From an optimization exercise on the open Yosys and OpenROAD flow, aimed at small area; shortcuts taken in it are not production practice. At most, simulation tests tie the RTL to the original design; equivalence was not proved. Some runs may be left out. An edit can pass the tests and still lose a function that they never use. For run 6, only the layout was checked, not whether the RTL still works. The clock cells of runs 7 to 10 come from the design's own scripts or RTL, not from TritonCTS. No driver is modelled on the clock port, so clock power and skew are understated where the tree is cut down; a real chip needs a root buffer or a tree.

### Where the registers sit, run 1

Other sequential cells in the stronger grey, the rest of the logic in the fainter grey.
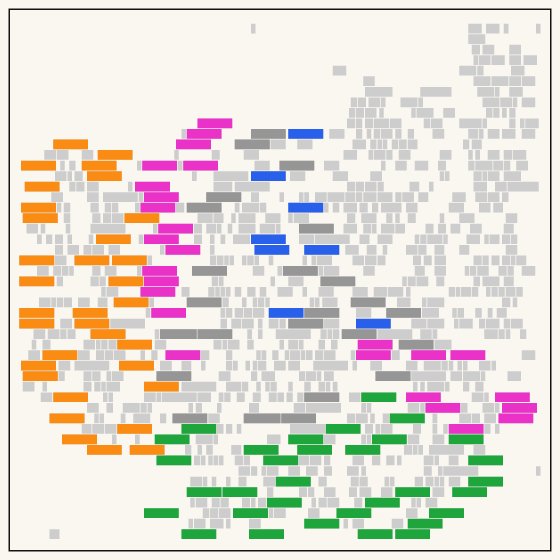
### Floorplan with the power grid, run 1

Pins as bars on the die edge. Tap cells in grey.
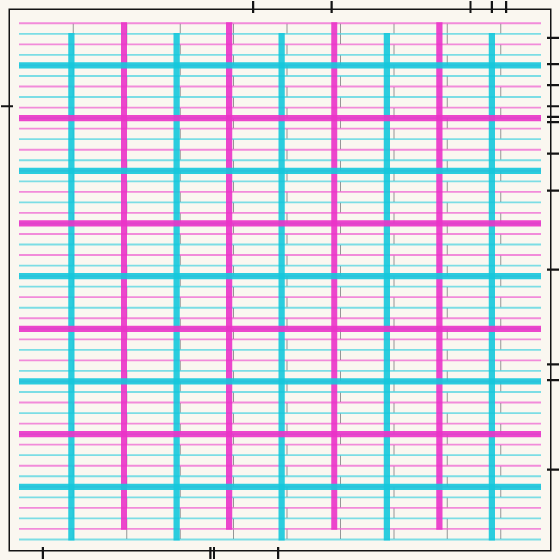
### Pin map, run 1

Pins as bars across the die edge, other pins in grey.
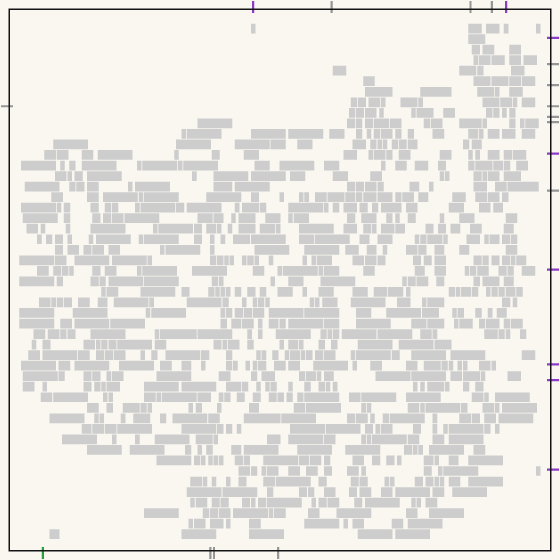
### Zoomed window, run 1

Window x 85 to 125, y 85 to 125 um. Cells in grey, sequential cells in the stronger grey; small squares are vias.
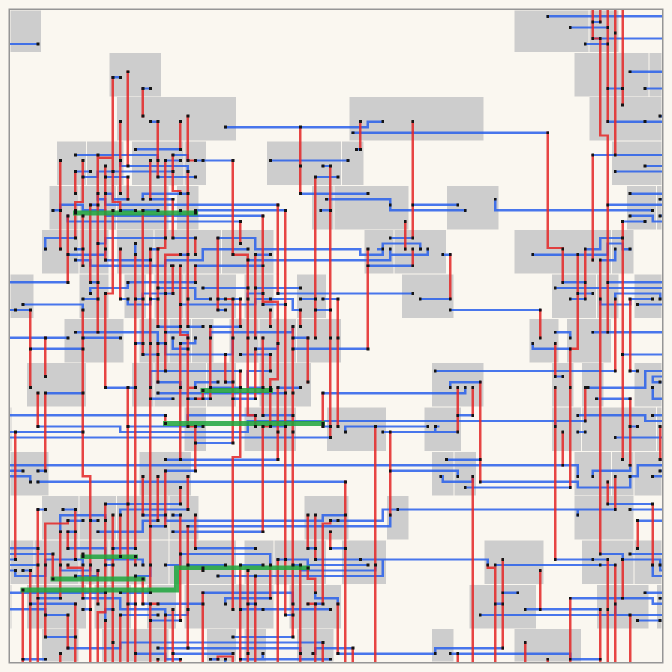
==> design.v <==
`timescale 1ns/1ps
module temp(clk, rst_n, sda_i, sda_o, sda_oe, scl, out_led, arrange);
    input clk;
    input rst_n;
    input sda_i;
    output sda_o;
    output sda_oe;
    output scl;
    output [7:0] out_led;
    output [7:0] arrange;
    wire [15:0] adc;
    wire [15:0] in_num;
    temp_sensor ts(clk, rst_n, scl, sda_i, sda_o, sda_oe, adc[15:8], adc[7:0]);
    convert bc(adc, in_num);
    num_top nt(clk, rst_n, in_num, out_led, arrange);
endmodule
`timescale 1ns/1ps
module temp_sensor(clk,rst_n,scl,sda_i,sda_o,sda_oe,read_data,read_data1);
input clk,rst_n;
output scl;
input sda_i;
output sda_o;
output sda_oe;
output [7:0] read_data;
output [7:0] read_data1;
reg scl;
reg clk_out;
reg [32:0] counter;
always@(posedge clk or negedge rst_n)
begin
	if(!rst_n)
		begin
			clk_out <= 1'b0;
			counter <= 33'd0;
		end
	else if(counter == 9)
		begin
			clk_out <= ~clk_out;
			counter<=1'b0;
		end
	else counter <= counter + 1;
end
wire clk_out_rise = (counter == 9) && !clk_out;
wire clk_out_fall = (counter == 9) && clk_out;
always@(posedge clk or negedge rst_n)
	if(!rst_n)
		scl <= 1'b1;
	else if(clk_out_rise)
		scl <= ~scl;
parameter  ready = 4'd0;
parameter  idle  = 4'd1;
parameter  start  = 4'd2;
parameter  add1  = 4'd3;
parameter  add2  = 4'd4;
parameter  idle1  = 4'd5;
parameter  wait1 = 4'd6;
parameter  add3  = 4'd7;
parameter  add4  = 4'd8;
parameter  add5 = 4'd9;
parameter  stop  = 4'd10;
parameter  stop1 = 4'd11;
reg[3:0] state;  
reg sda_r;   
reg sda_link;  
reg [3:0] num; 
reg [7:0] mid_buf;
reg [7:0] read_data;
reg [7:0] read_data1;
reg [31:0] counter1;
always @ (posedge clk or negedge rst_n)
begin
	if(!rst_n)
	begin
		sda_r <= 1'b1;
		sda_link <= 1'b0;
		state <= ready;
		num <= 4'd0;
		read_data <= 8'b0000_0000;
		read_data1 <= 8'b0000_0000;
		mid_buf <= 8'b0000_0000;
		counter1 <= 32'd0;
	end
	else if(clk_out_fall)
		case (state)
			ready:
				if(counter1==32'd999)
					begin
						state <=idle;
						counter1 <= 32'd0;
						sda_link <= 1'b0;
					end
				else
					begin
						counter1 <= counter1 + 1'd1;
						state <= ready;
					end
			idle:
				begin
					sda_link <= 1'b1;
					state <= start;mid_buf <= 8'b10010111;
				end
			start:
				if(scl)
					begin
						sda_r <= 1'b0;
						state <= add1;
					end
				else
					state <= start;
			add1:
				begin
					if(!scl)
						begin
							if(num == 4'd8)
							begin
							num <= 4'd0;
							sda_link <= 1'b0;
							state <= add2;
							end
						     else
									begin
									   state <= add1;
									    num <= num+1'd1;
									case (num)
									4'd0: sda_r <= mid_buf[7];
									4'd1: sda_r <= mid_buf[6];
									4'd2: sda_r <= mid_buf[5];
									4'd3: sda_r <= mid_buf[4];
									4'd4: sda_r <= mid_buf[3];
									4'd5: sda_r <= mid_buf[2];
									4'd6: sda_r <= mid_buf[1];
									4'd7: sda_r <= mid_buf[0];
									default:  ;
									endcase
									end
							end
				     else state <= add1;
					end
				add2:begin state <= add4;end
					add4:begin
							if(num<=4'd7)
								begin
									state <= add4;
									if(scl)
									begin
									num <= num+1'd1;
									 case (num)
									 4'd0: read_data[7] <= sda_i;
									 4'd1: read_data[6] <= sda_i;
									 4'd2: read_data[5] <= sda_i;
									 4'd3: read_data[4] <= sda_i;
									 4'd4: read_data[3] <= sda_i;
									 4'd5: read_data[2] <= sda_i;
									 4'd6: read_data[1] <= sda_i;
									 4'd7: read_data[0] <= sda_i;
									 default:  ;
									endcase
									end
								end
							else if((!scl) && (num==4'd8))
								begin
								num <= 4'd0;
								sda_r <= 1'b0;
								state <= add3;
								sda_link <= 1'b1;
								end
							else begin state <= add4;end
						end
					add3:begin state <= add5;end
					add5:begin
							if(num<=4'd7)
								begin
									state <= add5;
									sda_link <= 1'b0;
									if(scl)
									begin
									num <= num+1'd1;
									 case (num)
									 4'd0: read_data1[7] <= sda_i;
									 4'd1: read_data1[6] <= sda_i;
									 4'd2: read_data1[5] <= sda_i;
									 4'd3: read_data1[4] <= sda_i;
									 4'd4: read_data1[3] <= sda_i;
									 4'd5: read_data1[2] <= sda_i;
									 4'd6: read_data1[1] <= sda_i;
									 4'd7: read_data1[0] <= sda_i;
									 default:  ;
									endcase
									end
								end
							else if((!scl) && (num==4'd8))
								begin
								num <= 4'd0;
								state <= wait1;
								sda_r <= 1'b1;
						      sda_link <= 1'b1;
								end
							else state <= add5;
						end
						wait1:state <=stop;
					stop: if(!scl) begin sda_r <= 1'b0;state <= stop1;end
							else state <= stop;
					stop1:if(scl)begin sda_r <= 1'b1;state <= ready;end
			endcase
end
assign sda_o = sda_r;
assign sda_oe = sda_link;
endmodule
`timescale 1ns/1ps
module convert(adc,bcd);
    input [15:0] adc;
    output [15:0] bcd;
    reg [15:0] t1;
    reg [15:0] t2;
    reg [15:0] t3;
    reg [15:0] t4;
    always @*
    begin
     t1=adc/128;
     t2=t1/10;
     t3[15:12]=t2[3:0];
     t2=t1%10;
     t3[11:8]=t2[3:0];
     t4=adc[7:0]/10;
     t3[7:4]=t4[3:0];
     t4=adc[7:0]%10;
     t3[3:0]=t4[3:0];
    end
    assign bcd=t3;
endmodule
`timescale 1ns/1ps
module num_top(clk,rst_n,in_num,out_led,arrange);
    input clk;
    input rst_n;
    input [15:0] in_num;
    wire [1:0] count;
    wire sclk_rise;
    output [7:0] out_led;
    output [7:0] arrange;
    clock_div ucd(clk, rst_n, sclk_rise);
    counter uc(clk, rst_n, sclk_rise, count);
    num un(count, in_num, out_led, arrange);
endmodule
`timescale 1ns/1ps
module clock_div(clk,rst_n,clk_sys_rise);
    input clk;
    input rst_n;
    output clk_sys_rise;
    reg clk_sys;
    reg[25:0] div_counter;
    always @(posedge clk or negedge rst_n) begin
        if (!rst_n) begin
            clk_sys <= 1'b0;
            div_counter <= 26'd0;
        end
        else if (div_counter > 124) begin
            clk_sys <= ~clk_sys;
            div_counter <= 0;
        end
        else begin
            div_counter <= div_counter+1;
        end
    end
    assign clk_sys_rise = (div_counter > 124) && !clk_sys;
endmodule
`timescale 1ns/1ps
module counter(clk, rst_n, en, count);
    input clk;
    input rst_n;
    input en;
    output reg[1:0] count;
    always @(posedge clk or negedge rst_n)
        if (!rst_n)
            count <= 2'd0;
        else if (en)
            count <= count+1;
endmodule
`timescale 1ns/1ps
module num(c_digit, in_num, out_led, arrange);
    input [1:0] c_digit;
    input [15:0] in_num;
    output reg [7:0] out_led;
    output reg [7:0] arrange;
    reg [3:0] temp;
    always@*
        case(c_digit)
            2'b00:
            begin
                temp = in_num[3:0];
                arrange = 8'b1111_1110;
                out_led[0] = 1;
            end
            2'b01:
            begin
                temp = in_num[7:4];
                arrange = 8'b1111_1101;
                out_led[0] = 1;
            end
            2'b10:
            begin
                temp = in_num[11:8];
                arrange = 8'b1111_1011;
                out_led[0] = 0;
            end
            default:
            begin
                temp = in_num[15:12];
                arrange = 8'b1111_0111;
                out_led[0] = 1;
            end
        endcase
    always @*
        case(temp)
            4'b0000: out_led[7:1] = 7'b0000_001;
            4'b0001: out_led[7:1] = 7'b1001_111;
            4'b0010: out_led[7:1] = 7'b0010_010;
            4'b0011: out_led[7:1] = 7'b0000_110;
            4'b0100: out_led[7:1] = 7'b1001_100;
            4'b0101: out_led[7:1] = 7'b0100_100;
            4'b0110: out_led[7:1] = 7'b0100_000;
            4'b0111: out_led[7:1] = 7'b0001_111;
            4'b1000: out_led[7:1] = 7'b0000_000;
            4'b1001: out_led[7:1] = 7'b0001_100;
            default: out_led[7:1] = 7'b1111_111;
        endcase
endmodule
==> run.sh <==
#!/bin/bash
# synth_recipe.tcl (not shown) runs the flow's synth.tcl, then flattens the netlist and writes it again
# the make line also repeats each setting of config.mk as NAME=value (left out here)
make -C /OpenROAD-flow-scripts/flow DESIGN_CONFIG=/design/flow/config.mk WORK_HOME=/design/flow/orfs CLKGATE_MAP_FILE= SYNTH_SCRIPT=/design/flow/synth_recipe.tcl finish
==> config.mk <==
export PLATFORM = sky130hd
export DESIGN_NAME = temp
export DESIGN_NICKNAME = temp
export VERILOG_FILES = /design/flow/design.v
export SDC_FILE = /design/flow/constraint.sdc
export NUM_CORES = 4
export LEC_CHECK = 0
export CAP_MARGIN = 20
export CORE_MARGIN = 2
export CORE_UTILIZATION = 40
export SLEW_MARGIN = 20
==> constraint.sdc <==
create_clock -name core_clock -period 10.0 [get_ports {clk}]
set_input_delay 2.0000 -clock core_clock [delete_from_list [all_inputs] [get_ports {clk}]]
set_output_delay 2.0000 -clock core_clock [all_outputs]
set_load 0.01 [all_outputs]
==> summary.txt, run 1 <==
GRT
  • Most used routing layer in global routing: met2
  • Gr ovfl total: 0
  • Tot GR Track Use: 0.155
  • Global-route wire length before repair: 25100 um
  • Routing usage on met1: 0.225
  • Via count of the first global-routing pass: 5208
  • Pin count of the biggest net entering global routing: 69

Synthesis
  • Dominant combinational cell family by area after synthesis: simple AND/OR/NAND/NOR gates
  • Top cells by area, synth: dfrtp_1 (41%), xnor2_1 (6.3%), mux2_2 (4.3%)
  • Synthesized-area fraction occupied by ao, oa, aoi and oai cells: 0.123
  • Per-instance average area after synthesis: 9.48 um^2
  • Commonest cells in the synthesized netlist: dfrtp_1 (121), nand2_1 (82), nor2_1 (66)
  • Number of synthesized register bits: 123
  • Number of synthesized flops with an enable pin: 0
  • Number of standard cells after synthesis: 774
  • Adder-cell share of the synthesized area: 0.0409
  • Prevailing post-synth register cell: dfrtp_1

Floorplanning
  • Initial Utilization: 0.408
  • Die ar.: 19400 um^2
  • Number of tap cells added at floorplan: 229
  • Row count: 49
  • Die boundary height: 139 um
  • Core outline area: 18000 um^2
  • Floorplan die width: 139 um

Layout
  • Most common library cell in the layout ignoring fill and taps: dfrtp_1
  • Cell type taking the most area: multi-input gates
  • Register fraction of the total cell area: 0.373
  • Filler Cells Inserted: 1740
  • Footprint of the multi-input gates: 4050 um^2
  • Post-layout net count: 826
  • Number of non-clock inverters: 29
  • Buffers excl. clock: 20
  • Multi-input logic cell count: 608
  • Sequential standard cell area: 3080 um^2
  • Final design instance area without fill: 8270 um^2
  • Largest registers ranked by flip-flop count: ts.counter (33), ts.counter1 (32), nt.ucd.div_counter (26)
  • Total number of sequential cells: 123
  • Core utilization of the finished layout: 0.460

STA
  • Post-layout minimum cycle time: 8530 ps
  • Number of slew-limit violations in the final report: 0
  • Endpoints failing hold: 0
  • Hold slack final: 468 ps
  • Max transition margin: 0.334
  • Smallest setup slack after layout: 1470 ps
  • Maximum operating frequency: 0.117 GHz
  • Worst-margin pin slew: 999 ps
  • Finish-stage setup viols: 0

Route
  • Sum of routed wire segments on met1: 7450 um
  • Routed via count divided by cell count: 5.30
  • Antenna Nets Post-Route: 0
  • Routed wire length: 14400 um
  • Metal3 WL: 385 um
  • Wire per inst: 13.8 um

Placement
  • Last weighted congestion value of the routability-driven placer: 0.860
  • Post-place instance area: 7720 um^2
  • Buffers on Ports: 17
  • Placed wire-length estimate: 10100 um
  • Pre-CTS setup slack: 1940 ps
  • Number of instances in the placed design: 1009

Worst hold path
  • Min-Delay Endpoint: ts.counter1[31]
  • Worst hold start: ts.counter1[31]
  • Count of cells along the worst hold path: 1
  • Class of the worst hold path: reg -> reg

Status
  • Result of the run: timing/DRC/antenna clean

Worst setup path
  • Buffers and inverters on the worst path: 4
  • R2R cell count: 11
  • Depth of the critical timing path with buffers and inverters included: 22
  • Worst setup startpoint: nt.uc.count[0]
  • Chain of cells forming the critical path: inv_1 > ha_1 > mux2_2 > o22ai_1 > o2bb2ai_1 > or4_4 > o22a_1 > o221a_4 > ha_1 > a21oi_1 > nand3_1 > a221oi_1 > a31oi_1 > nand3_1 > xnor2_1 > a21oi_1 > inv_1 > ha_1 > inv_1 > mux2i_1 > a2bb2oi_1 > clkdlybuf4s50_1
  • Critical Path AT: 6530 ps
  • Endpoint of the worst-slack reg-to-reg timing path: ts.counter1[28]

Clocking
  • Sinks on the clock net: 123
  • TritonCTS clock tree: yes
  • Number of hold buffers added after cts: 0
  • Number of H-tree branching levels: 4
  • Clock latency at the later pin of the worst-skew pair: 420 ps
  • Root buffer cell: clkbuf_16
  • Number of buffers added for setup after CTS: 0
  • Clock-pin slew reported for the worst setup and hold paths after clock tree synthesis: 60 ps

Flow run
  • Number of max-cap violations: 0
-- 'Where the registers sit' (at the start) --
| colour | name in the netlist | placed flops |
|---|---|---|
| green | ts.counter1 | 32 |
| magenta | nt.ucd.div_counter | 26 |
| blue | ts.read_data | 8 |
| orange | ts.counter | 33 |
not coloured: 24

-- 'Floorplan with the power grid' (at the start) --
| colour | net |
|---|---|
| cyan | VSS |
| magenta | VDD |
signal pins: 22
tap cells: 229
met1 rails: 50
met4 straps: 9
rows: 49

-- 'Pin map' (at the start) --
| colour | port | pins | direction | edge |
|---|---|---|---|---|
| green | rst_n | 1 | input | bottom |
| purple | arrange | 8 | output | 6 right, 2 top |
all pins by edge: 12 right, 5 top, 4 bottom, 1 left

-- 'Zoomed window' (at the start) --
| colour | layer |
|---|---|
| blue | M1 |
| red | M2 |
| green | M3 |
cells with their middle in the window: 104
sequential cells in the window: 0
most frequent: nand2_1 (11)

### The clock tree on the layout, run 1

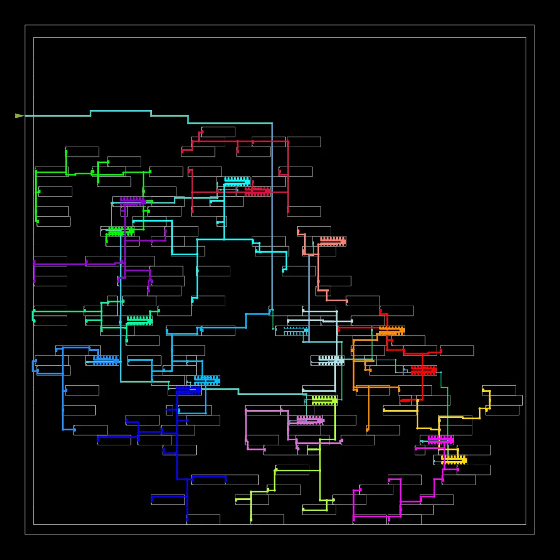

==> run 2, diff against run 1 <==
==> design.v (replaced) <==
`timescale 1ns/1ps
module temp(clk, rst_n, sda_i, sda_o, sda_oe, scl, out_led, arrange);
    input clk;
    input rst_n;
    input sda_i;
    output sda_o;
    output sda_oe;
    output scl;
    output [7:0] out_led;
    output [7:0] arrange;
    reg [1:0] p;
    reg [2:0] q;
    reg [5:0] d;
    reg [9:0] n;
    reg [1:0] count;
    reg scl, sda_r, sda_link;
    reg [7:0] rd0, rd1;
    wire q4   = q[2] & ~q[1];           
    wire p1   = ~p[1] & p[0];           
    wire p3   = p[1] & ~p[0];           
    wire step = q4 & p3;                
    wire tog  = q4 & p1;                
    wire odd  = scl;                    
    wire d62  = (d == 6'b100000);       
    wire cinc = d62 & p1;               
    wire wrap = (n == 10'd528);
    always @(posedge clk or negedge rst_n)
        if (!rst_n) begin
            p <= 2'b00;
            q <= 3'b000;
            d <= 6'b000001;
            count <= 2'd0;
            scl <= 1'b1;
            n <= 10'd10;
        end else begin
            p <= {p[0], ~p[1]};
            q <= {q[1:0], ~(q[2] | q[1])};
            d <= {d[4:0], d[5] ^ d[4]};
            if (cinc) count <= count + 2'd1;
            if (tog) scl <= ~scl;
            if (step & odd) n <= wrap ? 10'd0 : n + 10'd1;
        end
    always @(posedge clk or negedge rst_n)
        if (!rst_n) begin
            sda_r <= 1'b1;
            sda_link <= 1'b0;
        end else if (step) begin
            if (!odd) begin
                case (n)
                    10'd510: sda_link <= 1'b1;
                    10'd511: sda_r <= 1'b1;
                    10'd512: sda_r <= 1'b0;
                    10'd513: sda_r <= 1'b0;
                    10'd514: sda_r <= 1'b1;
                    10'd515: sda_r <= 1'b0;
                    10'd516: sda_r <= 1'b1;
                    10'd517: sda_r <= 1'b1;
                    10'd518: sda_r <= 1'b1;
                    10'd519: sda_link <= 1'b0;
                    10'd528: begin sda_r <= 1'b0; sda_link <= 1'b1; end
                    10'd0:   sda_link <= 1'b0;
                    10'd8:   begin sda_r <= 1'b1; sda_link <= 1'b1; end
                    10'd9:   sda_r <= 1'b0;
                    default: ;
                endcase
            end else begin
                case (n)
                    10'd509: sda_link <= 1'b0;
                    10'd510: sda_r <= 1'b0;
                    10'd9:   sda_r <= 1'b1;
                    default: ;
                endcase
            end
        end
    wire rd_en = step & odd;
    wire in0 = (n[9:3] == 7'd65);
    wire in1 = (n[9:3] == 7'd0);
    integer k;
    always @(posedge clk or negedge rst_n)
        if (!rst_n) begin
            rd0 <= 8'd0;
            rd1 <= 8'd0;
        end else if (rd_en) begin
            for (k = 0; k < 8; k = k + 1) begin
                if (in0 && n[2:0] == 7 - k) rd0[k] <= sda_i;
                if (in1 && n[2:0] == 7 - k) rd1[k] <= sda_i;
            end
        end
    assign sda_o = sda_r;
    assign sda_oe = sda_link;
    wire [8:0] x = count[1] ? {rd0, rd1[7]} : {1'b0, rd1};
    function [3:0] dstep;    
        input [3:0] t;
        case (t)
            4'd0: dstep = 4'b0000;
            4'd1: dstep = 4'b0001;
            4'd2: dstep = 4'b0010;
            4'd3: dstep = 4'b0011;
            4'd4: dstep = 4'b0100;
            4'd5: dstep = 4'b1000;
            4'd6: dstep = 4'b1001;
            4'd7: dstep = 4'b1010;
            4'd8: dstep = 4'b1011;
            4'd9: dstep = 4'b1100;
            default: dstep = 4'bxxxx;
        endcase
    endfunction
    wire [7:0] y = x[8:1];
    wire [3:0] s5 = dstep({1'b0, y[7:5]});
    wire [3:0] s4 = dstep({s5[2:0], y[4]});
    wire [3:0] s3 = dstep({s4[2:0], y[3]});
    wire [3:0] s2 = dstep({s3[2:0], y[2]});
    wire [3:0] s1 = dstep({s2[2:0], y[1]});
    wire [3:0] s0 = dstep({s1[2:0], y[0]});
    wire [7:0] yq = {4'd0, s3[3], s2[3], s1[3], s0[3]};
    wire [2:0] yr = s0[2:0];
    wire [3:0] dig = count[0] ? yq[3:0] : {yr[2:0], x[0]};
    reg [6:0] seg;
    always @*
        case (dig)
            4'd0: seg = 7'b0000001;
            4'd1: seg = 7'b1001111;
            4'd2: seg = 7'b0010010;
            4'd3: seg = 7'b0000110;
            4'd4: seg = 7'b1001100;
            4'd5: seg = 7'b0100100;
            4'd6: seg = 7'b0100000;
            4'd7: seg = 7'b0001111;
            4'd8: seg = 7'b0000000;
            4'd9: seg = 7'b0001100;
            default: seg = 7'b1111111;
        endcase
    assign out_led = {seg, count != 2'd2};
    assign arrange = ~(8'd1 << count);
endmodule
--- a/config.mk
+++ b/config.mk
@@ -7,2 +7,3 @@
 export LEC_CHECK = 0
+export ABC_AREA = 1
 export CAP_MARGIN = 20
### The clock tree on the layout, run 2

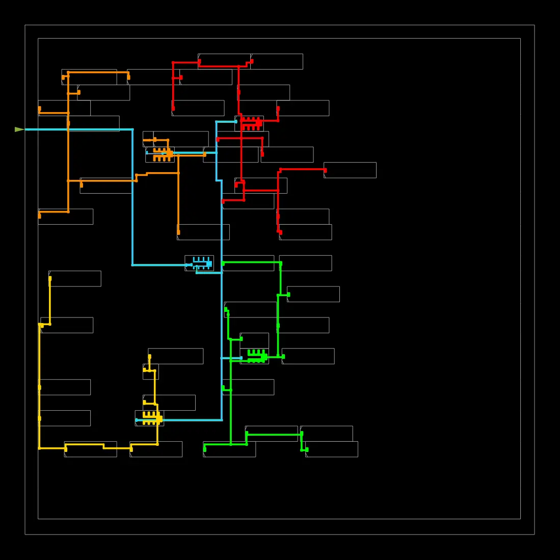
number of buffers created by CTS: 5
number of H-tree branching levels: 2
root buffer cell: clkbuf_8
sinks on the clock net: 42
total number of sequential cells: 42

### Where the registers sit, run 2

Other sequential cells in the stronger grey, the rest of the logic in the fainter grey.
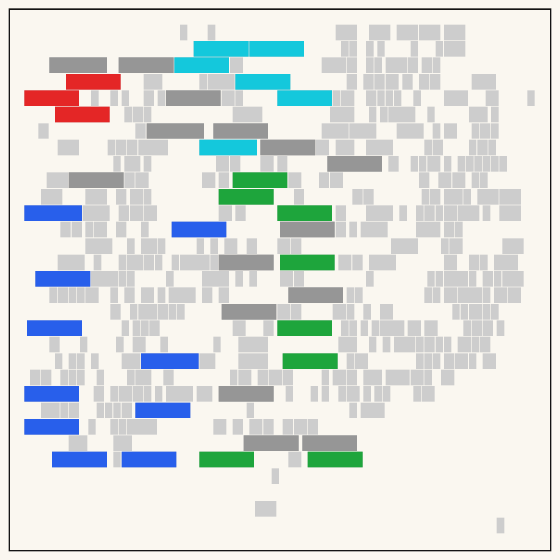
| colour | name in the netlist | placed flops |
|---|---|---|
| green | rd1 | 8 |
| blue | n | 10 |
| cyan | d | 6 |
| red | q | 3 |
not coloured: 15
core utilization of the finished layout: 0.458
register fraction of the total cell area: 0.324
sequential standard cell area: 1060 um^2

### Pin map, run 2

Pins as bars across the die edge, other pins in grey.
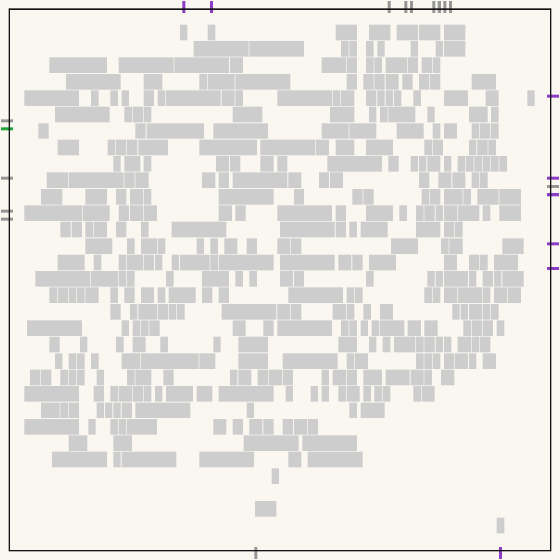
| colour | port | pins | direction | edge |
|---|---|---|---|---|
| green | rst_n | 1 | input | left |
| purple | arrange | 8 | output | 5 right, 2 top, 1 bottom |
all pins by edge: 9 top, 6 right, 5 left, 2 bottom
Buffers on Ports: 17
floorplan die width: 89.4 um
die boundary height: 89.4 um

==> run 2 against run 1 <==
Hold slack lost 110 ps. Sequential share of layout area decreased by 4.9 points. Core utilization decreased by 0.27 points. Critical path depth is 3 higher. Routed wire length shrank 60%. Count of clock-buffer cells in the layout fell by 12. Setup slack gained 2600 ps. Synthesized area down 60%. Synthesized cell count is 50% lower. Largest cell class unchanged.
==> summary.txt, run 2 <==
Status
  • Result of the run: timing/DRC/antenna clean

Worst setup path
  • Worst setup startpoint: count[1]
  • Endpoint of the worst-slack reg-to-reg timing path: rd0[3]
  • Critical Path Start Type: flip-flop
  • Buffers and inverters on the worst path: 5
  • R2R cell count: 9
  • Crit path capture: out_led[1]
  • Critical Path AT: 3970 ps

STA
  • Maximum operating frequency: 0.167 GHz
  • Endpoints failing hold: 0
  • Max transition margin: 0.393
  • Number of slew-limit violations in the final report: 0
  • Finish-stage setup viols: 0
  • Smallest setup slack after layout: 4030 ps
  • Hold slack final: 356 ps
  • Post-layout minimum cycle time: 5970 ps

Floorplanning
  • Core outline area: 7140 um^2
  • Initial Utilization: 0.409
  • Number of tap cells added at floorplan: 99
  • Die ar.: 7990 um^2
  • Row count: 31

Synthesis
  • Synthesized-area fraction occupied by ao, oa, aoi and oai cells: 0.124
  • Dominant combinational cell family by area after synthesis: simple AND/OR/NAND/NOR gates
  • Commonest cells in the synthesized netlist: nand2_1 (59), inv_1 (55), dfrtp_1 (37)
  • Cell accounting for the most synthesized area: dfrtp_1
  • Adder-cell share of the synthesized area: 0.0686
  • Number of standard cells after synthesis: 385
  • Per-instance average area after synthesis: 7.58 um^2
  • Number of synthesized register bits: 42
  • Prevailing post-synth register cell: dfrtp_1
  • Number of synthesized flops with an enable pin: 0

Worst hold path
  • Count of cells along the worst hold path: 0
  • Class of the worst hold path: reg -> reg
  • Worst hold start: q[0]
  • Min-Delay Endpoint: q[1]

Route
  • Routed wire length: 5760 um
  • Metal3 WL: 172 um
  • Wire per inst: 11.4 um
  • Antenna Nets Post-Route: 0
  • Routed via count divided by cell count: 4.86

Clocking
  • Number of buffers added for setup after CTS: 0
  • Clock-pin slew reported for the worst setup and hold paths after clock tree synthesis: 80 ps
  • Number of hold buffers added after cts: 0
  • TritonCTS clock tree: yes
  • Clock latency at the later pin of the worst-skew pair: 290 ps

Layout
  • Ratio of cells with drive above 1 in the final layout: 0.173
  • Multi-input logic cell count: 269
  • Footprint of the multi-input gates: 1560 um^2
  • Largest registers ranked by flip-flop count: n (10), rd0 (8), rd1 (8)
  • Most common library cell in the layout ignoring fill and taps: nand2_1
  • Filler Cells Inserted: 729
  • Final design instance area without fill: 3270 um^2
  • Cell type taking the most area: multi-input gates
  • Post-layout net count: 422

Placement
  • Placed wire-length estimate: 4380 um
  • Pre-CTS setup slack: 4340 ps
  • Last weighted congestion value of the routability-driven placer: 0.914
  • Number of instances in the placed design: 495

GRT
  • Most used routing layer in global routing: met2
  • Routing usage on met1: 0.206
  • Via count of the first global-routing pass: 2265
  • Tot GR Track Use: 0.158
  • Pin count of the biggest net entering global routing: 43
  • Global-route wire length before repair: 10000 um

Flow run
  • Number of max-cap violations: 0
### Floorplan with the power grid, run 2

Pins as bars on the die edge. Tap cells in grey.
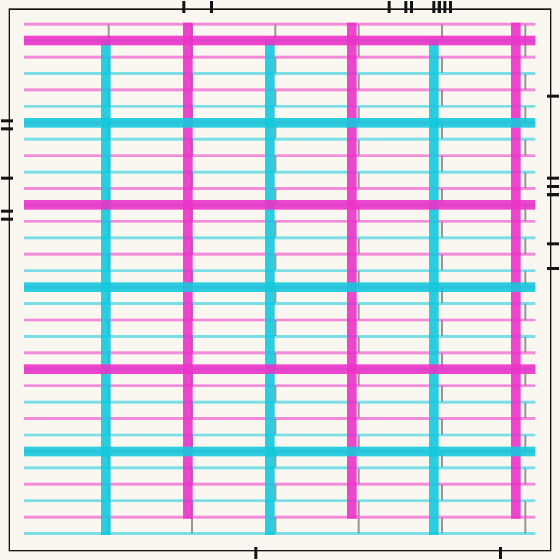

==> run 3, diff against run 2 <==
==> flow/run.sh (new file) <==
#!/bin/bash
# Own layout flow: the standard ORFS flow, with one change in synthesis:
# the final ABC technology mapping uses an area-oriented script (flow/abc_map.script)
# instead of ORFS's abc_area/abc_speed script. Everything else (registers, their
# names and cells, flattening, renaming, floorplan, placement, CTS, routing) is the
# standard flow, run through standard.sh.
set -euo pipefail
work=$(pwd)
abc_script=$work/flow/abc_map.script
{
    head -n 1 synth_recipe.tcl
    cat <<TCL
proc abc {args} {
    set i [lsearch -exact \$args -script]
    if {\$i >= 0} { set args [lreplace \$args [expr {\$i + 1}] [expr {\$i + 1}] $abc_script] }
    yosys abc {*}\$args
}
TCL
    tail -n +2 synth_recipe.tcl
} > own_synth.tcl
bash standard.sh SYNTH_SCRIPT=$work/own_synth.tcl finish > flow_make.log 2>&1
cp orfs/logs/*/temp/base/1_2_yosys.log synth_yosys.log 2>/dev/null || true
==> flow/abc_map.script (new file) <==
strash
balance
rewrite
refactor
balance
rewrite
rewrite -z
balance
refactor -z
rewrite -z
balance
dch -f
amap
topo
==> standard.sh (new file) <==
#!/bin/bash
# synth_recipe.tcl (not shown) runs the flow's synth.tcl, then flattens the netlist and writes it again
# the make line also repeats each setting of config.mk as NAME=value (left out here)
make -C /OpenROAD-flow-scripts/flow DESIGN_CONFIG=/design/flow/config.mk WORK_HOME=/design/flow/orfs CLKGATE_MAP_FILE= SYNTH_SCRIPT=/design/flow/synth_recipe.tcl "${@:-finish}"
removed: run.sh
### Floorplan with the power grid, run 3

Pins as bars on the die edge. Tap cells in grey.
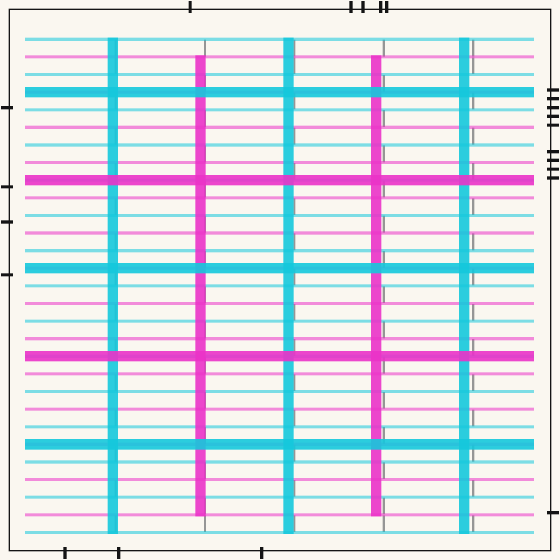
| colour | net |
|---|---|
| cyan | VSS |
| magenta | VDD |
met4 straps: 5
rows: 28
signal pins: 22
met1 rails: 29
met5 straps: 5
core outline area: 5990 um^2
floorplan die width: 83.4 um

### Where the registers sit, run 3

Other sequential cells in the stronger grey, the rest of the logic in the fainter grey.
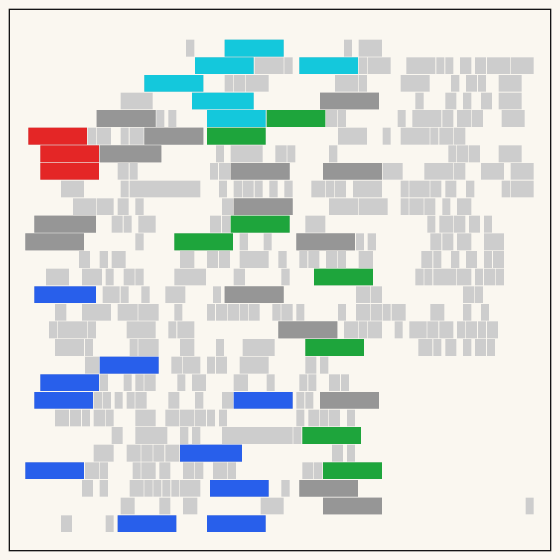
| colour | name in the netlist | placed flops |
|---|---|---|
| green | rd1 | 8 |
| blue | n | 10 |
| red | q | 3 |
| cyan | d | 6 |
not coloured: 15

### The clock tree on the layout, run 3

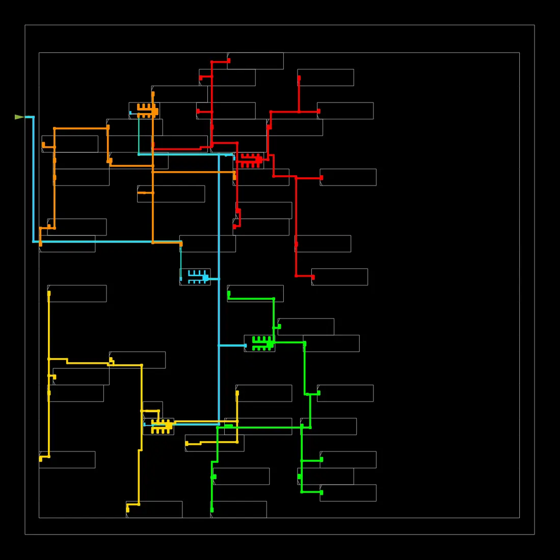

==> run 3 against run 2 <==
Still clean. Synthesized area decreased by 14%. Cell count shrank 17%. Sequential cell count did not move. Register-to-register slack worse by 410 ps. Core utilization grew 2.7 points. Hold slack better by 7.9 ps. Critical path type unchanged.
==> summary.txt, run 3 <==
STA
  • Number of slew-limit violations in the final report: 0
  • Post-layout minimum cycle time: 7920 ps
  • Endpoints failing hold: 0
  • Maximum operating frequency: 0.126 GHz
  • Worst-margin pin slew: 925 ps
  • Smallest setup slack after layout: 2080 ps
  • Finish-stage setup viols: 0

GRT
  • Gr ovfl total: 0
  • Most used routing layer in global routing: met2
  • Routing usage on met1: 0.212
  • Via count of the first global-routing pass: 2070

Clocking
  • Maximum number of buffers from clock root to sink: 2
  • TritonCTS clock tree: yes
  • Number of hold buffers added after cts: 0
  • Number of buffers added for setup after CTS: 0
  • Number of H-tree branching levels: 2
  • Clock-pin slew reported for the worst setup and hold paths after clock tree synthesis: 80 ps
  • Root buffer cell: clkbuf_8
  • Clock latency at the later pin of the worst-skew pair: 300 ps

Synthesis
  • Synthesized-area fraction occupied by ao, oa, aoi and oai cells: 0.212
  • Cell accounting for the most synthesized area: dfrtp_1
  • Number of standard cells after synthesis: 318
  • Top cells by area, synth: dfrtp_1 (37%), nor2_1 (9.1%), ha_1 (7.9%)
  • Dominant combinational cell family by area after synthesis: compound AO/OA/AOI/OAI gates
  • Prevailing post-synth register cell: dfrtp_1
  • Number of synthesized flops with an enable pin: 0
  • Adder-cell share of the synthesized area: 0.0794
  • Per-instance average area after synthesis: 7.93 um^2

Worst setup path
  • Crit path capture: out_led[3]
  • Buffers and inverters on the worst path: 6
  • Critical Path Start Type: flip-flop
  • R2R cell count: 8
  • Endpoint of the worst-slack reg-to-reg timing path: n[8]
  • Depth of the critical timing path with buffers and inverters included: 25
  • Worst setup startpoint: count[1]
  • Critical Path AT: 5920 ps

Layout
  • Most common library cell in the layout ignoring fill and taps: nor2_1
  • Footprint of the multi-input gates: 1280 um^2
  • Core utilization of the finished layout: 0.484
  • Sequential standard cell area: 1060 um^2
  • Final design instance area without fill: 2900 um^2
  • Number of non-clock inverters: 41
  • Total number of sequential cells: 42
  • Filler Cells Inserted: 578
  • Multi-input logic cell count: 233
  • Register fraction of the total cell area: 0.365
  • Cell type taking the most area: multi-input gates

Placement
  • Buffers on Ports: 17
  • Number of instances in the placed design: 409
  • Placed wire-length estimate: 3920 um
  • Pre-CTS setup slack: 2410 ps
  • Last weighted congestion value of the routability-driven placer: 0.853
  • Post-place instance area: 2760 um^2

Route
  • Metal3 WL: 144 um
  • Antenna Nets Post-Route: 0
  • Routed via count divided by cell count: 5.32
  • Wire per inst: 12.9 um
  • Sum of routed wire segments on met1: 2660 um
  • Routed wire length: 5380 um

Floorplanning
  • Number of tap cells added at floorplan: 75
  • Die ar.: 6960 um^2

Worst hold path
  • Class of the worst hold path: reg -> reg
  • Worst hold start: q[0]
  • Min-Delay Endpoint: q[1]
  • Count of cells along the worst hold path: 0

Status
  • Result of the run: timing/DRC/antenna clean
### Pin map, run 3

Pins as bars across the die edge, other pins in grey.
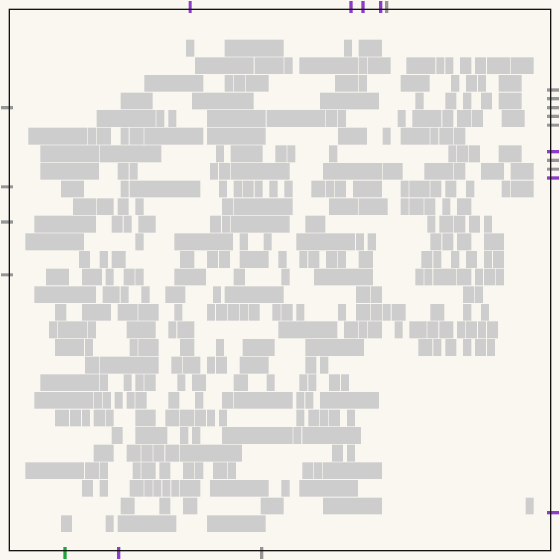

==> run 4, diff against run 3 <==
==> design.v (replaced) <==
`timescale 1ns/1ps
module temp(clk, rst_n, sda_i, sda_o, sda_oe, scl, out_led, arrange);
    input clk;
    input rst_n;
    input sda_i;
    output sda_o;
    output sda_oe;
    output scl;
    output [7:0] out_led;
    output [7:0] arrange;
    reg [1:0] p;
    reg [2:0] q;
    reg [5:0] d;
    reg [9:0] n;
    reg [1:0] count;
    reg scl, sda_r, sda_link;
    reg [7:0] rd0, rd1;
    wire q4   = q[2] & ~q[1];           
    wire p1   = ~p[1] & p[0];           
    wire p3   = p[1] & ~p[0];           
    wire step = q4 & p3;                
    wire tog  = q4 & p1;                
    wire inc  = step & scl;             
    wire cinc = (d == 6'b100000) & p1;  
    wire act  = n[9];
    wire [4:0] a = n[4:0];
    wire last = n[9] & n[4] & n[3] & n[2];      
    wire [9:0] carry;
    assign carry[0] = inc;
    genvar c;
    generate
        for (c = 1; c < 10; c = c + 1) begin : g_carry
            assign carry[c] = carry[c - 1] & n[c - 1];
        end
    endgenerate
    wire [9:0] nx = n ^ carry;
    always @(posedge clk or negedge rst_n)
        if (!rst_n) begin
            p <= 2'b00;
            q <= 3'b000;
            d <= 6'b000000;
            count <= 2'd0;
            scl <= 1'b1;
            n <= 10'd12;
        end else begin
            p <= {p[0], ~p[1]};
            q <= {q[1:0], ~(q[2] | q[1])};
            d <= {d[4:0], ~(d[5] ^ d[4])};
            count <= count + cinc;
            scl <= scl ^ tog;
            n <= nx & ~({last, 4'b0000, last, 3'b000, last} & {10{inc}});
        end
    wire link_a = ~a[4] & (~a[3] | ~(a[2] | a[1] | a[0]))
                | a[4] & (a[3] & a[2] | a[3] & a[1] & a[0] | ~a[3] & ~a[2] & a[1] & ~a[0]);
    wire sda_z = act & (a[1] & ~a[2] & ~a[3] | a[2] & ~a[1] & a[0]
                        | ~a[3] & ~a[2] & ~a[1] & ~a[0] & scl | a[3] & a[2] & ~scl);
    always @(posedge clk or negedge rst_n)
        if (!rst_n) begin
            sda_r <= 1'b1;
            sda_link <= 1'b0;
        end else begin
            if (step) sda_r <= ~sda_z;
            if (step & act) sda_link <= link_a;
            else if (carry[9] & ~n[9]) sda_link <= 1'b0;    
        end
    wire rd_en = inc & act;
    genvar k;
    generate
        for (k = 0; k < 8; k = k + 1) begin : g_rd
            always @(posedge clk or negedge rst_n)
                if (!rst_n) begin
                    rd0[k] <= 1'b0;
                    rd1[k] <= 1'b0;
                end else begin
                    if (rd_en & a == 17 - k) rd0[k] <= sda_i;
                    if (rd_en & a == 26 - k) rd1[k] <= sda_i;
                end
        end
    endgenerate
    assign sda_o = sda_r;
    assign sda_oe = sda_link;
    wire [7:0] y = count[1] ? rd0 : {1'b0, rd1[7:1]};
    wire lo = count[1] ? rd1[7] : rd1[0];
    function [3:0] dstep;
        input [2:0] r;
        input b;
        reg qb;
        begin
            qb = r[2] | (r[1] & (r[0] | b));
            dstep = {qb, r[1] & ~r[0] & ~b | r[2] & b,
                         r[0] & (~r[1] | b) | r[2] & ~b,
                         b ^ qb};
        end
    endfunction
    wire [3:0] s5 = dstep({1'b0, y[7:6]}, y[5]);
    wire [3:0] s4 = dstep(s5[2:0], y[4]);
    wire [3:0] s3 = dstep(s4[2:0], y[3]);
    wire [3:0] s2 = dstep(s3[2:0], y[2]);
    wire [3:0] s1 = dstep(s2[2:0], y[1]);
    wire [3:0] s0 = dstep(s1[2:0], y[0]);
    wire [3:0] dig = count[0] ? {s3[3], s2[3], s1[3], s0[3]} : {s0[2:0], lo};
    wire [3:0] v = dig;
    wire blank = v[3] & (v[2] | v[1]);
    wire [6:0] seg;
    assign seg[6] = blank | ~v[3] & ~v[1] & (v[2] ^ v[0]);                  
    assign seg[5] = blank | v[2] & (v[1] ^ v[0]);                           
    assign seg[4] = blank | ~v[2] & v[1] & ~v[0];                           
    assign seg[3] = blank | ~v[1] & (v[2] ^ v[0]) | v[2] & v[1] & v[0];     
    assign seg[2] = v[0] | blank | v[2] & ~v[1];                            
    assign seg[1] = blank | ~v[3] & ~v[2] & (v[1] | v[0]) | v[2] & v[1] & v[0];  
    assign seg[0] = blank | ~v[3] & ~v[2] & ~v[1] | v[2] & v[1] & v[0];     
    assign out_led = {seg, ~(count[1] & ~count[0])};
    assign arrange = {4'b1111, ~(4'b0001 << count)};
endmodule
==> run.sh (new file) <==
#!/bin/bash
# synth_recipe.tcl (not shown) runs the flow's synth.tcl, then flattens the netlist and writes it again
# the make line also repeats each setting of config.mk as NAME=value (left out here)
make -C /OpenROAD-flow-scripts/flow DESIGN_CONFIG=/design/flow/config.mk WORK_HOME=/design/flow/orfs CLKGATE_MAP_FILE= SYNTH_SCRIPT=/design/flow/synth_recipe.tcl finish
removed: flow/run.sh
removed: flow/abc_map.script
removed: standard.sh
### Pin map, run 4

Pins as bars across the die edge, other pins in grey.
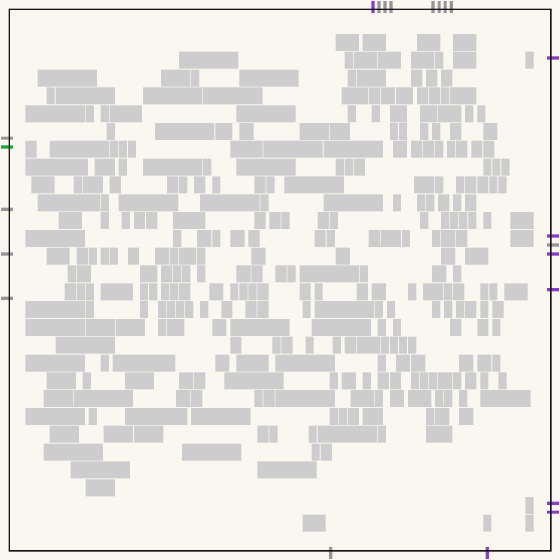
| colour | port | pins | direction | edge |
|---|---|---|---|---|
| green | rst_n | 1 | input | left |
| purple | arrange | 8 | output | 6 right, 1 top, 1 bottom |
all pins by edge: 8 top, 7 right, 5 left, 2 bottom
die boundary height: 82.5 um
floorplan die width: 82.5 um

### Zoomed window, run 4

Window x 42 to 82, y 42 to 82 um. Cells in grey, sequential cells in the stronger grey; small squares are vias.
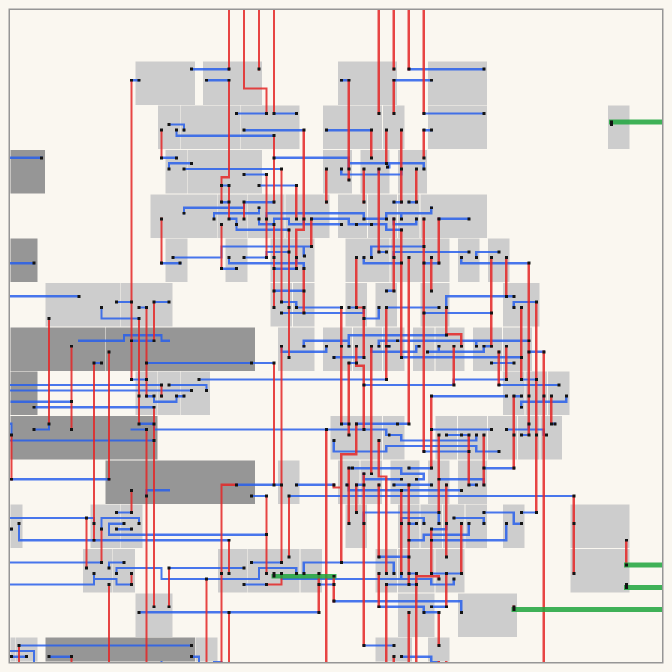
| colour | layer |
|---|---|
| green | M3 |
| blue | M1 |
| red | M2 |
netlist names of flops here include: count (2), rd1 (2)
most frequent: nand2_1 (30), nand3_1 (13), clkdlybuf4s50_1 (11)
sequential cells in the window: 5
cells with their middle in the window: 97

### The clock tree on the layout, run 4

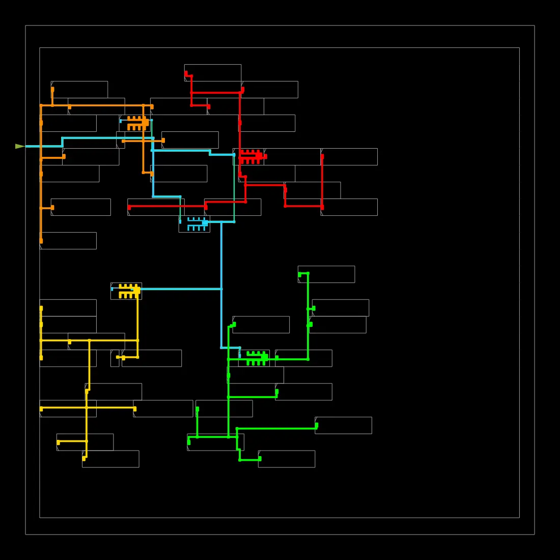

==> run 4 against run 3 <==
Still clean on timing, DRC and antenna. Register-to-register slack worse by 260 ps. Design area down 5.4%. Count of clock-buffer cells in the layout up 2. Setup slack better by 2000 ps. Via count down 14%. Global-route usage down 0.80 points. Critical path depth unchanged. Sequential share of layout area up 2.0 points. Critical path type unchanged.
==> summary.txt, run 4 <==
Worst setup path
  • Category of cells accounting for the largest share of critical-path delay: simple AND/OR/NAND/NOR gates
  • Highest cell delay on the worst timing path: 720 ps
  • Highest net fanout along the worst path: 19
  • Capturing element type of the critical path: output pin
  • Critical Path AT: 3910 ps
  • Data required time at the worst endpoint: 8000 ps
  • Endpoint of the worst-slack reg-to-reg timing path: n[9]
  • Register-to-register path setup slack: 7190 ps
  • R2R cell count: 15
  • Crit path capture: out_led[2]
  • Depth of the critical timing path with buffers and inverters included: 25
  • Worst reg2reg startpoint: q[2]
  • Buffers and inverters on the worst path: 1
  • Setup Crit Path Kind: reg -> out
  • Slowest cell on the critical path: dfrtp_1
  • Worst setup startpoint: count[1]
  • Critical Path Start Type: flip-flop
  • Crit-path most repeated cell: nand2_1

Synthesis
  • Prevailing post-synth register cell: dfrtp_1
  • Syn Std Cell Area: 2460 um^2
  • Sequential-to-total area share from yosys stat: 0.429
  • Post-synthesis mux area share: 0
  • Area share of xor/xnor cells in the synthesized design: 0.00711
  • Count leader, synth: nand2_1
  • Cell accounting for the most synthesized area: dfrtp_1
  • Share of flip-flops with an asynchronous set or reset: 1.00
  • Synthesized-area fraction occupied by ao, oa, aoi and oai cells: 0.114
  • Simple-gate area share of the yosys netlist: 0.297
  • Number of synthesized register bits: 42
  • Area share of the largest cell type after synthesis: 0.386
  • Commonest cells in the synthesized netlist: nand2_1 (69), dfrtp_1 (38), inv_1 (35)
  • Number of distinct library cell variants in the gate-level netlist after synthesis: 38
  • Adder-cell share of the synthesized area: 0.0609
  • Number of standard cells after synthesis: 307
  • Per-instance average area after synthesis: 8.02 um^2
  • Dominant combinational cell family by area after synthesis: simple AND/OR/NAND/NOR gates
  • Number of synthesis warnings: 1
  • Top cells by area, synth: dfrtp_1 (39%), nand2_1 (11%), ha_1 (6.1%)
  • Number of synthesized flops with an enable pin: 0

Layout
  • ANT cells: 0
  • Non-clk buf share: 0.0602
  • Buffers excl. clock: 17
  • Most common library cell in the layout ignoring fill and taps: nand2_1
  • Cell type taking the most area: multi-input gates
  • Max reg flops: 10
  • Core utilization of the finished layout: 0.463
  • Final std cells w/o fill: 400
  • Clock network area share: 0.0278
  • Multi-input gate share of the layout cell area: 0.436
  • Post-layout net count: 340
  • Clock buffer count: 7
  • Layout area overhead: 11.3%
  • Multi-input logic cell count: 218
  • Final design instance area without fill: 2740 um^2
  • Most frequent cells in the layout: nand2_1 (69), dfrtp_1 (38), inv_1 (35)
  • Register fraction of the total cell area: 0.385
  • Number of non-clock inverters: 41
  • Total number of sequential cells: 42
  • Largest registers ranked by flip-flop count: n (10), rd0 (8), rd1 (8)
  • Ratio of cells with drive above 1 in the final layout: 0.126
  • Footprint of the multi-input gates: 1190 um^2
  • Filler Cells Inserted: 591
  • Sequential standard cell area: 1060 um^2
  • Register with the most flip-flops: n

Route
  • Routed wire length: 4490 um
  • Number of remaining DRC errors: 0
  • Antenna Nets Post-Route: 0
  • Metal3 WL: 136 um
  • Wire per inst: 11.2 um
  • DRC marker count from the first detailed-route iteration: 60
  • Top layer used by detailed routing: met4
  • Routed via count divided by cell count: 4.76
  • Sum of routed wire segments on met1: 2310 um
  • Routed met2 length: 2010 um
  • Detailed Routing Iterations Pass 1: 4
  • Total vias in the final route: 1903

GRT
  • Tot GR Track Use: 0.151
  • Pin count of the biggest net entering global routing: 43
  • Number of antenna violations at the first check in global routing: 0
  • Global-route wire length before repair: 8000 um
  • Most used routing layer in global routing: met2
  • Routing usage on met1: 0.204
  • Gr ovfl total: 0
  • Via count of the first global-routing pass: 1856
  • Global-route track usage on met2: 0.252
  • GRT met3 Usage: 0.0283

STA
  • Endpoints failing hold: 0
  • Final Skew: 6.48 ps
  • Maximum operating frequency: 0.169 GHz
  • Smallest setup slack after layout: 4090 ps
  • Worst-margin pin slew: 889 ps
  • Hold slack final: 356 ps
  • Setup repair after global routing missed its margin: no
  • Max transition margin: 0.407
  • Finish-stage setup viols: 0
  • Post-layout minimum cycle time: 5910 ps
  • Number of slew-limit violations in the final report: 0
  • Final period util: 0.591
  • TNS Setup: 0 ps

Clocking
  • Clock latency at the later pin of the worst-skew pair: 280 ps
  • Sinks on the clock net: 42
  • Maximum number of buffers from clock root to sink: 2
  • Number of buffers added for setup after CTS: 0
  • Number of H-tree branching levels: 2
  • Root buffer cell: clkbuf_8
  • Number of buffers created by CTS: 5
  • TritonCTS clock tree: yes
  • Resized Gates After CTS: 0
  • Clock-pin slew reported for the worst setup and hold paths after clock tree synthesis: 70 ps
  • Number of hold buffers added after cts: 0

Worst hold path
  • Min-Delay Endpoint: q[1]
  • Class of the worst hold path: reg -> reg
  • Count of cells along the worst hold path: 0
  • Worst hold start: q[0]

Floorplanning
  • Count of pins on the block boundary: 22
  • Row count: 28
  • Core outline area: 5920 um^2
  • Initial Utilization: 0.416
  • Die ar.: 6800 um^2
  • Number of tap cells added at floorplan: 75

Placement
  • Number of instances in the placed design: 393
  • Post-place instance area: 2670 um^2
  • Pre-CTS setup slack: 4370 ps
  • Placed wire-length estimate: 3500 um
  • Buffers on Ports: 17
  • Last weighted congestion value of the routability-driven placer: 0.812

Status
  • Result of the run: timing/DRC/antenna clean

Flow run
  • Number of max-cap violations: 0
### Floorplan with the power grid, run 4

Pins as bars on the die edge. Tap cells in grey.
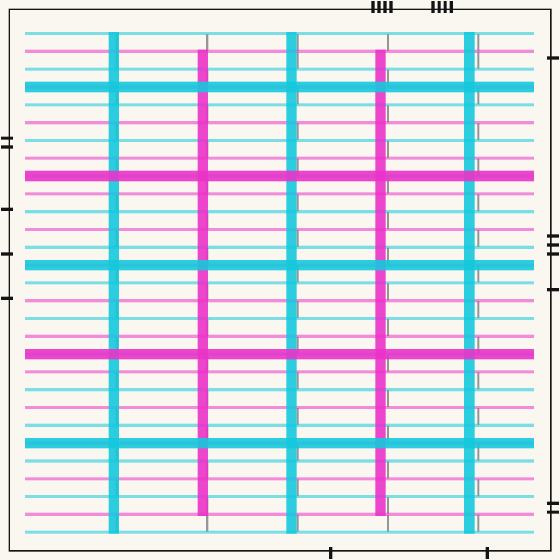

==> run 5, diff against run 4 <==
--- a/design.v
+++ b/design.v
@@ -27,11 +27,3 @@
     wire last = n[9] & n[4] & n[3] & n[2];      
-    wire [9:0] carry;
-    assign carry[0] = inc;
-    genvar c;
-    generate
-        for (c = 1; c < 10; c = c + 1) begin : g_carry
-            assign carry[c] = carry[c - 1] & n[c - 1];
-        end
-    endgenerate
-    wire [9:0] nx = n ^ carry;
+    wire [9:0] nx = n + inc;
     always @(posedge clk or negedge rst_n)
@@ -63,3 +55,3 @@
             if (step & act) sda_link <= link_a;
-            else if (carry[9] & ~n[9]) sda_link <= 1'b0;    
+            else if (inc & n == 10'd511) sda_link <= 1'b0;
         end
@@ -101,12 +93,17 @@
     wire [3:0] dig = count[0] ? {s3[3], s2[3], s1[3], s0[3]} : {s0[2:0], lo};
-    wire [3:0] v = dig;
-    wire blank = v[3] & (v[2] | v[1]);
-    wire [6:0] seg;
-    assign seg[6] = blank | ~v[3] & ~v[1] & (v[2] ^ v[0]);                  
-    assign seg[5] = blank | v[2] & (v[1] ^ v[0]);                           
-    assign seg[4] = blank | ~v[2] & v[1] & ~v[0];                           
-    assign seg[3] = blank | ~v[1] & (v[2] ^ v[0]) | v[2] & v[1] & v[0];     
-    assign seg[2] = v[0] | blank | v[2] & ~v[1];                            
-    assign seg[1] = blank | ~v[3] & ~v[2] & (v[1] | v[0]) | v[2] & v[1] & v[0];  
-    assign seg[0] = blank | ~v[3] & ~v[2] & ~v[1] | v[2] & v[1] & v[0];     
+    reg [6:0] seg;
+    always @*
+        case (dig)
+            4'd0: seg = 7'b0000001;
+            4'd1: seg = 7'b1001111;
+            4'd2: seg = 7'b0010010;
+            4'd3: seg = 7'b0000110;
+            4'd4: seg = 7'b1001100;
+            4'd5: seg = 7'b0100100;
+            4'd6: seg = 7'b0100000;
+            4'd7: seg = 7'b0001111;
+            4'd8: seg = 7'b0000000;
+            4'd9: seg = 7'b0001100;
+            default: seg = 7'b1111111;
+        endcase
     assign out_led = {seg, ~(count[1] & ~count[0])};
==> flow/run.sh (new file) <==
#!/bin/bash
# Own layout flow: the standard ORFS flow (standard.sh) with three changes:
#  1. synthesis: the final ABC technology mapping uses an area-oriented script
#     (flow/abc_map.script) instead of ORFS's abc_area/abc_speed script; the
#     rest of synthesis (registers, names, flattening, renaming) is unchanged;
#  2. port buffers are the smallest buffer (buf_1) instead of ORFS's default;
#  3. clock tree: no dummy loads, small clock buffers, large sink clusters.
# Each tool's full output stays in orfs/logs/ (one log per step) and make's
# output in flow_make.log.
set -euo pipefail
work=$(pwd)
abc_script=$work/flow/abc_map.script
{
    head -n 1 synth_recipe.tcl
    cat <<TCL
proc abc {args} {
    set i [lsearch -exact \$args -script]
    if {\$i >= 0} { set args [lreplace \$args [expr {\$i + 1}] [expr {\$i + 1}] $abc_script] }
    puts "own flow: abc {*}\$args"
    yosys abc {*}\$args
}
TCL
    tail -n +2 synth_recipe.tcl
} > own_synth.tcl
export BUFFER_PORTS_ARGS="-buffer_cell sky130_fd_sc_hd__buf_1"
export CTS_ARGS="-sink_clustering_enable -repair_clock_nets -dont_use_dummy_load -buf_list {sky130_fd_sc_hd__clkbuf_4 sky130_fd_sc_hd__clkbuf_8} -sink_clustering_size 50 -sink_clustering_max_diameter 300"
bash standard.sh SYNTH_SCRIPT=$work/own_synth.tcl finish > flow_make.log 2>&1
==> flow/abc_map.script (new file) <==
strash
balance
rewrite
refactor
balance
rewrite
rewrite -z
balance
refactor -z
rewrite -z
balance
dch -f
amap
topo
==> standard.sh (new file) <==
#!/bin/bash
# synth_recipe.tcl (not shown) runs the flow's synth.tcl, then flattens the netlist and writes it again
# the make line also repeats each setting of config.mk as NAME=value (left out here)
make -C /OpenROAD-flow-scripts/flow DESIGN_CONFIG=/design/flow/config.mk WORK_HOME=/design/flow/orfs CLKGATE_MAP_FILE= SYNTH_SCRIPT=/design/flow/synth_recipe.tcl "${@:-finish}"
--- a/config.mk
+++ b/config.mk
@@ -7,3 +7,2 @@
 export LEC_CHECK = 0
-export ABC_AREA = 1
 export CAP_MARGIN = 20
removed: run.sh
### Floorplan with the power grid, run 5

Pins as bars on the die edge. Tap cells in grey.
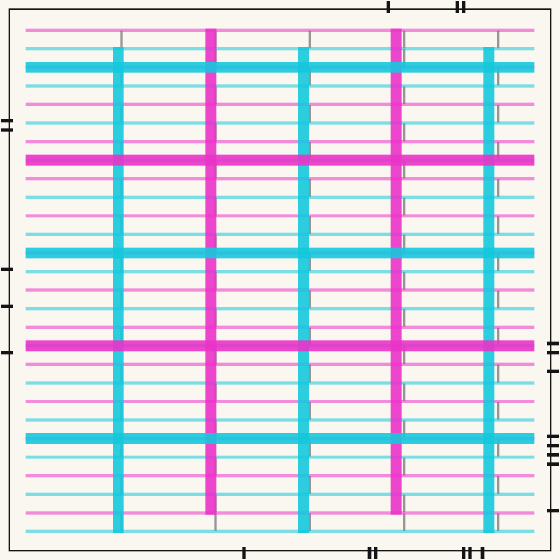
| colour | net |
|---|---|
| cyan | VSS |
| magenta | VDD |
met5 straps: 5
tap cells: 72
floorplan die width: 79.1 um
core outline area: 5470 um^2
die boundary height: 79.1 um

### Where the registers sit, run 5

Other sequential cells in the stronger grey, the rest of the logic in the fainter grey.
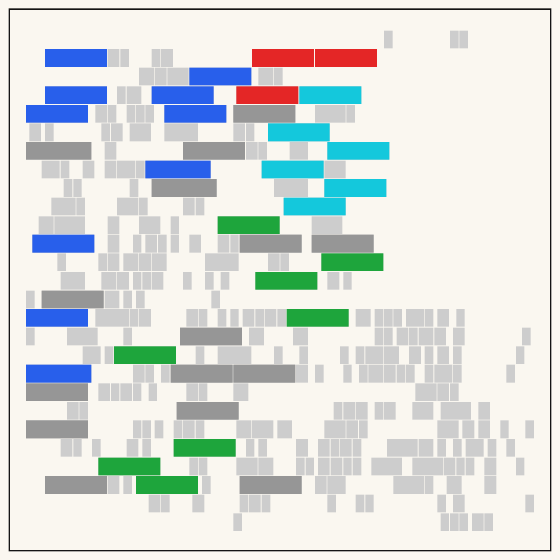
| colour | name in the netlist | placed flops |
|---|---|---|
| blue | n | 10 |
| cyan | d | 6 |
| green | rd1 | 8 |
| red | q | 3 |
not coloured: 15

### The clock tree on the layout, run 5

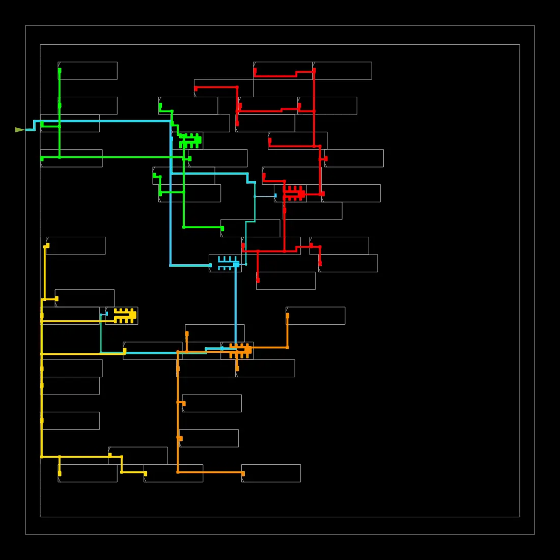

==> run 5 against run 4 <==
Still clean on timing, DRC and antenna. Routed wire length barely moved. Clock skew up 21 ps. Die area shrank 8.0%. Highest routed layer unchanged.
==> summary.txt, run 5 <==
Layout
  • Max reg flops: 10
  • Post-layout net count: 308
  • Cell type taking the most area: multi-input gates
  • Register with the most flip-flops: n
  • Final std cells w/o fill: 366
  • Total number of sequential cells: 42
  • Ratio of cells with drive above 1 in the final layout: 0.0340
  • Register fraction of the total cell area: 0.430
  • Footprint of the multi-input gates: 1060 um^2
  • Non-clk buf share: 0.0265
  • Layout area overhead: 8.76%
  • Final design instance area without fill: 2450 um^2
  • Filler Cells Inserted: 584
  • Most frequent cells in the layout: nor2_1 (64), dfrtp_1 (38), clkinv_1 (30)
  • Most common library cell in the layout ignoring fill and taps: nor2_1
  • Number of non-clock inverters: 30
  • Multi-input gate share of the layout cell area: 0.433
  • Buffers excl. clock: 17
  • Sequential standard cell area: 1060 um^2

STA
  • Hold slack final: 355 ps
  • Number of slew-limit violations in the final report: 0
  • Post-layout minimum cycle time: 7700 ps
  • Finish-stage setup viols: 0
  • Endpoints failing hold: 0
  • Worst-margin pin slew: 898 ps
  • Maximum operating frequency: 0.130 GHz
  • Final period util: 0.770
  • Setup repair after global routing missed its margin: no
  • Smallest setup slack after layout: 2300 ps

Worst setup path
  • Highest cell delay on the worst timing path: 540 ps
  • Critical Path AT: 5700 ps
  • R2R cell count: 10
  • Endpoint of the worst-slack reg-to-reg timing path: n[4]
  • Crit-path most repeated cell: nor2_1
  • Worst reg2reg startpoint: q[1]
  • Slowest cell on the critical path: dfrtp_1
  • Category of cells accounting for the largest share of critical-path delay: compound AO/OA/AOI/OAI gates
  • Buffers and inverters on the worst path: 3
  • Highest net fanout along the worst path: 12
  • Setup Crit Path Kind: reg -> out
  • Worst setup startpoint: count[1]
  • Data required time at the worst endpoint: 8000 ps
  • Crit path capture: out_led[2]
  • Depth of the critical timing path with buffers and inverters included: 27
  • Critical Path Start Type: flip-flop
  • Register-to-register path setup slack: 7550 ps

Worst hold path
  • Min-Delay Endpoint: q[1]
  • Class of the worst hold path: reg -> reg
  • Worst hold start: q[0]

Route
  • Sum of routed wire segments on met1: 2290 um
  • Routed met2 length: 1960 um
  • Wire per inst: 12.2 um
  • Antenna Nets Post-Route: 0
  • Top layer used by detailed routing: met4
  • Number of remaining DRC errors: 0
  • Total vias in the final route: 1917
  • Routed wire length: 4480 um
  • Metal3 WL: 169 um
  • Detailed Routing Iterations Pass 1: 4
  • DRC marker count from the first detailed-route iteration: 119
  • Routed via count divided by cell count: 5.24

GRT
  • Number of antenna violations at the first check in global routing: 0
  • Global-route track usage on met2: 0.229
  • Tot GR Track Use: 0.155
  • Routing usage on met1: 0.231
  • Gr ovfl total: 0
  • Via count of the first global-routing pass: 1691
  • Pin count of the biggest net entering global routing: 43
  • Global-route wire length before repair: 7800 um

Synthesis
  • Number of synthesis warnings: 1
  • Post-synthesis mux area share: 0
  • Number of standard cells after synthesis: 274
  • Synthesized-area fraction occupied by ao, oa, aoi and oai cells: 0.201
  • Cell accounting for the most synthesized area: dfrtp_1
  • Area share of the largest cell type after synthesis: 0.421
  • Count leader, synth: nor2_1
  • Sequential-to-total area share from yosys stat: 0.468
  • Top cells by area, synth: dfrtp_1 (42%), nor2_1 (11%), a21oi_1 (6.0%)
  • Adder-cell share of the synthesized area: 0.0499
  • Dominant combinational cell family by area after synthesis: simple AND/OR/NAND/NOR gates
  • Per-instance average area after synthesis: 8.24 um^2
  • Number of synthesized register bits: 42
  • Share of flip-flops with an asynchronous set or reset: 1.00
  • Number of distinct library cell variants in the gate-level netlist after synthesis: 33
  • Simple-gate area share of the yosys netlist: 0.210
  • Number of synthesized flops with an enable pin: 0
  • Prevailing post-synth register cell: dfrtp_1

Clocking
  • Number of buffers created by CTS: 5
  • Number of hold buffers added after cts: 0
  • Clock latency at the later pin of the worst-skew pair: 290 ps
  • Resized Gates After CTS: 0
  • Maximum number of buffers from clock root to sink: 2
  • Number of buffers added for setup after CTS: 0
  • Root buffer cell: clkbuf_8
  • Sinks on the clock net: 42
  • Number of H-tree branching levels: 2

Flow run
  • Number of max-cap violations: 0

Floorplanning
  • Initial Utilization: 0.412
  • Die ar.: 6260 um^2
  • Number of tap cells added at floorplan: 72

Placement
  • Last weighted congestion value of the routability-driven placer: 0.853
  • Buffers on Ports: 17
  • Placed wire-length estimate: 3360 um

Status
  • Result of the run: timing/DRC/antenna clean
### Zoomed window, run 5

Window x 39 to 79, y 39 to 79 um. Cells in grey, sequential cells in the stronger grey; small squares are vias.
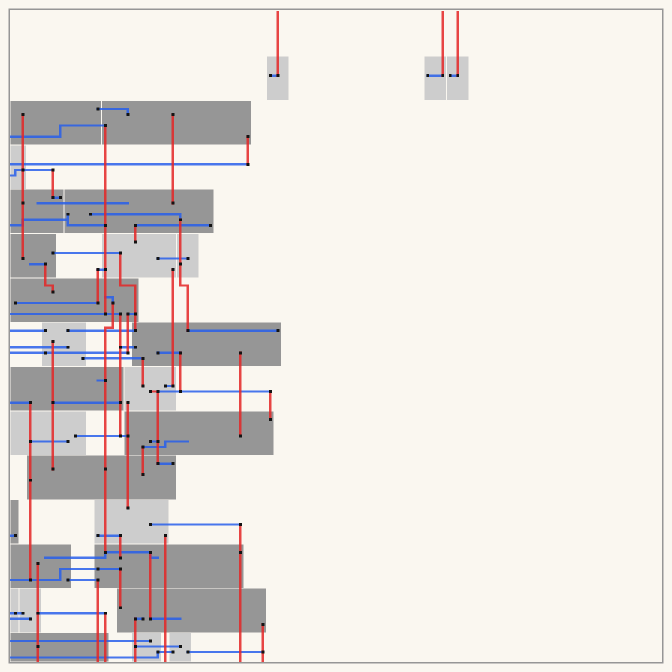

==> run 6, diff against run 5 <==
--- a/design.v
+++ b/design.v
@@ -22,8 +22,6 @@
     wire tog  = q4 & p1;                
-    wire inc  = step & scl;             
+    wire odd  = scl;                    
+    wire inc  = step & odd;
     wire cinc = (d == 6'b100000) & p1;  
-    wire act  = n[9];
-    wire [4:0] a = n[4:0];
-    wire last = n[9] & n[4] & n[3] & n[2];      
-    wire [9:0] nx = n + inc;
+    wire [10:0] nx = {1'b0, n} + inc;
     always @(posedge clk or negedge rst_n)
@@ -35,3 +33,3 @@
             scl <= 1'b1;
-            n <= 10'd12;
+            n <= 10'd506;
         end else begin
@@ -42,8 +40,4 @@
             scl <= scl ^ tog;
-            n <= nx & ~({last, 4'b0000, last, 3'b000, last} & {10{inc}});
+            n <= nx[9:0] | (nx[10] ? 10'd495 : 10'd0);
         end
-    wire link_a = ~a[4] & (~a[3] | ~(a[2] | a[1] | a[0]))
-                | a[4] & (a[3] & a[2] | a[3] & a[1] & a[0] | ~a[3] & ~a[2] & a[1] & ~a[0]);
-    wire sda_z = act & (a[1] & ~a[2] & ~a[3] | a[2] & ~a[1] & a[0]
-                        | ~a[3] & ~a[2] & ~a[1] & ~a[0] & scl | a[3] & a[2] & ~scl);
     always @(posedge clk or negedge rst_n)
@@ -52,8 +46,32 @@
             sda_link <= 1'b0;
-        end else begin
-            if (step) sda_r <= ~sda_z;
-            if (step & act) sda_link <= link_a;
-            else if (inc & n == 10'd511) sda_link <= 1'b0;
+        end else if (step) begin
+            if (!odd) begin
+                case (n)
+                    10'd1006: sda_link <= 1'b1;
+                    10'd1007: sda_r <= 1'b1;
+                    10'd1008: sda_r <= 1'b0;
+                    10'd1009: sda_r <= 1'b0;
+                    10'd1010: sda_r <= 1'b1;
+                    10'd1011: sda_r <= 1'b0;
+                    10'd1012: sda_r <= 1'b1;
+                    10'd1013: sda_r <= 1'b1;
+                    10'd1014: sda_r <= 1'b1;
+                    10'd1015: sda_link <= 1'b0;
+                    10'd495: begin sda_r <= 1'b0; sda_link <= 1'b1; end
+                    10'd496: sda_link <= 1'b0;
+                    10'd504: begin sda_r <= 1'b1; sda_link <= 1'b1; end
+                    10'd505: sda_r <= 1'b0;
+                    default: ;
+                endcase
+            end else begin
+                case (n)
+                    10'd1005: sda_link <= 1'b0;
+                    10'd1006: sda_r <= 1'b0;
+                    10'd505: sda_r <= 1'b1;
+                    default: ;
+                endcase
+            end
         end
-    wire rd_en = inc & act;
+    wire in0 = (n[9:3] == 7'b1111111);
+    wire in1 = (n[9:3] == 7'b0111110);
     genvar k;
@@ -61,2 +79,3 @@
         for (k = 0; k < 8; k = k + 1) begin : g_rd
+            wire hit = inc & (n[2:0] == 7 - k);
             always @(posedge clk or negedge rst_n)
@@ -66,4 +85,4 @@
                 end else begin
-                    if (rd_en & a == 17 - k) rd0[k] <= sda_i;
-                    if (rd_en & a == 26 - k) rd1[k] <= sda_i;
+                    if (hit & in0) rd0[k] <= sda_i;
+                    if (hit & in1) rd1[k] <= sda_i;
                 end
### Zoomed window, run 6

Window x 41 to 81, y 41 to 81 um. Cells in grey, sequential cells in the stronger grey; small squares are vias.
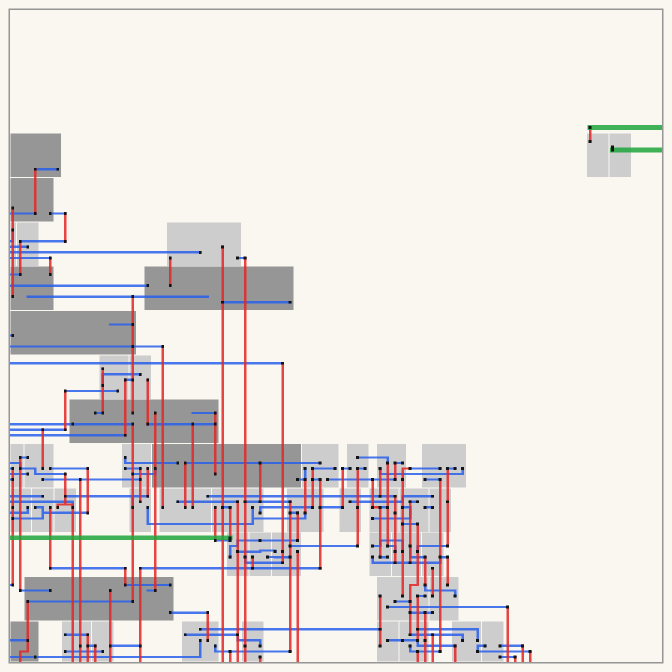
| colour | layer |
|---|---|
| green | M3 |
| red | M2 |
| blue | M1 |
sequential cells in the window: 5
most frequent: nor2_1 (11), a21oi_1 (6)
cells with their middle in the window: 45
netlist names of flops here include: rd0 (2), rd1 (2)

### Where the registers sit, run 6

Other sequential cells in the stronger grey, the rest of the logic in the fainter grey.
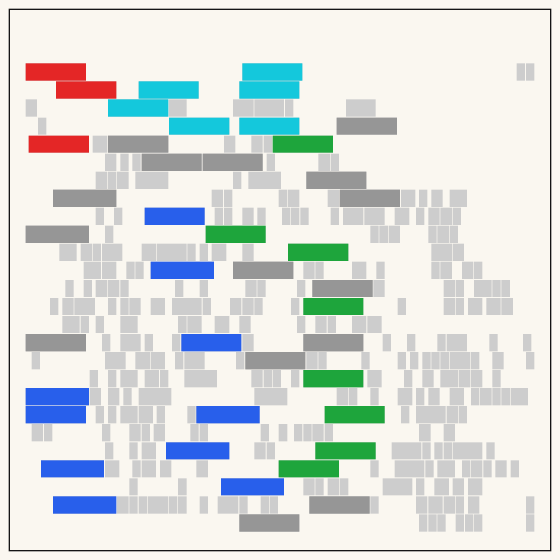
| colour | name in the netlist | placed flops |
|---|---|---|
| cyan | d | 6 |
| red | q | 3 |
| green | rd1 | 8 |
| blue | n | 10 |
not coloured: 15

### The clock tree on the layout, run 6

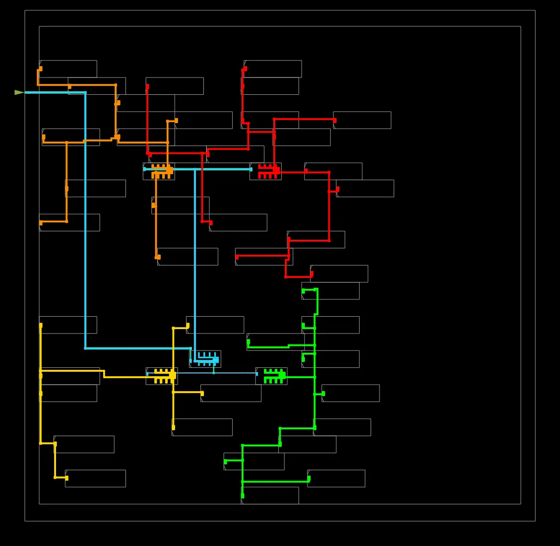

==> run 6 against run 5 <==
Clock skew decreased by 5.6 ps. First-iteration DRC count fell by 62%. Die area is 5.9% higher. Fmax rose by 1.5%. Synthesized area grew 6.3%. Sequential share of layout area is 2.2 points lower. Global-route usage rose by 1.4 points.
==> summary.txt, run 6 <==
Clocking
  • TritonCTS clock tree: yes
  • Number of hold buffers added after cts: 0
  • Maximum number of buffers from clock root to sink: 2
  • Clock-pin slew reported for the worst setup and hold paths after clock tree synthesis: 90 ps
  • Resized Gates After CTS: 0
  • Number of buffers added for setup after CTS: 0
  • Number of H-tree branching levels: 2
  • Sinks on the clock net: 42

GRT
  • Via count of the first global-routing pass: 1984
  • Global-route wire length before repair: 8700 um
  • Tot GR Track Use: 0.169
  • Global-route track usage on met2: 0.295
  • Most used routing layer in global routing: met2
  • Gr ovfl total: 0
  • Pin count of the biggest net entering global routing: 43
  • GRT met3 Usage: 0.0308
  • Routing usage on met1: 0.211

Worst hold path
  • Min-Delay Endpoint: q[1]
  • Count of cells along the worst hold path: 0
  • Class of the worst hold path: reg -> reg
  • Worst hold start: q[0]

Layout
  • Non-clk buf share: 0.0250
  • Clock network area share: 0.0265
  • Sequential standard cell area: 1060 um^2
  • Total number of sequential cells: 42
  • Clock buffer count: 5
  • Most common library cell in the layout ignoring fill and taps: nor2_1
  • Max reg flops: 10
  • Post-layout net count: 337
  • Buffers excl. clock: 17
  • Cell type taking the most area: multi-input gates
  • Multi-input logic cell count: 222
  • Final design instance area without fill: 2600 um^2
  • Ratio of cells with drive above 1 in the final layout: 0.0464
  • Footprint of the multi-input gates: 1170 um^2
  • Number of non-clock inverters: 37
  • Final std cells w/o fill: 398
  • Register with the most flip-flops: n
  • ANT cells: 0
  • Register fraction of the total cell area: 0.409
  • Multi-input gate share of the layout cell area: 0.450
  • Most frequent cells in the layout: nor2_1 (72), clkinv_1 (37), dfrtp_1 (33)

Route
  • Routed via count divided by cell count: 5.21
  • Top layer used by detailed routing: met4
  • Antenna Nets Post-Route: 0
  • Number of remaining DRC errors: 0
  • Metal3 WL: 165 um
  • DRC marker count from the first detailed-route iteration: 45
  • Routed wire length: 4900 um
  • Detailed Routing Iterations Pass 1: 4
  • Routed met2 length: 2320 um
  • Sum of routed wire segments on met1: 2340 um
  • Total vias in the final route: 2074

Placement
  • Pre-CTS setup slack: 2750 ps
  • Last weighted congestion value of the routability-driven placer: 0.855
  • Number of instances in the placed design: 393
  • Post-place instance area: 2530 um^2
  • Buffers on Ports: 17

Worst setup path
  • Category of cells accounting for the largest share of critical-path delay: compound AO/OA/AOI/OAI gates
  • Data required time at the worst endpoint: 8000 ps
  • Endpoint of the worst-slack reg-to-reg timing path: n[1]
  • Critical Path AT: 5590 ps
  • Crit path capture: out_led[3]
  • Worst setup startpoint: count[1]
  • Slowest cell on the critical path: dfrtp_1
  • Worst reg2reg startpoint: q[1]
  • Buffers and inverters on the worst path: 3
  • Setup Crit Path Kind: reg -> out
  • Critical Path Start Type: flip-flop
  • Highest net fanout along the worst path: 12
  • Depth of the critical timing path with buffers and inverters included: 27
  • Highest cell delay on the worst timing path: 540 ps

STA
  • Hold slack final: 354 ps
  • TNS Setup: 0 ps
  • Post-layout minimum cycle time: 7590 ps
  • Finish-stage setup viols: 0
  • Endpoints failing hold: 0
  • Maximum operating frequency: 0.132 GHz
  • Smallest setup slack after layout: 2410 ps
  • Final period util: 0.759
  • Number of slew-limit violations in the final report: 0
  • Max transition margin: 0.404

Synthesis
  • Per-instance average area after synthesis: 7.92 um^2
  • Count leader, synth: nor2_1
  • Number of distinct library cell variants in the gate-level netlist after synthesis: 33
  • Number of standard cells after synthesis: 303
  • Commonest cells in the synthesized netlist: nor2_1 (72), clkinv_1 (37), dfrtp_1 (33)
  • Area share of xor/xnor cells in the synthesized design: 0
  • Simple-gate area share of the yosys netlist: 0.239
  • Share of flip-flops with an asynchronous set or reset: 1.00
  • Prevailing post-synth register cell: dfrtp_1
  • Number of synthesized register bits: 42
  • Synthesized-area fraction occupied by ao, oa, aoi and oai cells: 0.196
  • Syn Std Cell Area: 2400 um^2
  • Post-synthesis mux area share: 0
  • Adder-cell share of the synthesized area: 0.0469
  • Sequential-to-total area share from yosys stat: 0.443
  • Area share of the largest cell type after synthesis: 0.344
  • Cell accounting for the most synthesized area: dfrtp_1

Floorplanning
  • Row count: 28
  • Floorplan die width: 81.4 um
  • Die ar.: 6630 um^2
  • Initial Utilization: 0.410
  • Core outline area: 5850 um^2
  • Count of pins on the block boundary: 22
  • Number of tap cells added at floorplan: 75

Flow run
  • Number of max-cap violations: 0

Status
  • Result of the run: timing/DRC/antenna clean
### Pin map, run 6

Pins as bars across the die edge, other pins in grey.
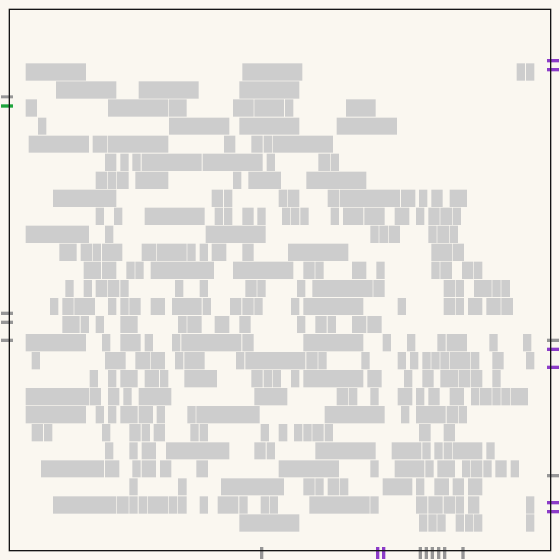

## Run 7: files that changed since run 6, shown whole
==> design.v <==
`timescale 1ns/1ps
module temp(clk, rst_n, sda_i, sda_o, sda_oe, scl, out_led, arrange);
    input clk;
    input rst_n;
    input sda_i;
    output sda_o;
    output sda_oe;
    output scl;
    output [7:0] out_led;
    output [7:0] arrange;
    reg [1:0] p;
    reg [2:0] q;
    reg [5:0] d;
    reg [9:0] n;
    reg [1:0] count;
    reg scl, sda_r, sda_link;
    reg [7:0] rd0, rd1;
    wire q4   = q[2] & ~q[1];           
    wire p1   = ~p[1] & p[0];           
    wire p3   = p[1] & ~p[0];           
    wire step = q4 & p3;                
    wire tog  = q4 & p1;                
    wire inc  = step & scl;             
    wire cinc = (d == 6'b100000) & p1;  
    wire act  = n[9];
    wire [4:0] a = n[4:0];
    wire last = n[9] & n[4] & n[3] & n[2];      
    wire [9:0] nx = n + inc;
    always @(posedge clk or negedge rst_n)
        if (!rst_n) begin
            p <= 2'b00;
            q <= 3'b000;
            d <= 6'b000000;
            count <= 2'd0;
            scl <= 1'b1;
            n <= 10'd12;
        end else begin
            p <= {p[0], ~p[1]};
            q <= {q[1:0], ~(q[2] | q[1])};
            d <= {d[4:0], ~(d[5] ^ d[4])};
            count <= count + cinc;
            scl <= scl ^ tog;
            n <= nx & ~({last, 4'b0000, last, 3'b000, last} & {10{inc}});
        end
    wire link_a = ~a[4] & (~a[3] | ~(a[2] | a[1] | a[0]))
                | a[4] & (a[3] & a[2] | a[3] & a[1] & a[0] | ~a[3] & ~a[2] & a[1] & ~a[0]);
    wire sda_z = act & (a[1] & ~a[2] & ~a[3] | a[2] & ~a[1] & a[0]
                        | ~a[3] & ~a[2] & ~a[1] & ~a[0] & scl | a[3] & a[2] & ~scl);
    always @(posedge clk or negedge rst_n)
        if (!rst_n) begin
            sda_r <= 1'b1;
            sda_link <= 1'b0;
        end else begin
            if (step) sda_r <= ~sda_z;
            if (step & act) sda_link <= link_a;
            else if (inc & n == 10'd511) sda_link <= 1'b0;
        end
    wire rd_en = inc & act;
    genvar k;
    generate
        for (k = 0; k < 8; k = k + 1) begin : g_rd
            always @(posedge clk or negedge rst_n)
                if (!rst_n) begin
                    rd0[k] <= 1'b0;
                    rd1[k] <= 1'b0;
                end else begin
                    if (rd_en & a == 17 - k) rd0[k] <= sda_i;
                    if (rd_en & a == 26 - k) rd1[k] <= sda_i;
                end
        end
    endgenerate
    assign sda_o = sda_r;
    assign sda_oe = sda_link;
    wire [7:0] y = count[1] ? rd0 : {1'b0, rd1[7:1]};
    wire lo = count[1] ? rd1[7] : rd1[0];
    function [3:0] dstep;
        input [2:0] r;
        input b;
        reg qb;
        begin
            qb = r[2] | (r[1] & (r[0] | b));
            dstep = {qb, r[1] & ~r[0] & ~b | r[2] & b,
                         r[0] & (~r[1] | b) | r[2] & ~b,
                         b ^ qb};
        end
    endfunction
    wire [3:0] s5 = dstep({1'b0, y[7:6]}, y[5]);
    wire [3:0] s4 = dstep(s5[2:0], y[4]);
    wire [3:0] s3 = dstep(s4[2:0], y[3]);
    wire [3:0] s2 = dstep(s3[2:0], y[2]);
    wire [3:0] s1 = dstep(s2[2:0], y[1]);
    wire [3:0] s0 = dstep(s1[2:0], y[0]);
    wire [3:0] dig = count[0] ? {s3[3], s2[3], s1[3], s0[3]} : {s0[2:0], lo};
    reg [6:0] seg;
    always @*
        case (dig)
            4'd0: seg = 7'b0000001;
            4'd1: seg = 7'b1001111;
            4'd2: seg = 7'b0010010;
            4'd3: seg = 7'b0000110;
            4'd4: seg = 7'b1001100;
            4'd5: seg = 7'b0100100;
            4'd6: seg = 7'b0100000;
            4'd7: seg = 7'b0001111;
            4'd8: seg = 7'b0000000;
            4'd9: seg = 7'b0001100;
            default: seg = 7'b1111111;
        endcase
    assign out_led = {seg, ~(count[1] & ~count[0])};
    assign arrange = {4'b1111, ~(4'b0001 << count)};
endmodule
==> flow/run.sh <==
#!/bin/bash
# Own layout flow: the standard ORFS flow (standard.sh) with these changes:
#  1. synthesis: the final ABC technology mapping uses an area-oriented script
#     (flow/abc_map.script) instead of ORFS's abc_area/abc_speed script; the
#     rest of synthesis (registers, names, flattening, renaming) is unchanged;
#  2. port buffers are the smallest buffer (buf_1) instead of ORFS's default;
#  3. clock tree: built by flow/cts_hook.tcl (a PRE_CTS hook) as a few clock
#     buffers driven by the clock port, each driving a group of nearby
#     register clock pins, in place of TritonCTS's H-tree with dummy loads.
# Each tool's full output stays in orfs/logs/ (one log per step) and make's
# output in flow_make.log.
set -euo pipefail
work=$(pwd)
abc_script=$work/flow/abc_map.script
{
    head -n 1 synth_recipe.tcl
    cat <<TCL
proc abc {args} {
    set i [lsearch -exact \$args -script]
    if {\$i >= 0} { set args [lreplace \$args [expr {\$i + 1}] [expr {\$i + 1}] $abc_script] }
    puts "own flow: abc {*}\$args"
    yosys abc {*}\$args
}
TCL
    tail -n +2 synth_recipe.tcl
} > own_synth.tcl
export BUFFER_PORTS_ARGS="-buffer_cell sky130_fd_sc_hd__buf_1"
export PRE_CTS_TCL=$work/flow/cts_hook.tcl
export OWN_CLOCK_BUFFER=${OWN_CLOCK_BUFFER:-sky130_fd_sc_hd__clkbuf_8}
export OWN_CLOCK_GROUPS=${OWN_CLOCK_GROUPS:-3}
bash standard.sh SYNTH_SCRIPT=$work/own_synth.tcl finish > flow_make.log 2>&1
==> flow/cts_hook.tcl <==
# Clock tree for a small design: the clock port drives OWN_CLOCK_GROUPS clock
# buffers (OWN_CLOCK_BUFFER) directly, each at the centre of its group of
# register clock pins; the groups split the pins by x (or y) position. This
# replaces TritonCTS's H-tree, which puts a root buffer above leaf buffers of
# at most 15 sinks each and adds dummy loads.
set cts_block [ord::get_db_block]
set cts_port_net [[$cts_block findBTerm clk] getNet]
set cts_master [[ord::get_db] findMaster $::env(OWN_CLOCK_BUFFER)]
set cts_k $::env(OWN_CLOCK_GROUPS)
set cts_pins {}
set cts_xs {}
set cts_ys {}
foreach it [$cts_port_net getITerms] {
  set box [[$it getInst] getBBox]
  set x [expr {([$box xMin] + [$box xMax]) / 2}]
  set y [expr {([$box yMin] + [$box yMax]) / 2}]
  lappend cts_pins [list $it $x $y]
  lappend cts_xs $x
  lappend cts_ys $y
}
set cts_xs [lsort -integer $cts_xs]
set cts_ys [lsort -integer $cts_ys]
set cts_dx [expr {[lindex $cts_xs end] - [lindex $cts_xs 0]}]
set cts_dy [expr {[lindex $cts_ys end] - [lindex $cts_ys 0]}]
set cts_axis [expr {$cts_dx >= $cts_dy ? 1 : 2}]
set cts_pins [lsort -integer -index $cts_axis $cts_pins]
set cts_n [llength $cts_pins]
for {set g 0} {$g < $cts_k} {incr g} {
  set lo [expr {$g * $cts_n / $cts_k}]
  set hi [expr {($g + 1) * $cts_n / $cts_k - 1}]
  set buf [odb::dbInst_create $cts_block $cts_master clkbuf_own_$g]
  set net [odb::dbNet_create $cts_block clknet_own_$g]
  $net setSigType CLOCK
  set sx 0
  set sy 0
  foreach p [lrange $cts_pins $lo $hi] {
    lassign $p it x y
    set sx [expr {$sx + $x}]
    set sy [expr {$sy + $y}]
    $it disconnect
    $it connect $net
  }
  set m [expr {$hi - $lo + 1}]
  [$buf findITerm A] connect $cts_port_net
  [$buf findITerm X] connect $net
  $buf setLocation [expr {$sx / $m}] [expr {$sy / $m}]
  $buf setPlacementStatus PLACED
  puts "own flow: clock buffer clkbuf_own_$g ($::env(OWN_CLOCK_BUFFER)) drives $m clock pins"
}
set_propagated_clock [all_clocks]
proc clock_tree_synthesis {args} {
  puts "own flow: clock_tree_synthesis skipped, clock tree built by the PRE_CTS hook"
}
### Pin map, run 7

Pins as bars across the die edge, other pins in grey.
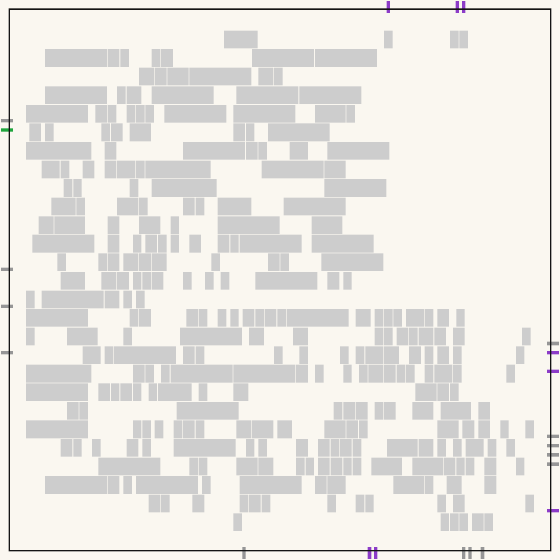
| colour | port | pins | direction | edge |
|---|---|---|---|---|
| purple | arrange | 8 | output | 3 right, 3 top, 2 bottom |
| green | rst_n | 1 | input | left |

### Where the registers sit, run 7

Other sequential cells in the stronger grey, the rest of the logic in the fainter grey.
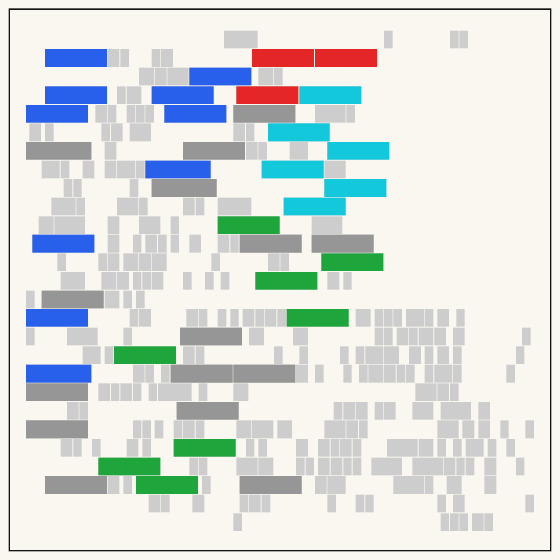
| colour | name in the netlist | placed flops |
|---|---|---|
| green | rd1 | 8 |
| cyan | d | 6 |
| red | q | 3 |
| blue | n | 10 |
not coloured: 15
core utilization of the finished layout: 0.444
sequential standard cell area: 1060 um^2
register fraction of the total cell area: 0.435

### Zoomed window, run 7

Window x 39 to 79, y 39 to 79 um. Cells in grey, sequential cells in the stronger grey; small squares are vias.
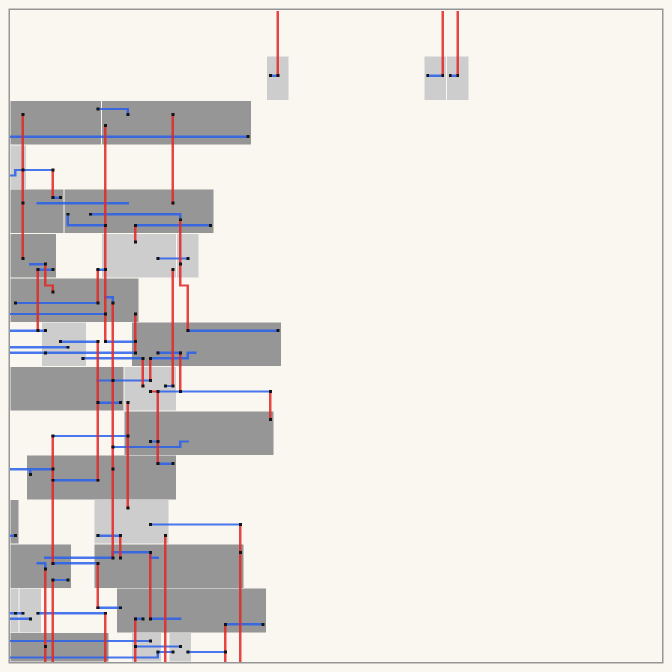
| colour | layer |
|---|---|
| blue | M1 |
| red | M2 |
netlist names of flops here include: d (6), q (2), rd1 (2)
most frequent: dfrtp_1 (11), nor2_1 (3), conb_1 (3)
sequential cells in the window: 11
cells with their middle in the window: 23

==> run 7 against run 6 <==
Still clean on timing, DRC and antenna. Clock skew is 20 ps lower. Setup slack about the same. Critical endpoint is now out_led[2]. Critical path depth is the same. First-iteration DRC count grew 120%.
==> summary.txt, run 7 <==
Layout
  • Final std cells w/o fill: 364
  • Register with the most flip-flops: n
  • Most frequent cells in the layout: nor2_1 (64), dfrtp_1 (38), clkinv_1 (30)
  • Footprint of the multi-input gates: 1060 um^2
  • Multi-input gate share of the layout cell area: 0.438
  • Final design instance area without fill: 2430 um^2
  • Total number of sequential cells: 42
  • Most common library cell in the layout ignoring fill and taps: nor2_1
  • Post-layout net count: 306
  • Multi-input logic cell count: 200
  • Filler Cells Inserted: 584
  • Number of non-clock inverters: 30
  • Cell type taking the most area: multi-input gates
  • Layout area overhead: 7.54%
  • Ratio of cells with drive above 1 in the final layout: 0.0274
  • Max reg flops: 10
  • ANT cells: 0

Route
  • Detailed Routing Iterations Pass 1: 4
  • Routed met2 length: 1940 um
  • Top layer used by detailed routing: met4
  • Metal3 WL: 168 um
  • Total vias in the final route: 1895
  • Antenna Nets Post-Route: 0
  • Routed via count divided by cell count: 5.21
  • Number of remaining DRC errors: 0
  • DRC marker count from the first detailed-route iteration: 97
  • Routed wire length: 4450 um
  • Sum of routed wire segments on met1: 2270 um
  • Wire per inst: 12.2 um

Worst setup path
  • Worst reg2reg startpoint: q[1]
  • Endpoint of the worst-slack reg-to-reg timing path: n[4]
  • Category of cells accounting for the largest share of critical-path delay: compound AO/OA/AOI/OAI gates
  • Critical Path Start Type: flip-flop
  • Highest net fanout along the worst path: 12
  • Crit-path most repeated cell: nor2_1
  • Data required time at the worst endpoint: 8000 ps
  • R2R cell count: 10
  • Slowest cell on the critical path: dfrtp_1
  • Setup Crit Path Kind: reg -> out
  • Capturing element type of the critical path: output pin
  • Crit path capture: out_led[2]
  • Highest cell delay on the worst timing path: 550 ps
  • Depth of the critical timing path with buffers and inverters included: 27
  • Worst setup startpoint: count[1]
  • Critical Path AT: 5590 ps
  • Register-to-register path setup slack: 7560 ps

Flow run
  • Number of max-cap violations: 0

Synthesis
  • Commonest cells in the synthesized netlist: nor2_1 (64), dfrtp_1 (38), clkinv_1 (30)
  • Count leader, synth: nor2_1
  • Number of synthesized register bits: 42
  • Share of flip-flops with an asynchronous set or reset: 1.00
  • Number of distinct library cell variants in the gate-level netlist after synthesis: 33
  • Area share of xor/xnor cells in the synthesized design: 0.00388
  • Post-synthesis mux area share: 0
  • Cell accounting for the most synthesized area: dfrtp_1
  • Area share of the largest cell type after synthesis: 0.421
  • Prevailing post-synth register cell: dfrtp_1
  • Per-instance average area after synthesis: 8.24 um^2
  • Number of standard cells after synthesis: 274
  • Syn Std Cell Area: 2260 um^2
  • Sequential-to-total area share from yosys stat: 0.468
  • Adder-cell share of the synthesized area: 0.0499
  • Simple-gate area share of the yosys netlist: 0.210
  • Top cells by area, synth: dfrtp_1 (42%), nor2_1 (11%), a21oi_1 (6.0%)
  • Dominant combinational cell family by area after synthesis: simple AND/OR/NAND/NOR gates
  • Synthesized-area fraction occupied by ao, oa, aoi and oai cells: 0.201
  • Number of synthesis warnings: 1
  • Number of synthesized flops with an enable pin: 0

Placement
  • Post-place instance area: 2390 um^2
  • Placed wire-length estimate: 3360 um
  • Buffers on Ports: 17
  • Number of instances in the placed design: 361
  • Last weighted congestion value of the routability-driven placer: 0.853

Worst hold path
  • Class of the worst hold path: reg -> reg
  • Min-Delay Endpoint: q[1]
  • Worst hold start: q[0]
  • Count of cells along the worst hold path: 0

STA
  • Final period util: 0.759
  • Maximum operating frequency: 0.132 GHz
  • Number of slew-limit violations in the final report: 0
  • Worst-margin pin slew: 893 ps
  • Hold slack final: 352 ps
  • Endpoints failing hold: 0
  • Max transition margin: 0.405
  • Setup repair after global routing missed its margin: no
  • Finish-stage setup viols: 0
  • TNS Setup: 0 ps
  • Smallest setup slack after layout: 2410 ps
  • Final Skew: 2.37 ps
  • Post-layout minimum cycle time: 7590 ps

GRT
  • Most used routing layer in global routing: met1
  • Global-route wire length before repair: 7840 um
  • Global-route track usage on met2: 0.231
  • Routing usage on met1: 0.235
  • Pin count of the biggest net entering global routing: 43
  • Number of antenna violations at the first check in global routing: 0
  • GRT met3 Usage: 0.00568
  • Gr ovfl total: 0
  • Tot GR Track Use: 0.148

Clocking
  • Number of hold buffers added after cts: 0
  • Clock latency at the later pin of the worst-skew pair: 150 ps
  • Clock-pin slew reported for the worst setup and hold paths after clock tree synthesis: 90 ps
  • Resized Gates After CTS: 0
  • Number of buffers added for setup after CTS: 0

Floorplanning
  • Count of pins on the block boundary: 22
  • Row count: 27
  • Initial Utilization: 0.412
  • Floorplan die width: 79.1 um
  • Core outline area: 5470 um^2
  • Number of tap cells added at floorplan: 72
  • Die ar.: 6260 um^2
  • Die boundary height: 79.1 um

Status
  • Result of the run: timing/DRC/antenna clean
==> run 8, diff against run 7 <==
--- a/design.v
+++ b/design.v
@@ -55,3 +55,3 @@
             if (step & act) sda_link <= link_a;
-            else if (inc & n == 10'd511) sda_link <= 1'b0;
+            else if (~n[9] & nx[9]) sda_link <= 1'b0;    
         end
--- a/flow/run.sh
+++ b/flow/run.sh
@@ -3,3 +3,4 @@
 #  1. synthesis: the final ABC technology mapping uses an area-oriented script
-#     (flow/abc_map.script) instead of ORFS's abc_area/abc_speed script; the
+#     (flow/abc_map.script: &deepsyn, then dch and amap) instead of ORFS's
+#     abc_area/abc_speed script; the
 #     rest of synthesis (registers, names, flattening, renaming) is unchanged;
==> flow/abc_map.script (replaced) <==
strash
&get -n
&deepsyn -T 60
&put
dch -f
amap
topo
### Pin map, run 8

Pins as bars across the die edge, other pins in grey.
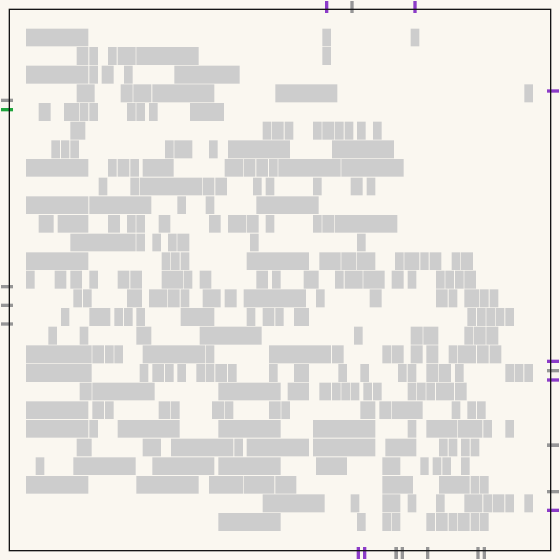
| colour | port | pins | direction | edge |
|---|---|---|---|---|
| purple | arrange | 8 | output | 4 right, 2 bottom, 2 top |
| green | rst_n | 1 | input | left |
all pins by edge: 7 right, 7 bottom, 5 left, 3 top
die boundary height: 78.8 um
floorplan die width: 78.8 um

### Where the registers sit, run 8

Other sequential cells in the stronger grey, the rest of the logic in the fainter grey.
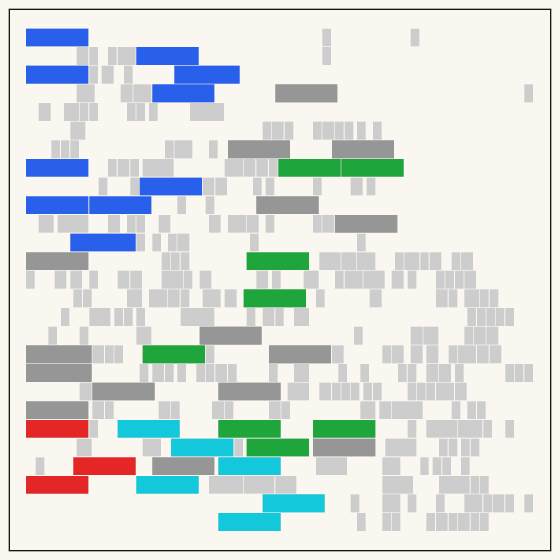
| colour | name in the netlist | placed flops |
|---|---|---|
| cyan | d | 6 |
| blue | n | 10 |
| red | q | 3 |
| green | rd1 | 8 |

### Zoomed window, run 8

Window x 39 to 79, y 39 to 79 um. Cells in grey, sequential cells in the stronger grey; small squares are vias.
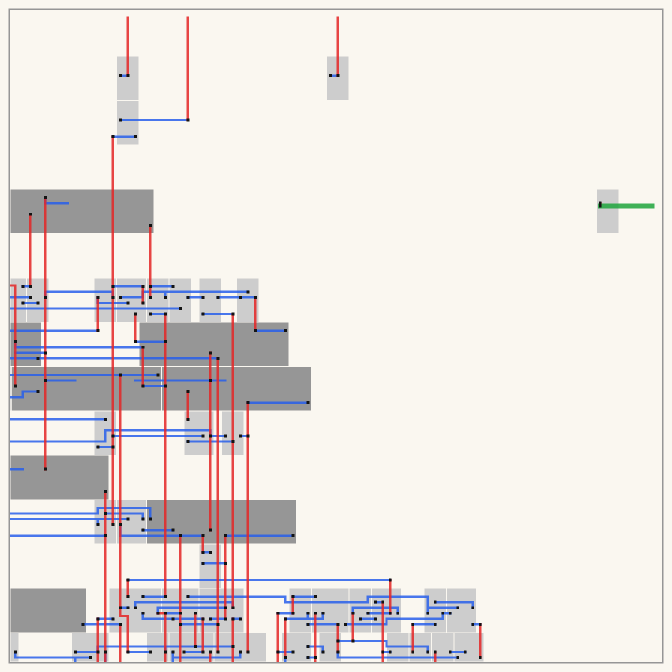
| colour | layer |
|---|---|
| blue | M1 |
| red | M2 |
| green | M3 |
sequential cells in the window: 7
cells with their middle in the window: 44
most frequent: dfrtp_1 (7)
netlist names of flops here include: rd0 (4), rd1 (3)

==> run 8 against run 7 <==
Still clean on timing, DRC and antenna. Global-route usage fell by 0.50 points. Via count fell by 5.3%. Clock skew increased by 6.7 ps. Largest cell class is now registers. Highest routed layer unchanged.
==> summary.txt, run 8 <==
Status
  • Result of the run: timing/DRC/antenna clean

Placement
  • Placed wire-length estimate: 3330 um
  • Last weighted congestion value of the routability-driven placer: 0.805
  • Number of instances in the placed design: 364
  • Post-place instance area: 2370 um^2
  • Buffers on Ports: 17
  • Pre-CTS setup slack: 3030 ps

Worst setup path
  • R2R cell count: 13
  • Crit path capture: out_led[4]
  • Critical Path Start Type: flip-flop
  • Crit-path most repeated cell: nor2_1
  • Register-to-register path setup slack: 7190 ps
  • Category of cells accounting for the largest share of critical-path delay: simple AND/OR/NAND/NOR gates
  • Endpoint of the worst-slack reg-to-reg timing path: n[9]
  • Buffers and inverters on the worst path: 5
  • Worst reg2reg startpoint: q[1]
  • Depth of the critical timing path with buffers and inverters included: 28
  • Worst setup startpoint: count[1]
  • Highest net fanout along the worst path: 13
  • Data required time at the worst endpoint: 8000 ps
  • Highest cell delay on the worst timing path: 540 ps
  • Slowest cell on the critical path: dfrtp_1
  • Critical Path AT: 5150 ps

Synthesis
  • Prevailing post-synth register cell: dfrtp_1
  • Number of standard cells after synthesis: 277
  • Sequential-to-total area share from yosys stat: 0.472
  • Post-synthesis mux area share: 0
  • Number of distinct library cell variants in the gate-level netlist after synthesis: 32
  • Simple-gate area share of the yosys netlist: 0.219
  • Number of synthesis warnings: 1
  • Area share of the largest cell type after synthesis: 0.425
  • Area share of xor/xnor cells in the synthesized design: 0
  • Per-instance average area after synthesis: 8.08 um^2
  • Commonest cells in the synthesized netlist: nor2_1 (60), dfrtp_1 (38), clkinv_1 (36)
  • Adder-cell share of the synthesized area: 0.0503
  • Number of synthesized register bits: 42
  • Share of flip-flops with an asynchronous set or reset: 1.00
  • Count leader, synth: nor2_1
  • Number of synthesized flops with an enable pin: 0
  • Synthesized-area fraction occupied by ao, oa, aoi and oai cells: 0.181
  • Dominant combinational cell family by area after synthesis: simple AND/OR/NAND/NOR gates
  • Syn Std Cell Area: 2240 um^2
  • Cell accounting for the most synthesized area: dfrtp_1

GRT
  • Routing usage on met1: 0.216
  • Most used routing layer in global routing: met2
  • Via count of the first global-routing pass: 1640
  • GRT met3 Usage: 0.00455
  • Pin count of the biggest net entering global routing: 43
  • Global-route wire length before repair: 7440 um
  • Number of antenna violations at the first check in global routing: 0
  • Gr ovfl total: 0

Layout
  • ANT cells: 0
  • Most common library cell in the layout ignoring fill and taps: nor2_1
  • Total number of sequential cells: 42
  • Layout area overhead: 7.60%
  • Register fraction of the total cell area: 0.438
  • Cell type taking the most area: registers
  • Most frequent cells in the layout: nor2_1 (60), dfrtp_1 (38), clkinv_1 (36)
  • Ratio of cells with drive above 1 in the final layout: 0.0271
  • Final design instance area without fill: 2410 um^2
  • Multi-input gate share of the layout cell area: 0.424
  • Final std cells w/o fill: 367
  • Register with the most flip-flops: n
  • Sequential standard cell area: 1060 um^2
  • Post-layout net count: 309
  • Footprint of the multi-input gates: 1020 um^2
  • Number of non-clock inverters: 36
  • Filler Cells Inserted: 549
  • Largest registers ranked by flip-flop count: n (10), rd0 (8), rd1 (8)
  • Multi-input logic cell count: 197
  • Core utilization of the finished layout: 0.443

Route
  • Metal3 WL: 98 um
  • Detailed Routing Iterations Pass 1: 4
  • Antenna Nets Post-Route: 0
  • Routed wire length: 4290 um
  • Top layer used by detailed routing: met4
  • Total vias in the final route: 1794
  • DRC marker count from the first detailed-route iteration: 94
  • Routed via count divided by cell count: 4.89
  • Routed met2 length: 1910 um
  • Number of remaining DRC errors: 0

STA
  • Post-layout minimum cycle time: 7150 ps
  • Hold slack final: 353 ps
  • Endpoints failing hold: 0
  • Worst-margin pin slew: 909 ps
  • Number of slew-limit violations in the final report: 0
  • Final period util: 0.715
  • Max transition margin: 0.394
  • TNS Setup: 0 ps
  • Setup repair after global routing missed its margin: no
  • Maximum operating frequency: 0.140 GHz
  • Final Skew: 9.05 ps
  • Finish-stage setup viols: 0

Worst hold path
  • Min-Delay Endpoint: q[1]
  • Worst hold start: q[0]
  • Count of cells along the worst hold path: 0
  • Class of the worst hold path: reg -> reg

Floorplanning
  • Count of pins on the block boundary: 22
  • Number of tap cells added at floorplan: 72
  • Core outline area: 5440 um^2
  • Initial Utilization: 0.412
  • Row count: 27
  • Die ar.: 6210 um^2

Clocking
  • Clock latency at the later pin of the worst-skew pair: 150 ps
  • Clock-pin slew reported for the worst setup and hold paths after clock tree synthesis: 90 ps
  • Number of hold buffers added after cts: 0
  • Number of buffers added for setup after CTS: 0
  • Resized Gates After CTS: 0
### Floorplan with the power grid, run 8

Pins as bars on the die edge. Tap cells in grey.
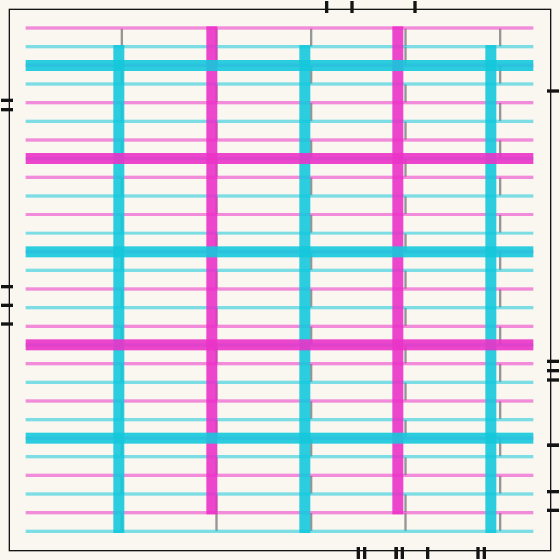

==> run 9, diff against run 8 <==
--- a/config.mk
+++ b/config.mk
@@ -9,3 +9,3 @@
 export CORE_MARGIN = 2
-export CORE_UTILIZATION = 40
+export CORE_UTILIZATION = 65
 export SLEW_MARGIN = 20
### Floorplan with the power grid, run 9

Pins as bars on the die edge. Tap cells in grey.
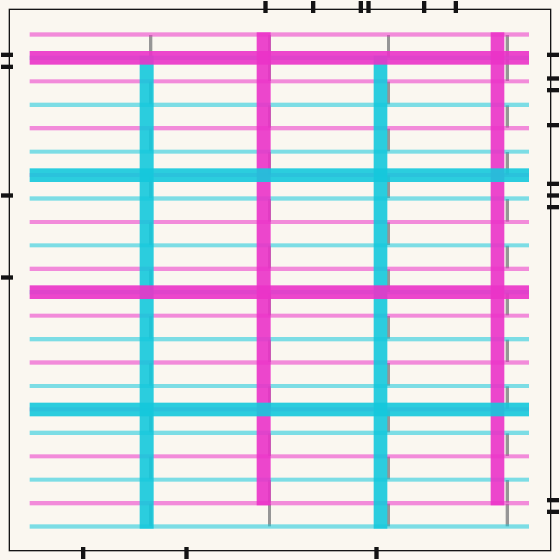
| colour | net |
|---|---|
| magenta | VDD |
| cyan | VSS |
met5 straps: 4
met4 straps: 4

### Zoomed window, run 9

Window x 23 to 63, y 23 to 63 um. Cells in grey, sequential cells in the stronger grey; small squares are vias.
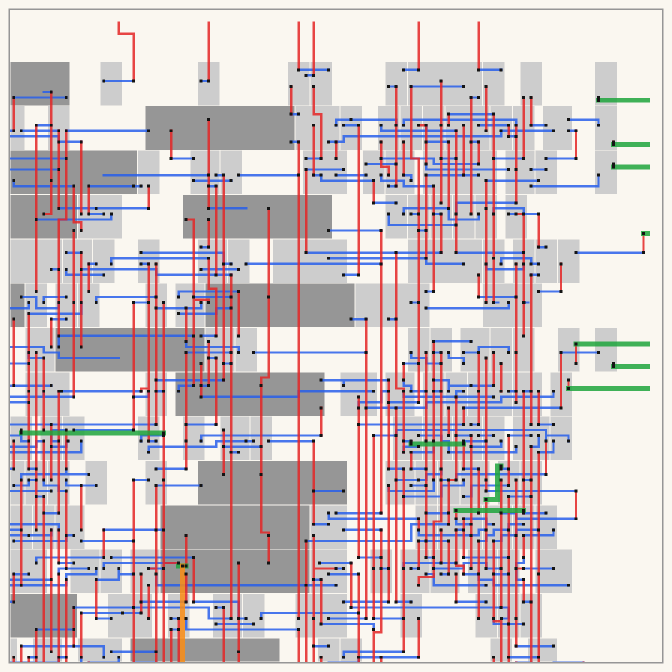
| colour | layer |
|---|---|
| orange | M4 |
| green | M3 |
| blue | M1 |
| red | M2 |
most frequent: nor2_1 (36), clkinv_1 (19), nand2_1 (15)
cells with their middle in the window: 144
sequential cells in the window: 10
netlist names of flops here include: rd0 (4), rd1 (4)

==> run 9 against run 8 <==
Design area decreased by 1.4%. Fmax shrank 0.89%. Sequential cell count stayed put. First-iteration DRC count grew 93%. Setup slack worse by 65 ps. Synthesized area is the same. Critical path depth did not move. Global-route usage increased by 9.3 points. Cell count down 7.1%. Die area down 37%.
==> summary.txt, run 9 <==
Flow run
  • Number of max-cap violations: 0

Worst setup path
  • Slowest cell on the critical path: dfrtp_1
  • Register-to-register path setup slack: 7220 ps
  • Capturing element type of the critical path: output pin
  • Critical Path Start Type: flip-flop
  • Crit-path most repeated cell: nor2_1
  • Category of cells accounting for the largest share of critical-path delay: simple AND/OR/NAND/NOR gates
  • Setup Crit Path Kind: reg -> out
  • Highest cell delay on the worst timing path: 540 ps
  • Critical Path AT: 5210 ps
  • Worst setup startpoint: count[1]
  • Crit path capture: out_led[4]
  • Highest net fanout along the worst path: 13
  • Depth of the critical timing path with buffers and inverters included: 28
  • R2R cell count: 13
  • Data required time at the worst endpoint: 8000 ps
  • Worst reg2reg startpoint: q[1]
  • Buffers and inverters on the worst path: 5
  • Endpoint of the worst-slack reg-to-reg timing path: n[9]

Synthesis
  • Top cells by area, synth: dfrtp_1 (42%), nor2_1 (10%), clkinv_1 (6.0%)
  • Number of standard cells after synthesis: 277
  • Commonest cells in the synthesized netlist: nor2_1 (60), dfrtp_1 (38), clkinv_1 (36)
  • Synthesized-area fraction occupied by ao, oa, aoi and oai cells: 0.181
  • Per-instance average area after synthesis: 8.08 um^2
  • Sequential-to-total area share from yosys stat: 0.472
  • Area share of the largest cell type after synthesis: 0.425
  • Number of distinct library cell variants in the gate-level netlist after synthesis: 32
  • Syn Std Cell Area: 2240 um^2
  • Area share of xor/xnor cells in the synthesized design: 0
  • Count leader, synth: nor2_1
  • Adder-cell share of the synthesized area: 0.0503
  • Prevailing post-synth register cell: dfrtp_1
  • Number of synthesized register bits: 42
  • Dominant combinational cell family by area after synthesis: simple AND/OR/NAND/NOR gates
  • Cell accounting for the most synthesized area: dfrtp_1
  • Simple-gate area share of the yosys netlist: 0.219
  • Number of synthesis warnings: 1
  • Post-synthesis mux area share: 0
  • Share of flip-flops with an asynchronous set or reset: 1.00
  • Number of synthesized flops with an enable pin: 0

Layout
  • Layout area overhead: 6.15%
  • Ratio of cells with drive above 1 in the final layout: 0.0271
  • Cell type taking the most area: registers
  • Final std cells w/o fill: 341
  • ANT cells: 0
  • Number of non-clock inverters: 36
  • Multi-input logic cell count: 197
  • Most common library cell in the layout ignoring fill and taps: nor2_1
  • Post-layout net count: 309
  • Sequential standard cell area: 1060 um^2
  • Filler Cells Inserted: 281
  • Final design instance area without fill: 2380 um^2
  • Total number of sequential cells: 42
  • Register with the most flip-flops: n
  • Register fraction of the total cell area: 0.444
  • Multi-input gate share of the layout cell area: 0.430
  • Core utilization of the finished layout: 0.718
  • Footprint of the multi-input gates: 1020 um^2
  • Most frequent cells in the layout: nor2_1 (60), dfrtp_1 (38), clkinv_1 (36)
  • Max reg flops: 10
  • Largest registers ranked by flip-flop count: n (10), rd0 (8), rd1 (8)

STA
  • Finish-stage setup viols: 0
  • Setup repair after global routing missed its margin: no
  • Worst-margin pin slew: 876 ps
  • Smallest setup slack after layout: 2790 ps
  • Maximum operating frequency: 0.139 GHz
  • Final Skew: 2.33 ps
  • TNS Setup: 0 ps
  • Endpoints failing hold: 0
  • Number of slew-limit violations in the final report: 0
  • Final period util: 0.721
  • Hold slack final: 369 ps
  • Max transition margin: 0.416
  • Post-layout minimum cycle time: 7210 ps

Route
  • Wire per inst: 12.2 um
  • Routed via count divided by cell count: 5.49
  • Routed wire length: 4150 um
  • Detailed Routing Iterations Pass 1: 5
  • Sum of routed wire segments on met1: 1990 um
  • Total vias in the final route: 1871
  • DRC marker count from the first detailed-route iteration: 181
  • Routed met2 length: 1970 um
  • Top layer used by detailed routing: met4
  • Number of remaining DRC errors: 0
  • Antenna Nets Post-Route: 0
  • Metal3 WL: 122 um

Clocking
  • Clock-pin slew reported for the worst setup and hold paths after clock tree synthesis: 80 ps
  • Number of buffers added for setup after CTS: 0
  • Number of hold buffers added after cts: 0
  • Resized Gates After CTS: 0
  • Clock latency at the later pin of the worst-skew pair: 140 ps

Worst hold path
  • Count of cells along the worst hold path: 0
  • Class of the worst hold path: reg -> reg
  • Min-Delay Endpoint: q[1]
  • Worst hold start: q[0]

Floorplanning
  • Number of tap cells added at floorplan: 46
  • Initial Utilization: 0.676
  • Die ar.: 3930 um^2
  • Count of pins on the block boundary: 22
  • Core outline area: 3310 um^2
  • Row count: 21

GRT
  • GRT met3 Usage: 0.0108
  • Global-route track usage on met2: 0.425
  • Number of antenna violations at the first check in global routing: 0
  • Most used routing layer in global routing: met2
  • Routing usage on met1: 0.329
  • Pin count of the biggest net entering global routing: 43
  • Global-route wire length before repair: 7770 um
  • Gr ovfl total: 0
  • Tot GR Track Use: 0.236
  • Via count of the first global-routing pass: 1800

Placement
  • Pre-CTS setup slack: 3000 ps
  • Placed wire-length estimate: 3290 um
  • Number of instances in the placed design: 338
  • Post-place instance area: 2330 um^2
  • Buffers on Ports: 17
  • Last weighted congestion value of the routability-driven placer: 0.831

Status
  • Result of the run: timing/DRC/antenna clean
### Pin map, run 9

Pins as bars across the die edge, other pins in grey.
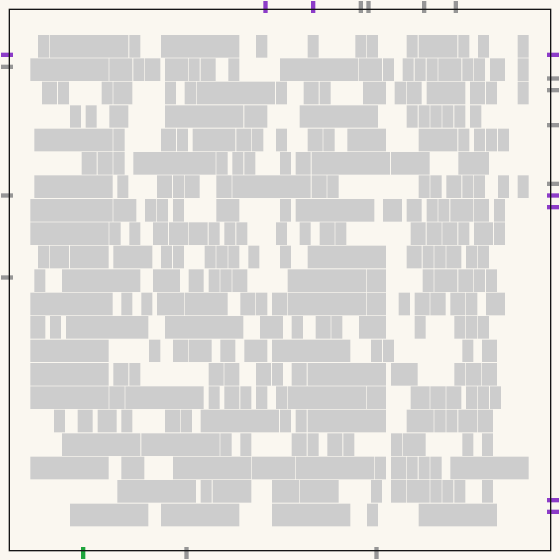
| colour | port | pins | direction | edge |
|---|---|---|---|---|
| green | rst_n | 1 | input | bottom |
| purple | arrange | 8 | output | 5 right, 2 top, 1 left |
all pins by edge: 9 right, 6 top, 4 left, 3 bottom
die boundary height: 62.7 um
floorplan die width: 62.7 um

### Where the registers sit, run 9

Other sequential cells in the stronger grey, the rest of the logic in the fainter grey.
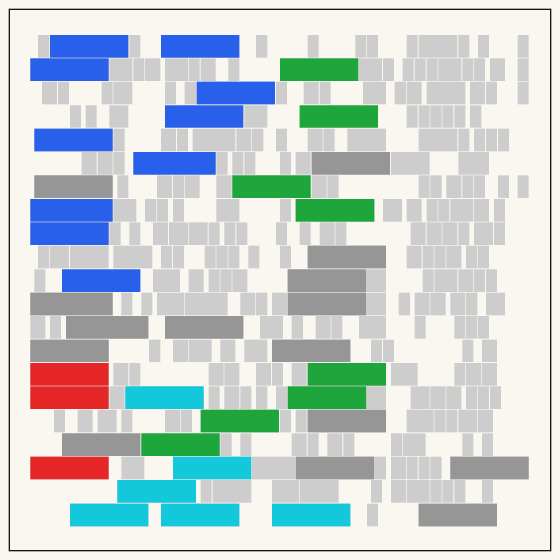

==> run 10, diff against run 9 <==
--- a/flow/run.sh
+++ b/flow/run.sh
@@ -9,3 +9,4 @@
 #     buffers driven by the clock port, each driving a group of nearby
-#     register clock pins, in place of TritonCTS's H-tree with dummy loads.
+#     register clock pins, in place of TritonCTS's H-tree with dummy loads;
+#  4. constant outputs share synthesis's tie cell (no repair_tie_fanout).
 # Each tool's full output stays in orfs/logs/ (one log per step) and make's
@@ -30,3 +31,4 @@
 export OWN_CLOCK_BUFFER=${OWN_CLOCK_BUFFER:-sky130_fd_sc_hd__clkbuf_8}
-export OWN_CLOCK_GROUPS=${OWN_CLOCK_GROUPS:-3}
+export OWN_CLOCK_GROUPS=${OWN_CLOCK_GROUPS:-2}
+export SKIP_REPAIR_TIE_FANOUT=1
 bash standard.sh SYNTH_SCRIPT=$work/own_synth.tcl finish > flow_make.log 2>&1
### Where the registers sit, run 10

Other sequential cells in the stronger grey, the rest of the logic in the fainter grey.
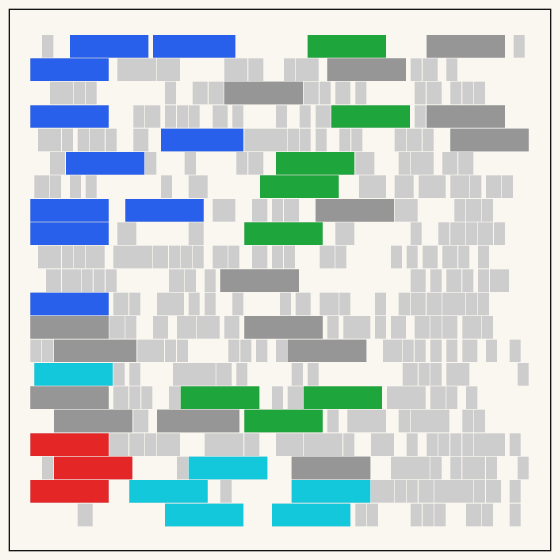
| colour | name in the netlist | placed flops |
|---|---|---|
| red | q | 3 |
| blue | n | 10 |
| green | rd1 | 8 |
| cyan | d | 6 |
not coloured: 15

### Pin map, run 10

Pins as bars across the die edge, other pins in grey.
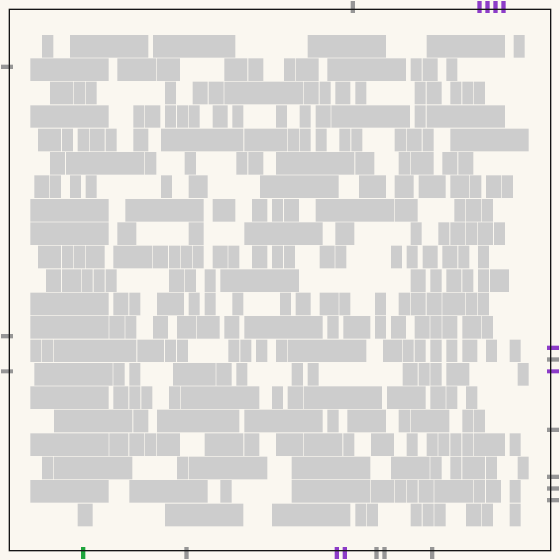
| colour | port | pins | direction | edge |
|---|---|---|---|---|
| purple | arrange | 8 | output | 4 top, 2 right, 2 bottom |
| green | rst_n | 1 | input | bottom |
all pins by edge: 7 right, 7 bottom, 5 top, 3 left

### Floorplan with the power grid, run 10

Pins as bars on the die edge. Tap cells in grey.
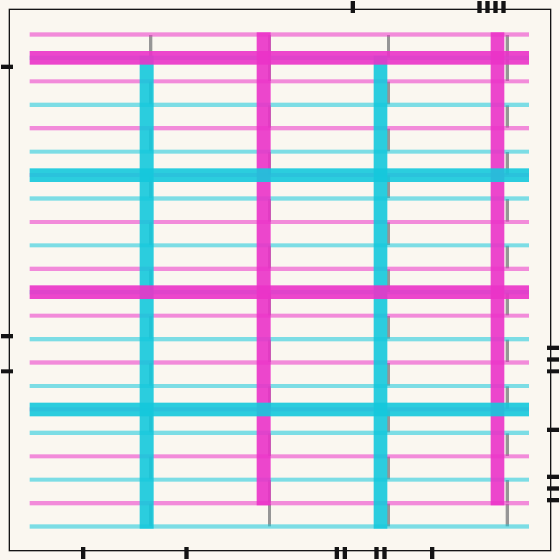
| colour | net |
|---|---|
| cyan | VSS |
| magenta | VDD |
met1 rails: 22
signal pins: 22
met5 straps: 4
core outline area: 3310 um^2

==> run 10 against run 9 <==
Still clean on timing, DRC and antenna. Register-to-register slack better by 60 ps. Sequential cell count unchanged. Synthesized cell count unchanged. Cell count is 1.2% lower. Critical endpoint unchanged.
==> summary.txt, run 10 <==
Layout
  • Number of non-clock inverters: 36
  • Total number of sequential cells: 42
  • Ratio of cells with drive above 1 in the final layout: 0.0241
  • Core utilization of the finished layout: 0.710
  • Multi-input logic cell count: 194
  • Sequential standard cell area: 1060 um^2
  • Most frequent cells in the layout: nor2_1 (60), dfrtp_1 (38), clkinv_1 (36)
  • Post-layout net count: 305
  • Most common library cell in the layout ignoring fill and taps: nor2_1
  • Max reg flops: 10
  • Largest registers ranked by flip-flop count: n (10), rd0 (8), rd1 (8)
  • Final design instance area without fill: 2350 um^2
  • Cell type taking the most area: registers
  • Layout area overhead: 5.03%
  • ANT cells: 0
  • Filler Cells Inserted: 289
  • Register with the most flip-flops: n
  • Footprint of the multi-input gates: 1010 um^2
  • Final std cells w/o fill: 337
  • Register fraction of the total cell area: 0.449
  • Multi-input gate share of the layout cell area: 0.429

Synthesis
  • Number of standard cells after synthesis: 277
  • Share of flip-flops with an asynchronous set or reset: 1.00
  • Area share of xor/xnor cells in the synthesized design: 0
  • Top cells by area, synth: dfrtp_1 (42%), nor2_1 (10%), clkinv_1 (6.0%)
  • Adder-cell share of the synthesized area: 0.0503
  • Number of synthesized register bits: 42
  • Number of synthesis warnings: 1
  • Simple-gate area share of the yosys netlist: 0.219
  • Number of synthesized flops with an enable pin: 0
  • Cell accounting for the most synthesized area: dfrtp_1
  • Number of distinct library cell variants in the gate-level netlist after synthesis: 32
  • Post-synthesis mux area share: 0
  • Synthesized-area fraction occupied by ao, oa, aoi and oai cells: 0.181
  • Dominant combinational cell family by area after synthesis: simple AND/OR/NAND/NOR gates
  • Syn Std Cell Area: 2240 um^2
  • Area share of the largest cell type after synthesis: 0.425
  • Commonest cells in the synthesized netlist: nor2_1 (60), dfrtp_1 (38), clkinv_1 (36)
  • Per-instance average area after synthesis: 8.08 um^2
  • Count leader, synth: nor2_1
  • Sequential-to-total area share from yosys stat: 0.472
  • Prevailing post-synth register cell: dfrtp_1

GRT
  • GRT met3 Usage: 0.0144
  • Pin count of the biggest net entering global routing: 43
  • Number of antenna violations at the first check in global routing: 0
  • Via count of the first global-routing pass: 1776
  • Most used routing layer in global routing: met2
  • Tot GR Track Use: 0.225
  • Gr ovfl total: 0
  • Routing usage on met1: 0.301
  • Global-route wire length before repair: 7450 um
  • Global-route track usage on met2: 0.410

STA
  • TNS Setup: 0 ps
  • Hold slack final: 368 ps
  • Smallest setup slack after layout: 2750 ps
  • Setup repair after global routing missed its margin: no
  • Post-layout minimum cycle time: 7250 ps
  • Maximum operating frequency: 0.138 GHz
  • Endpoints failing hold: 0
  • Number of slew-limit violations in the final report: 0
  • Worst-margin pin slew: 871 ps
  • Final period util: 0.725
  • Final Skew: 8.20 ps
  • Finish-stage setup viols: 0
  • Max transition margin: 0.419

Route
  • Antenna Nets Post-Route: 0
  • Number of remaining DRC errors: 0
  • Total vias in the final route: 1873
  • Metal3 WL: 93 um
  • Routed wire length: 4070 um
  • Routed via count divided by cell count: 5.56
  • Detailed Routing Iterations Pass 1: 4
  • DRC marker count from the first detailed-route iteration: 152
  • Routed met2 length: 2000 um
  • Wire per inst: 12.1 um
  • Top layer used by detailed routing: met4
  • Sum of routed wire segments on met1: 1930 um

Clocking
  • Number of buffers added for setup after CTS: 0
  • Clock-pin slew reported for the worst setup and hold paths after clock tree synthesis: 120 ps
  • Resized Gates After CTS: 0
  • Clock latency at the later pin of the worst-skew pair: 170 ps
  • Number of hold buffers added after cts: 0

Floorplanning
  • Die ar.: 3930 um^2
  • Initial Utilization: 0.676
  • Count of pins on the block boundary: 22
  • Row count: 21
  • Number of tap cells added at floorplan: 46
  • Die boundary height: 62.7 um
  • Floorplan die width: 62.7 um

Worst setup path
  • Worst setup startpoint: count[1]
  • Crit-path most repeated cell: nor2_1
  • Critical Path AT: 5250 ps
  • Capturing element type of the critical path: output pin
  • Highest cell delay on the worst timing path: 540 ps
  • Depth of the critical timing path with buffers and inverters included: 28
  • Slowest cell on the critical path: dfrtp_1
  • Crit path capture: out_led[4]
  • Category of cells accounting for the largest share of critical-path delay: simple AND/OR/NAND/NOR gates
  • R2R cell count: 13
  • Buffers and inverters on the worst path: 5
  • Setup Crit Path Kind: reg -> out
  • Endpoint of the worst-slack reg-to-reg timing path: n[9]
  • Data required time at the worst endpoint: 8000 ps
  • Critical Path Start Type: flip-flop
  • Highest net fanout along the worst path: 13
  • Worst reg2reg startpoint: q[1]
  • Register-to-register path setup slack: 7280 ps

Flow run
  • Number of max-cap violations: 0

Placement
  • Last weighted congestion value of the routability-driven placer: 0.840
  • Placed wire-length estimate: 3250 um
  • Number of instances in the placed design: 335
  • Pre-CTS setup slack: 3000 ps
  • Buffers on Ports: 17
  • Post-place instance area: 2320 um^2

Worst hold path
  • Min-Delay Endpoint: q[1]
  • Class of the worst hold path: reg -> reg
  • Worst hold start: q[0]
  • Count of cells along the worst hold path: 0

Status
  • Result of the run: timing/DRC/antenna clean

-- port drivers added, routing unchanged --
The results above use ideal ports. As a check the final layouts listed here were re-extracted and re-timed, cells and wires unchanged.
Step 1 (the two cells are an assumption about what drives the block):
set clk [get_ports {clk}]
set_driving_cell -lib_cell sky130_fd_sc_hd__clkbuf_16 $clk
set_driving_cell -lib_cell sky130_fd_sc_hd__buf_2 [delete_from_list [all_inputs] $clk]
Step 2 times the ports against the registers' clock, not the clock port: input delays grow and output delays shrink by t, the midpoint of the rising clock arrivals with the driver on.
Three values: ideal, step 1, step 2; two values: the first two.
run | t, ns | setup slack, ns | worst setup path after step 2
run 1 | 0.451 | 1.473 / 1.432 / 1.883 | register to output
run 2 | 0.319 | 4.029 / 4.002 / 4.321 | register to output
run 3 | 0.322 | 2.077 / 2.053 / 2.375 | register to output
run 4 | 0.304 | 4.089 / 4.066 / 4.370 | register to output
run 5 | 0.305 | 2.302 / 2.276 / 2.582 | register to output
run 6 | 0.310 | 2.414 / 2.386 / 2.696 | register to output
run 7 | 0.190 | 2.414 / 2.368 / 2.558 | register to output
run 8 | 0.191 | 2.852 / 2.807 / 2.998 | register to output
run 9 | 0.187 | 2.787 / 2.743 / 2.930 | register to output
run 10 | 0.202 | 2.747 / 2.712 / 2.914 | register to output
After both steps every run listed still meets setup and hold.
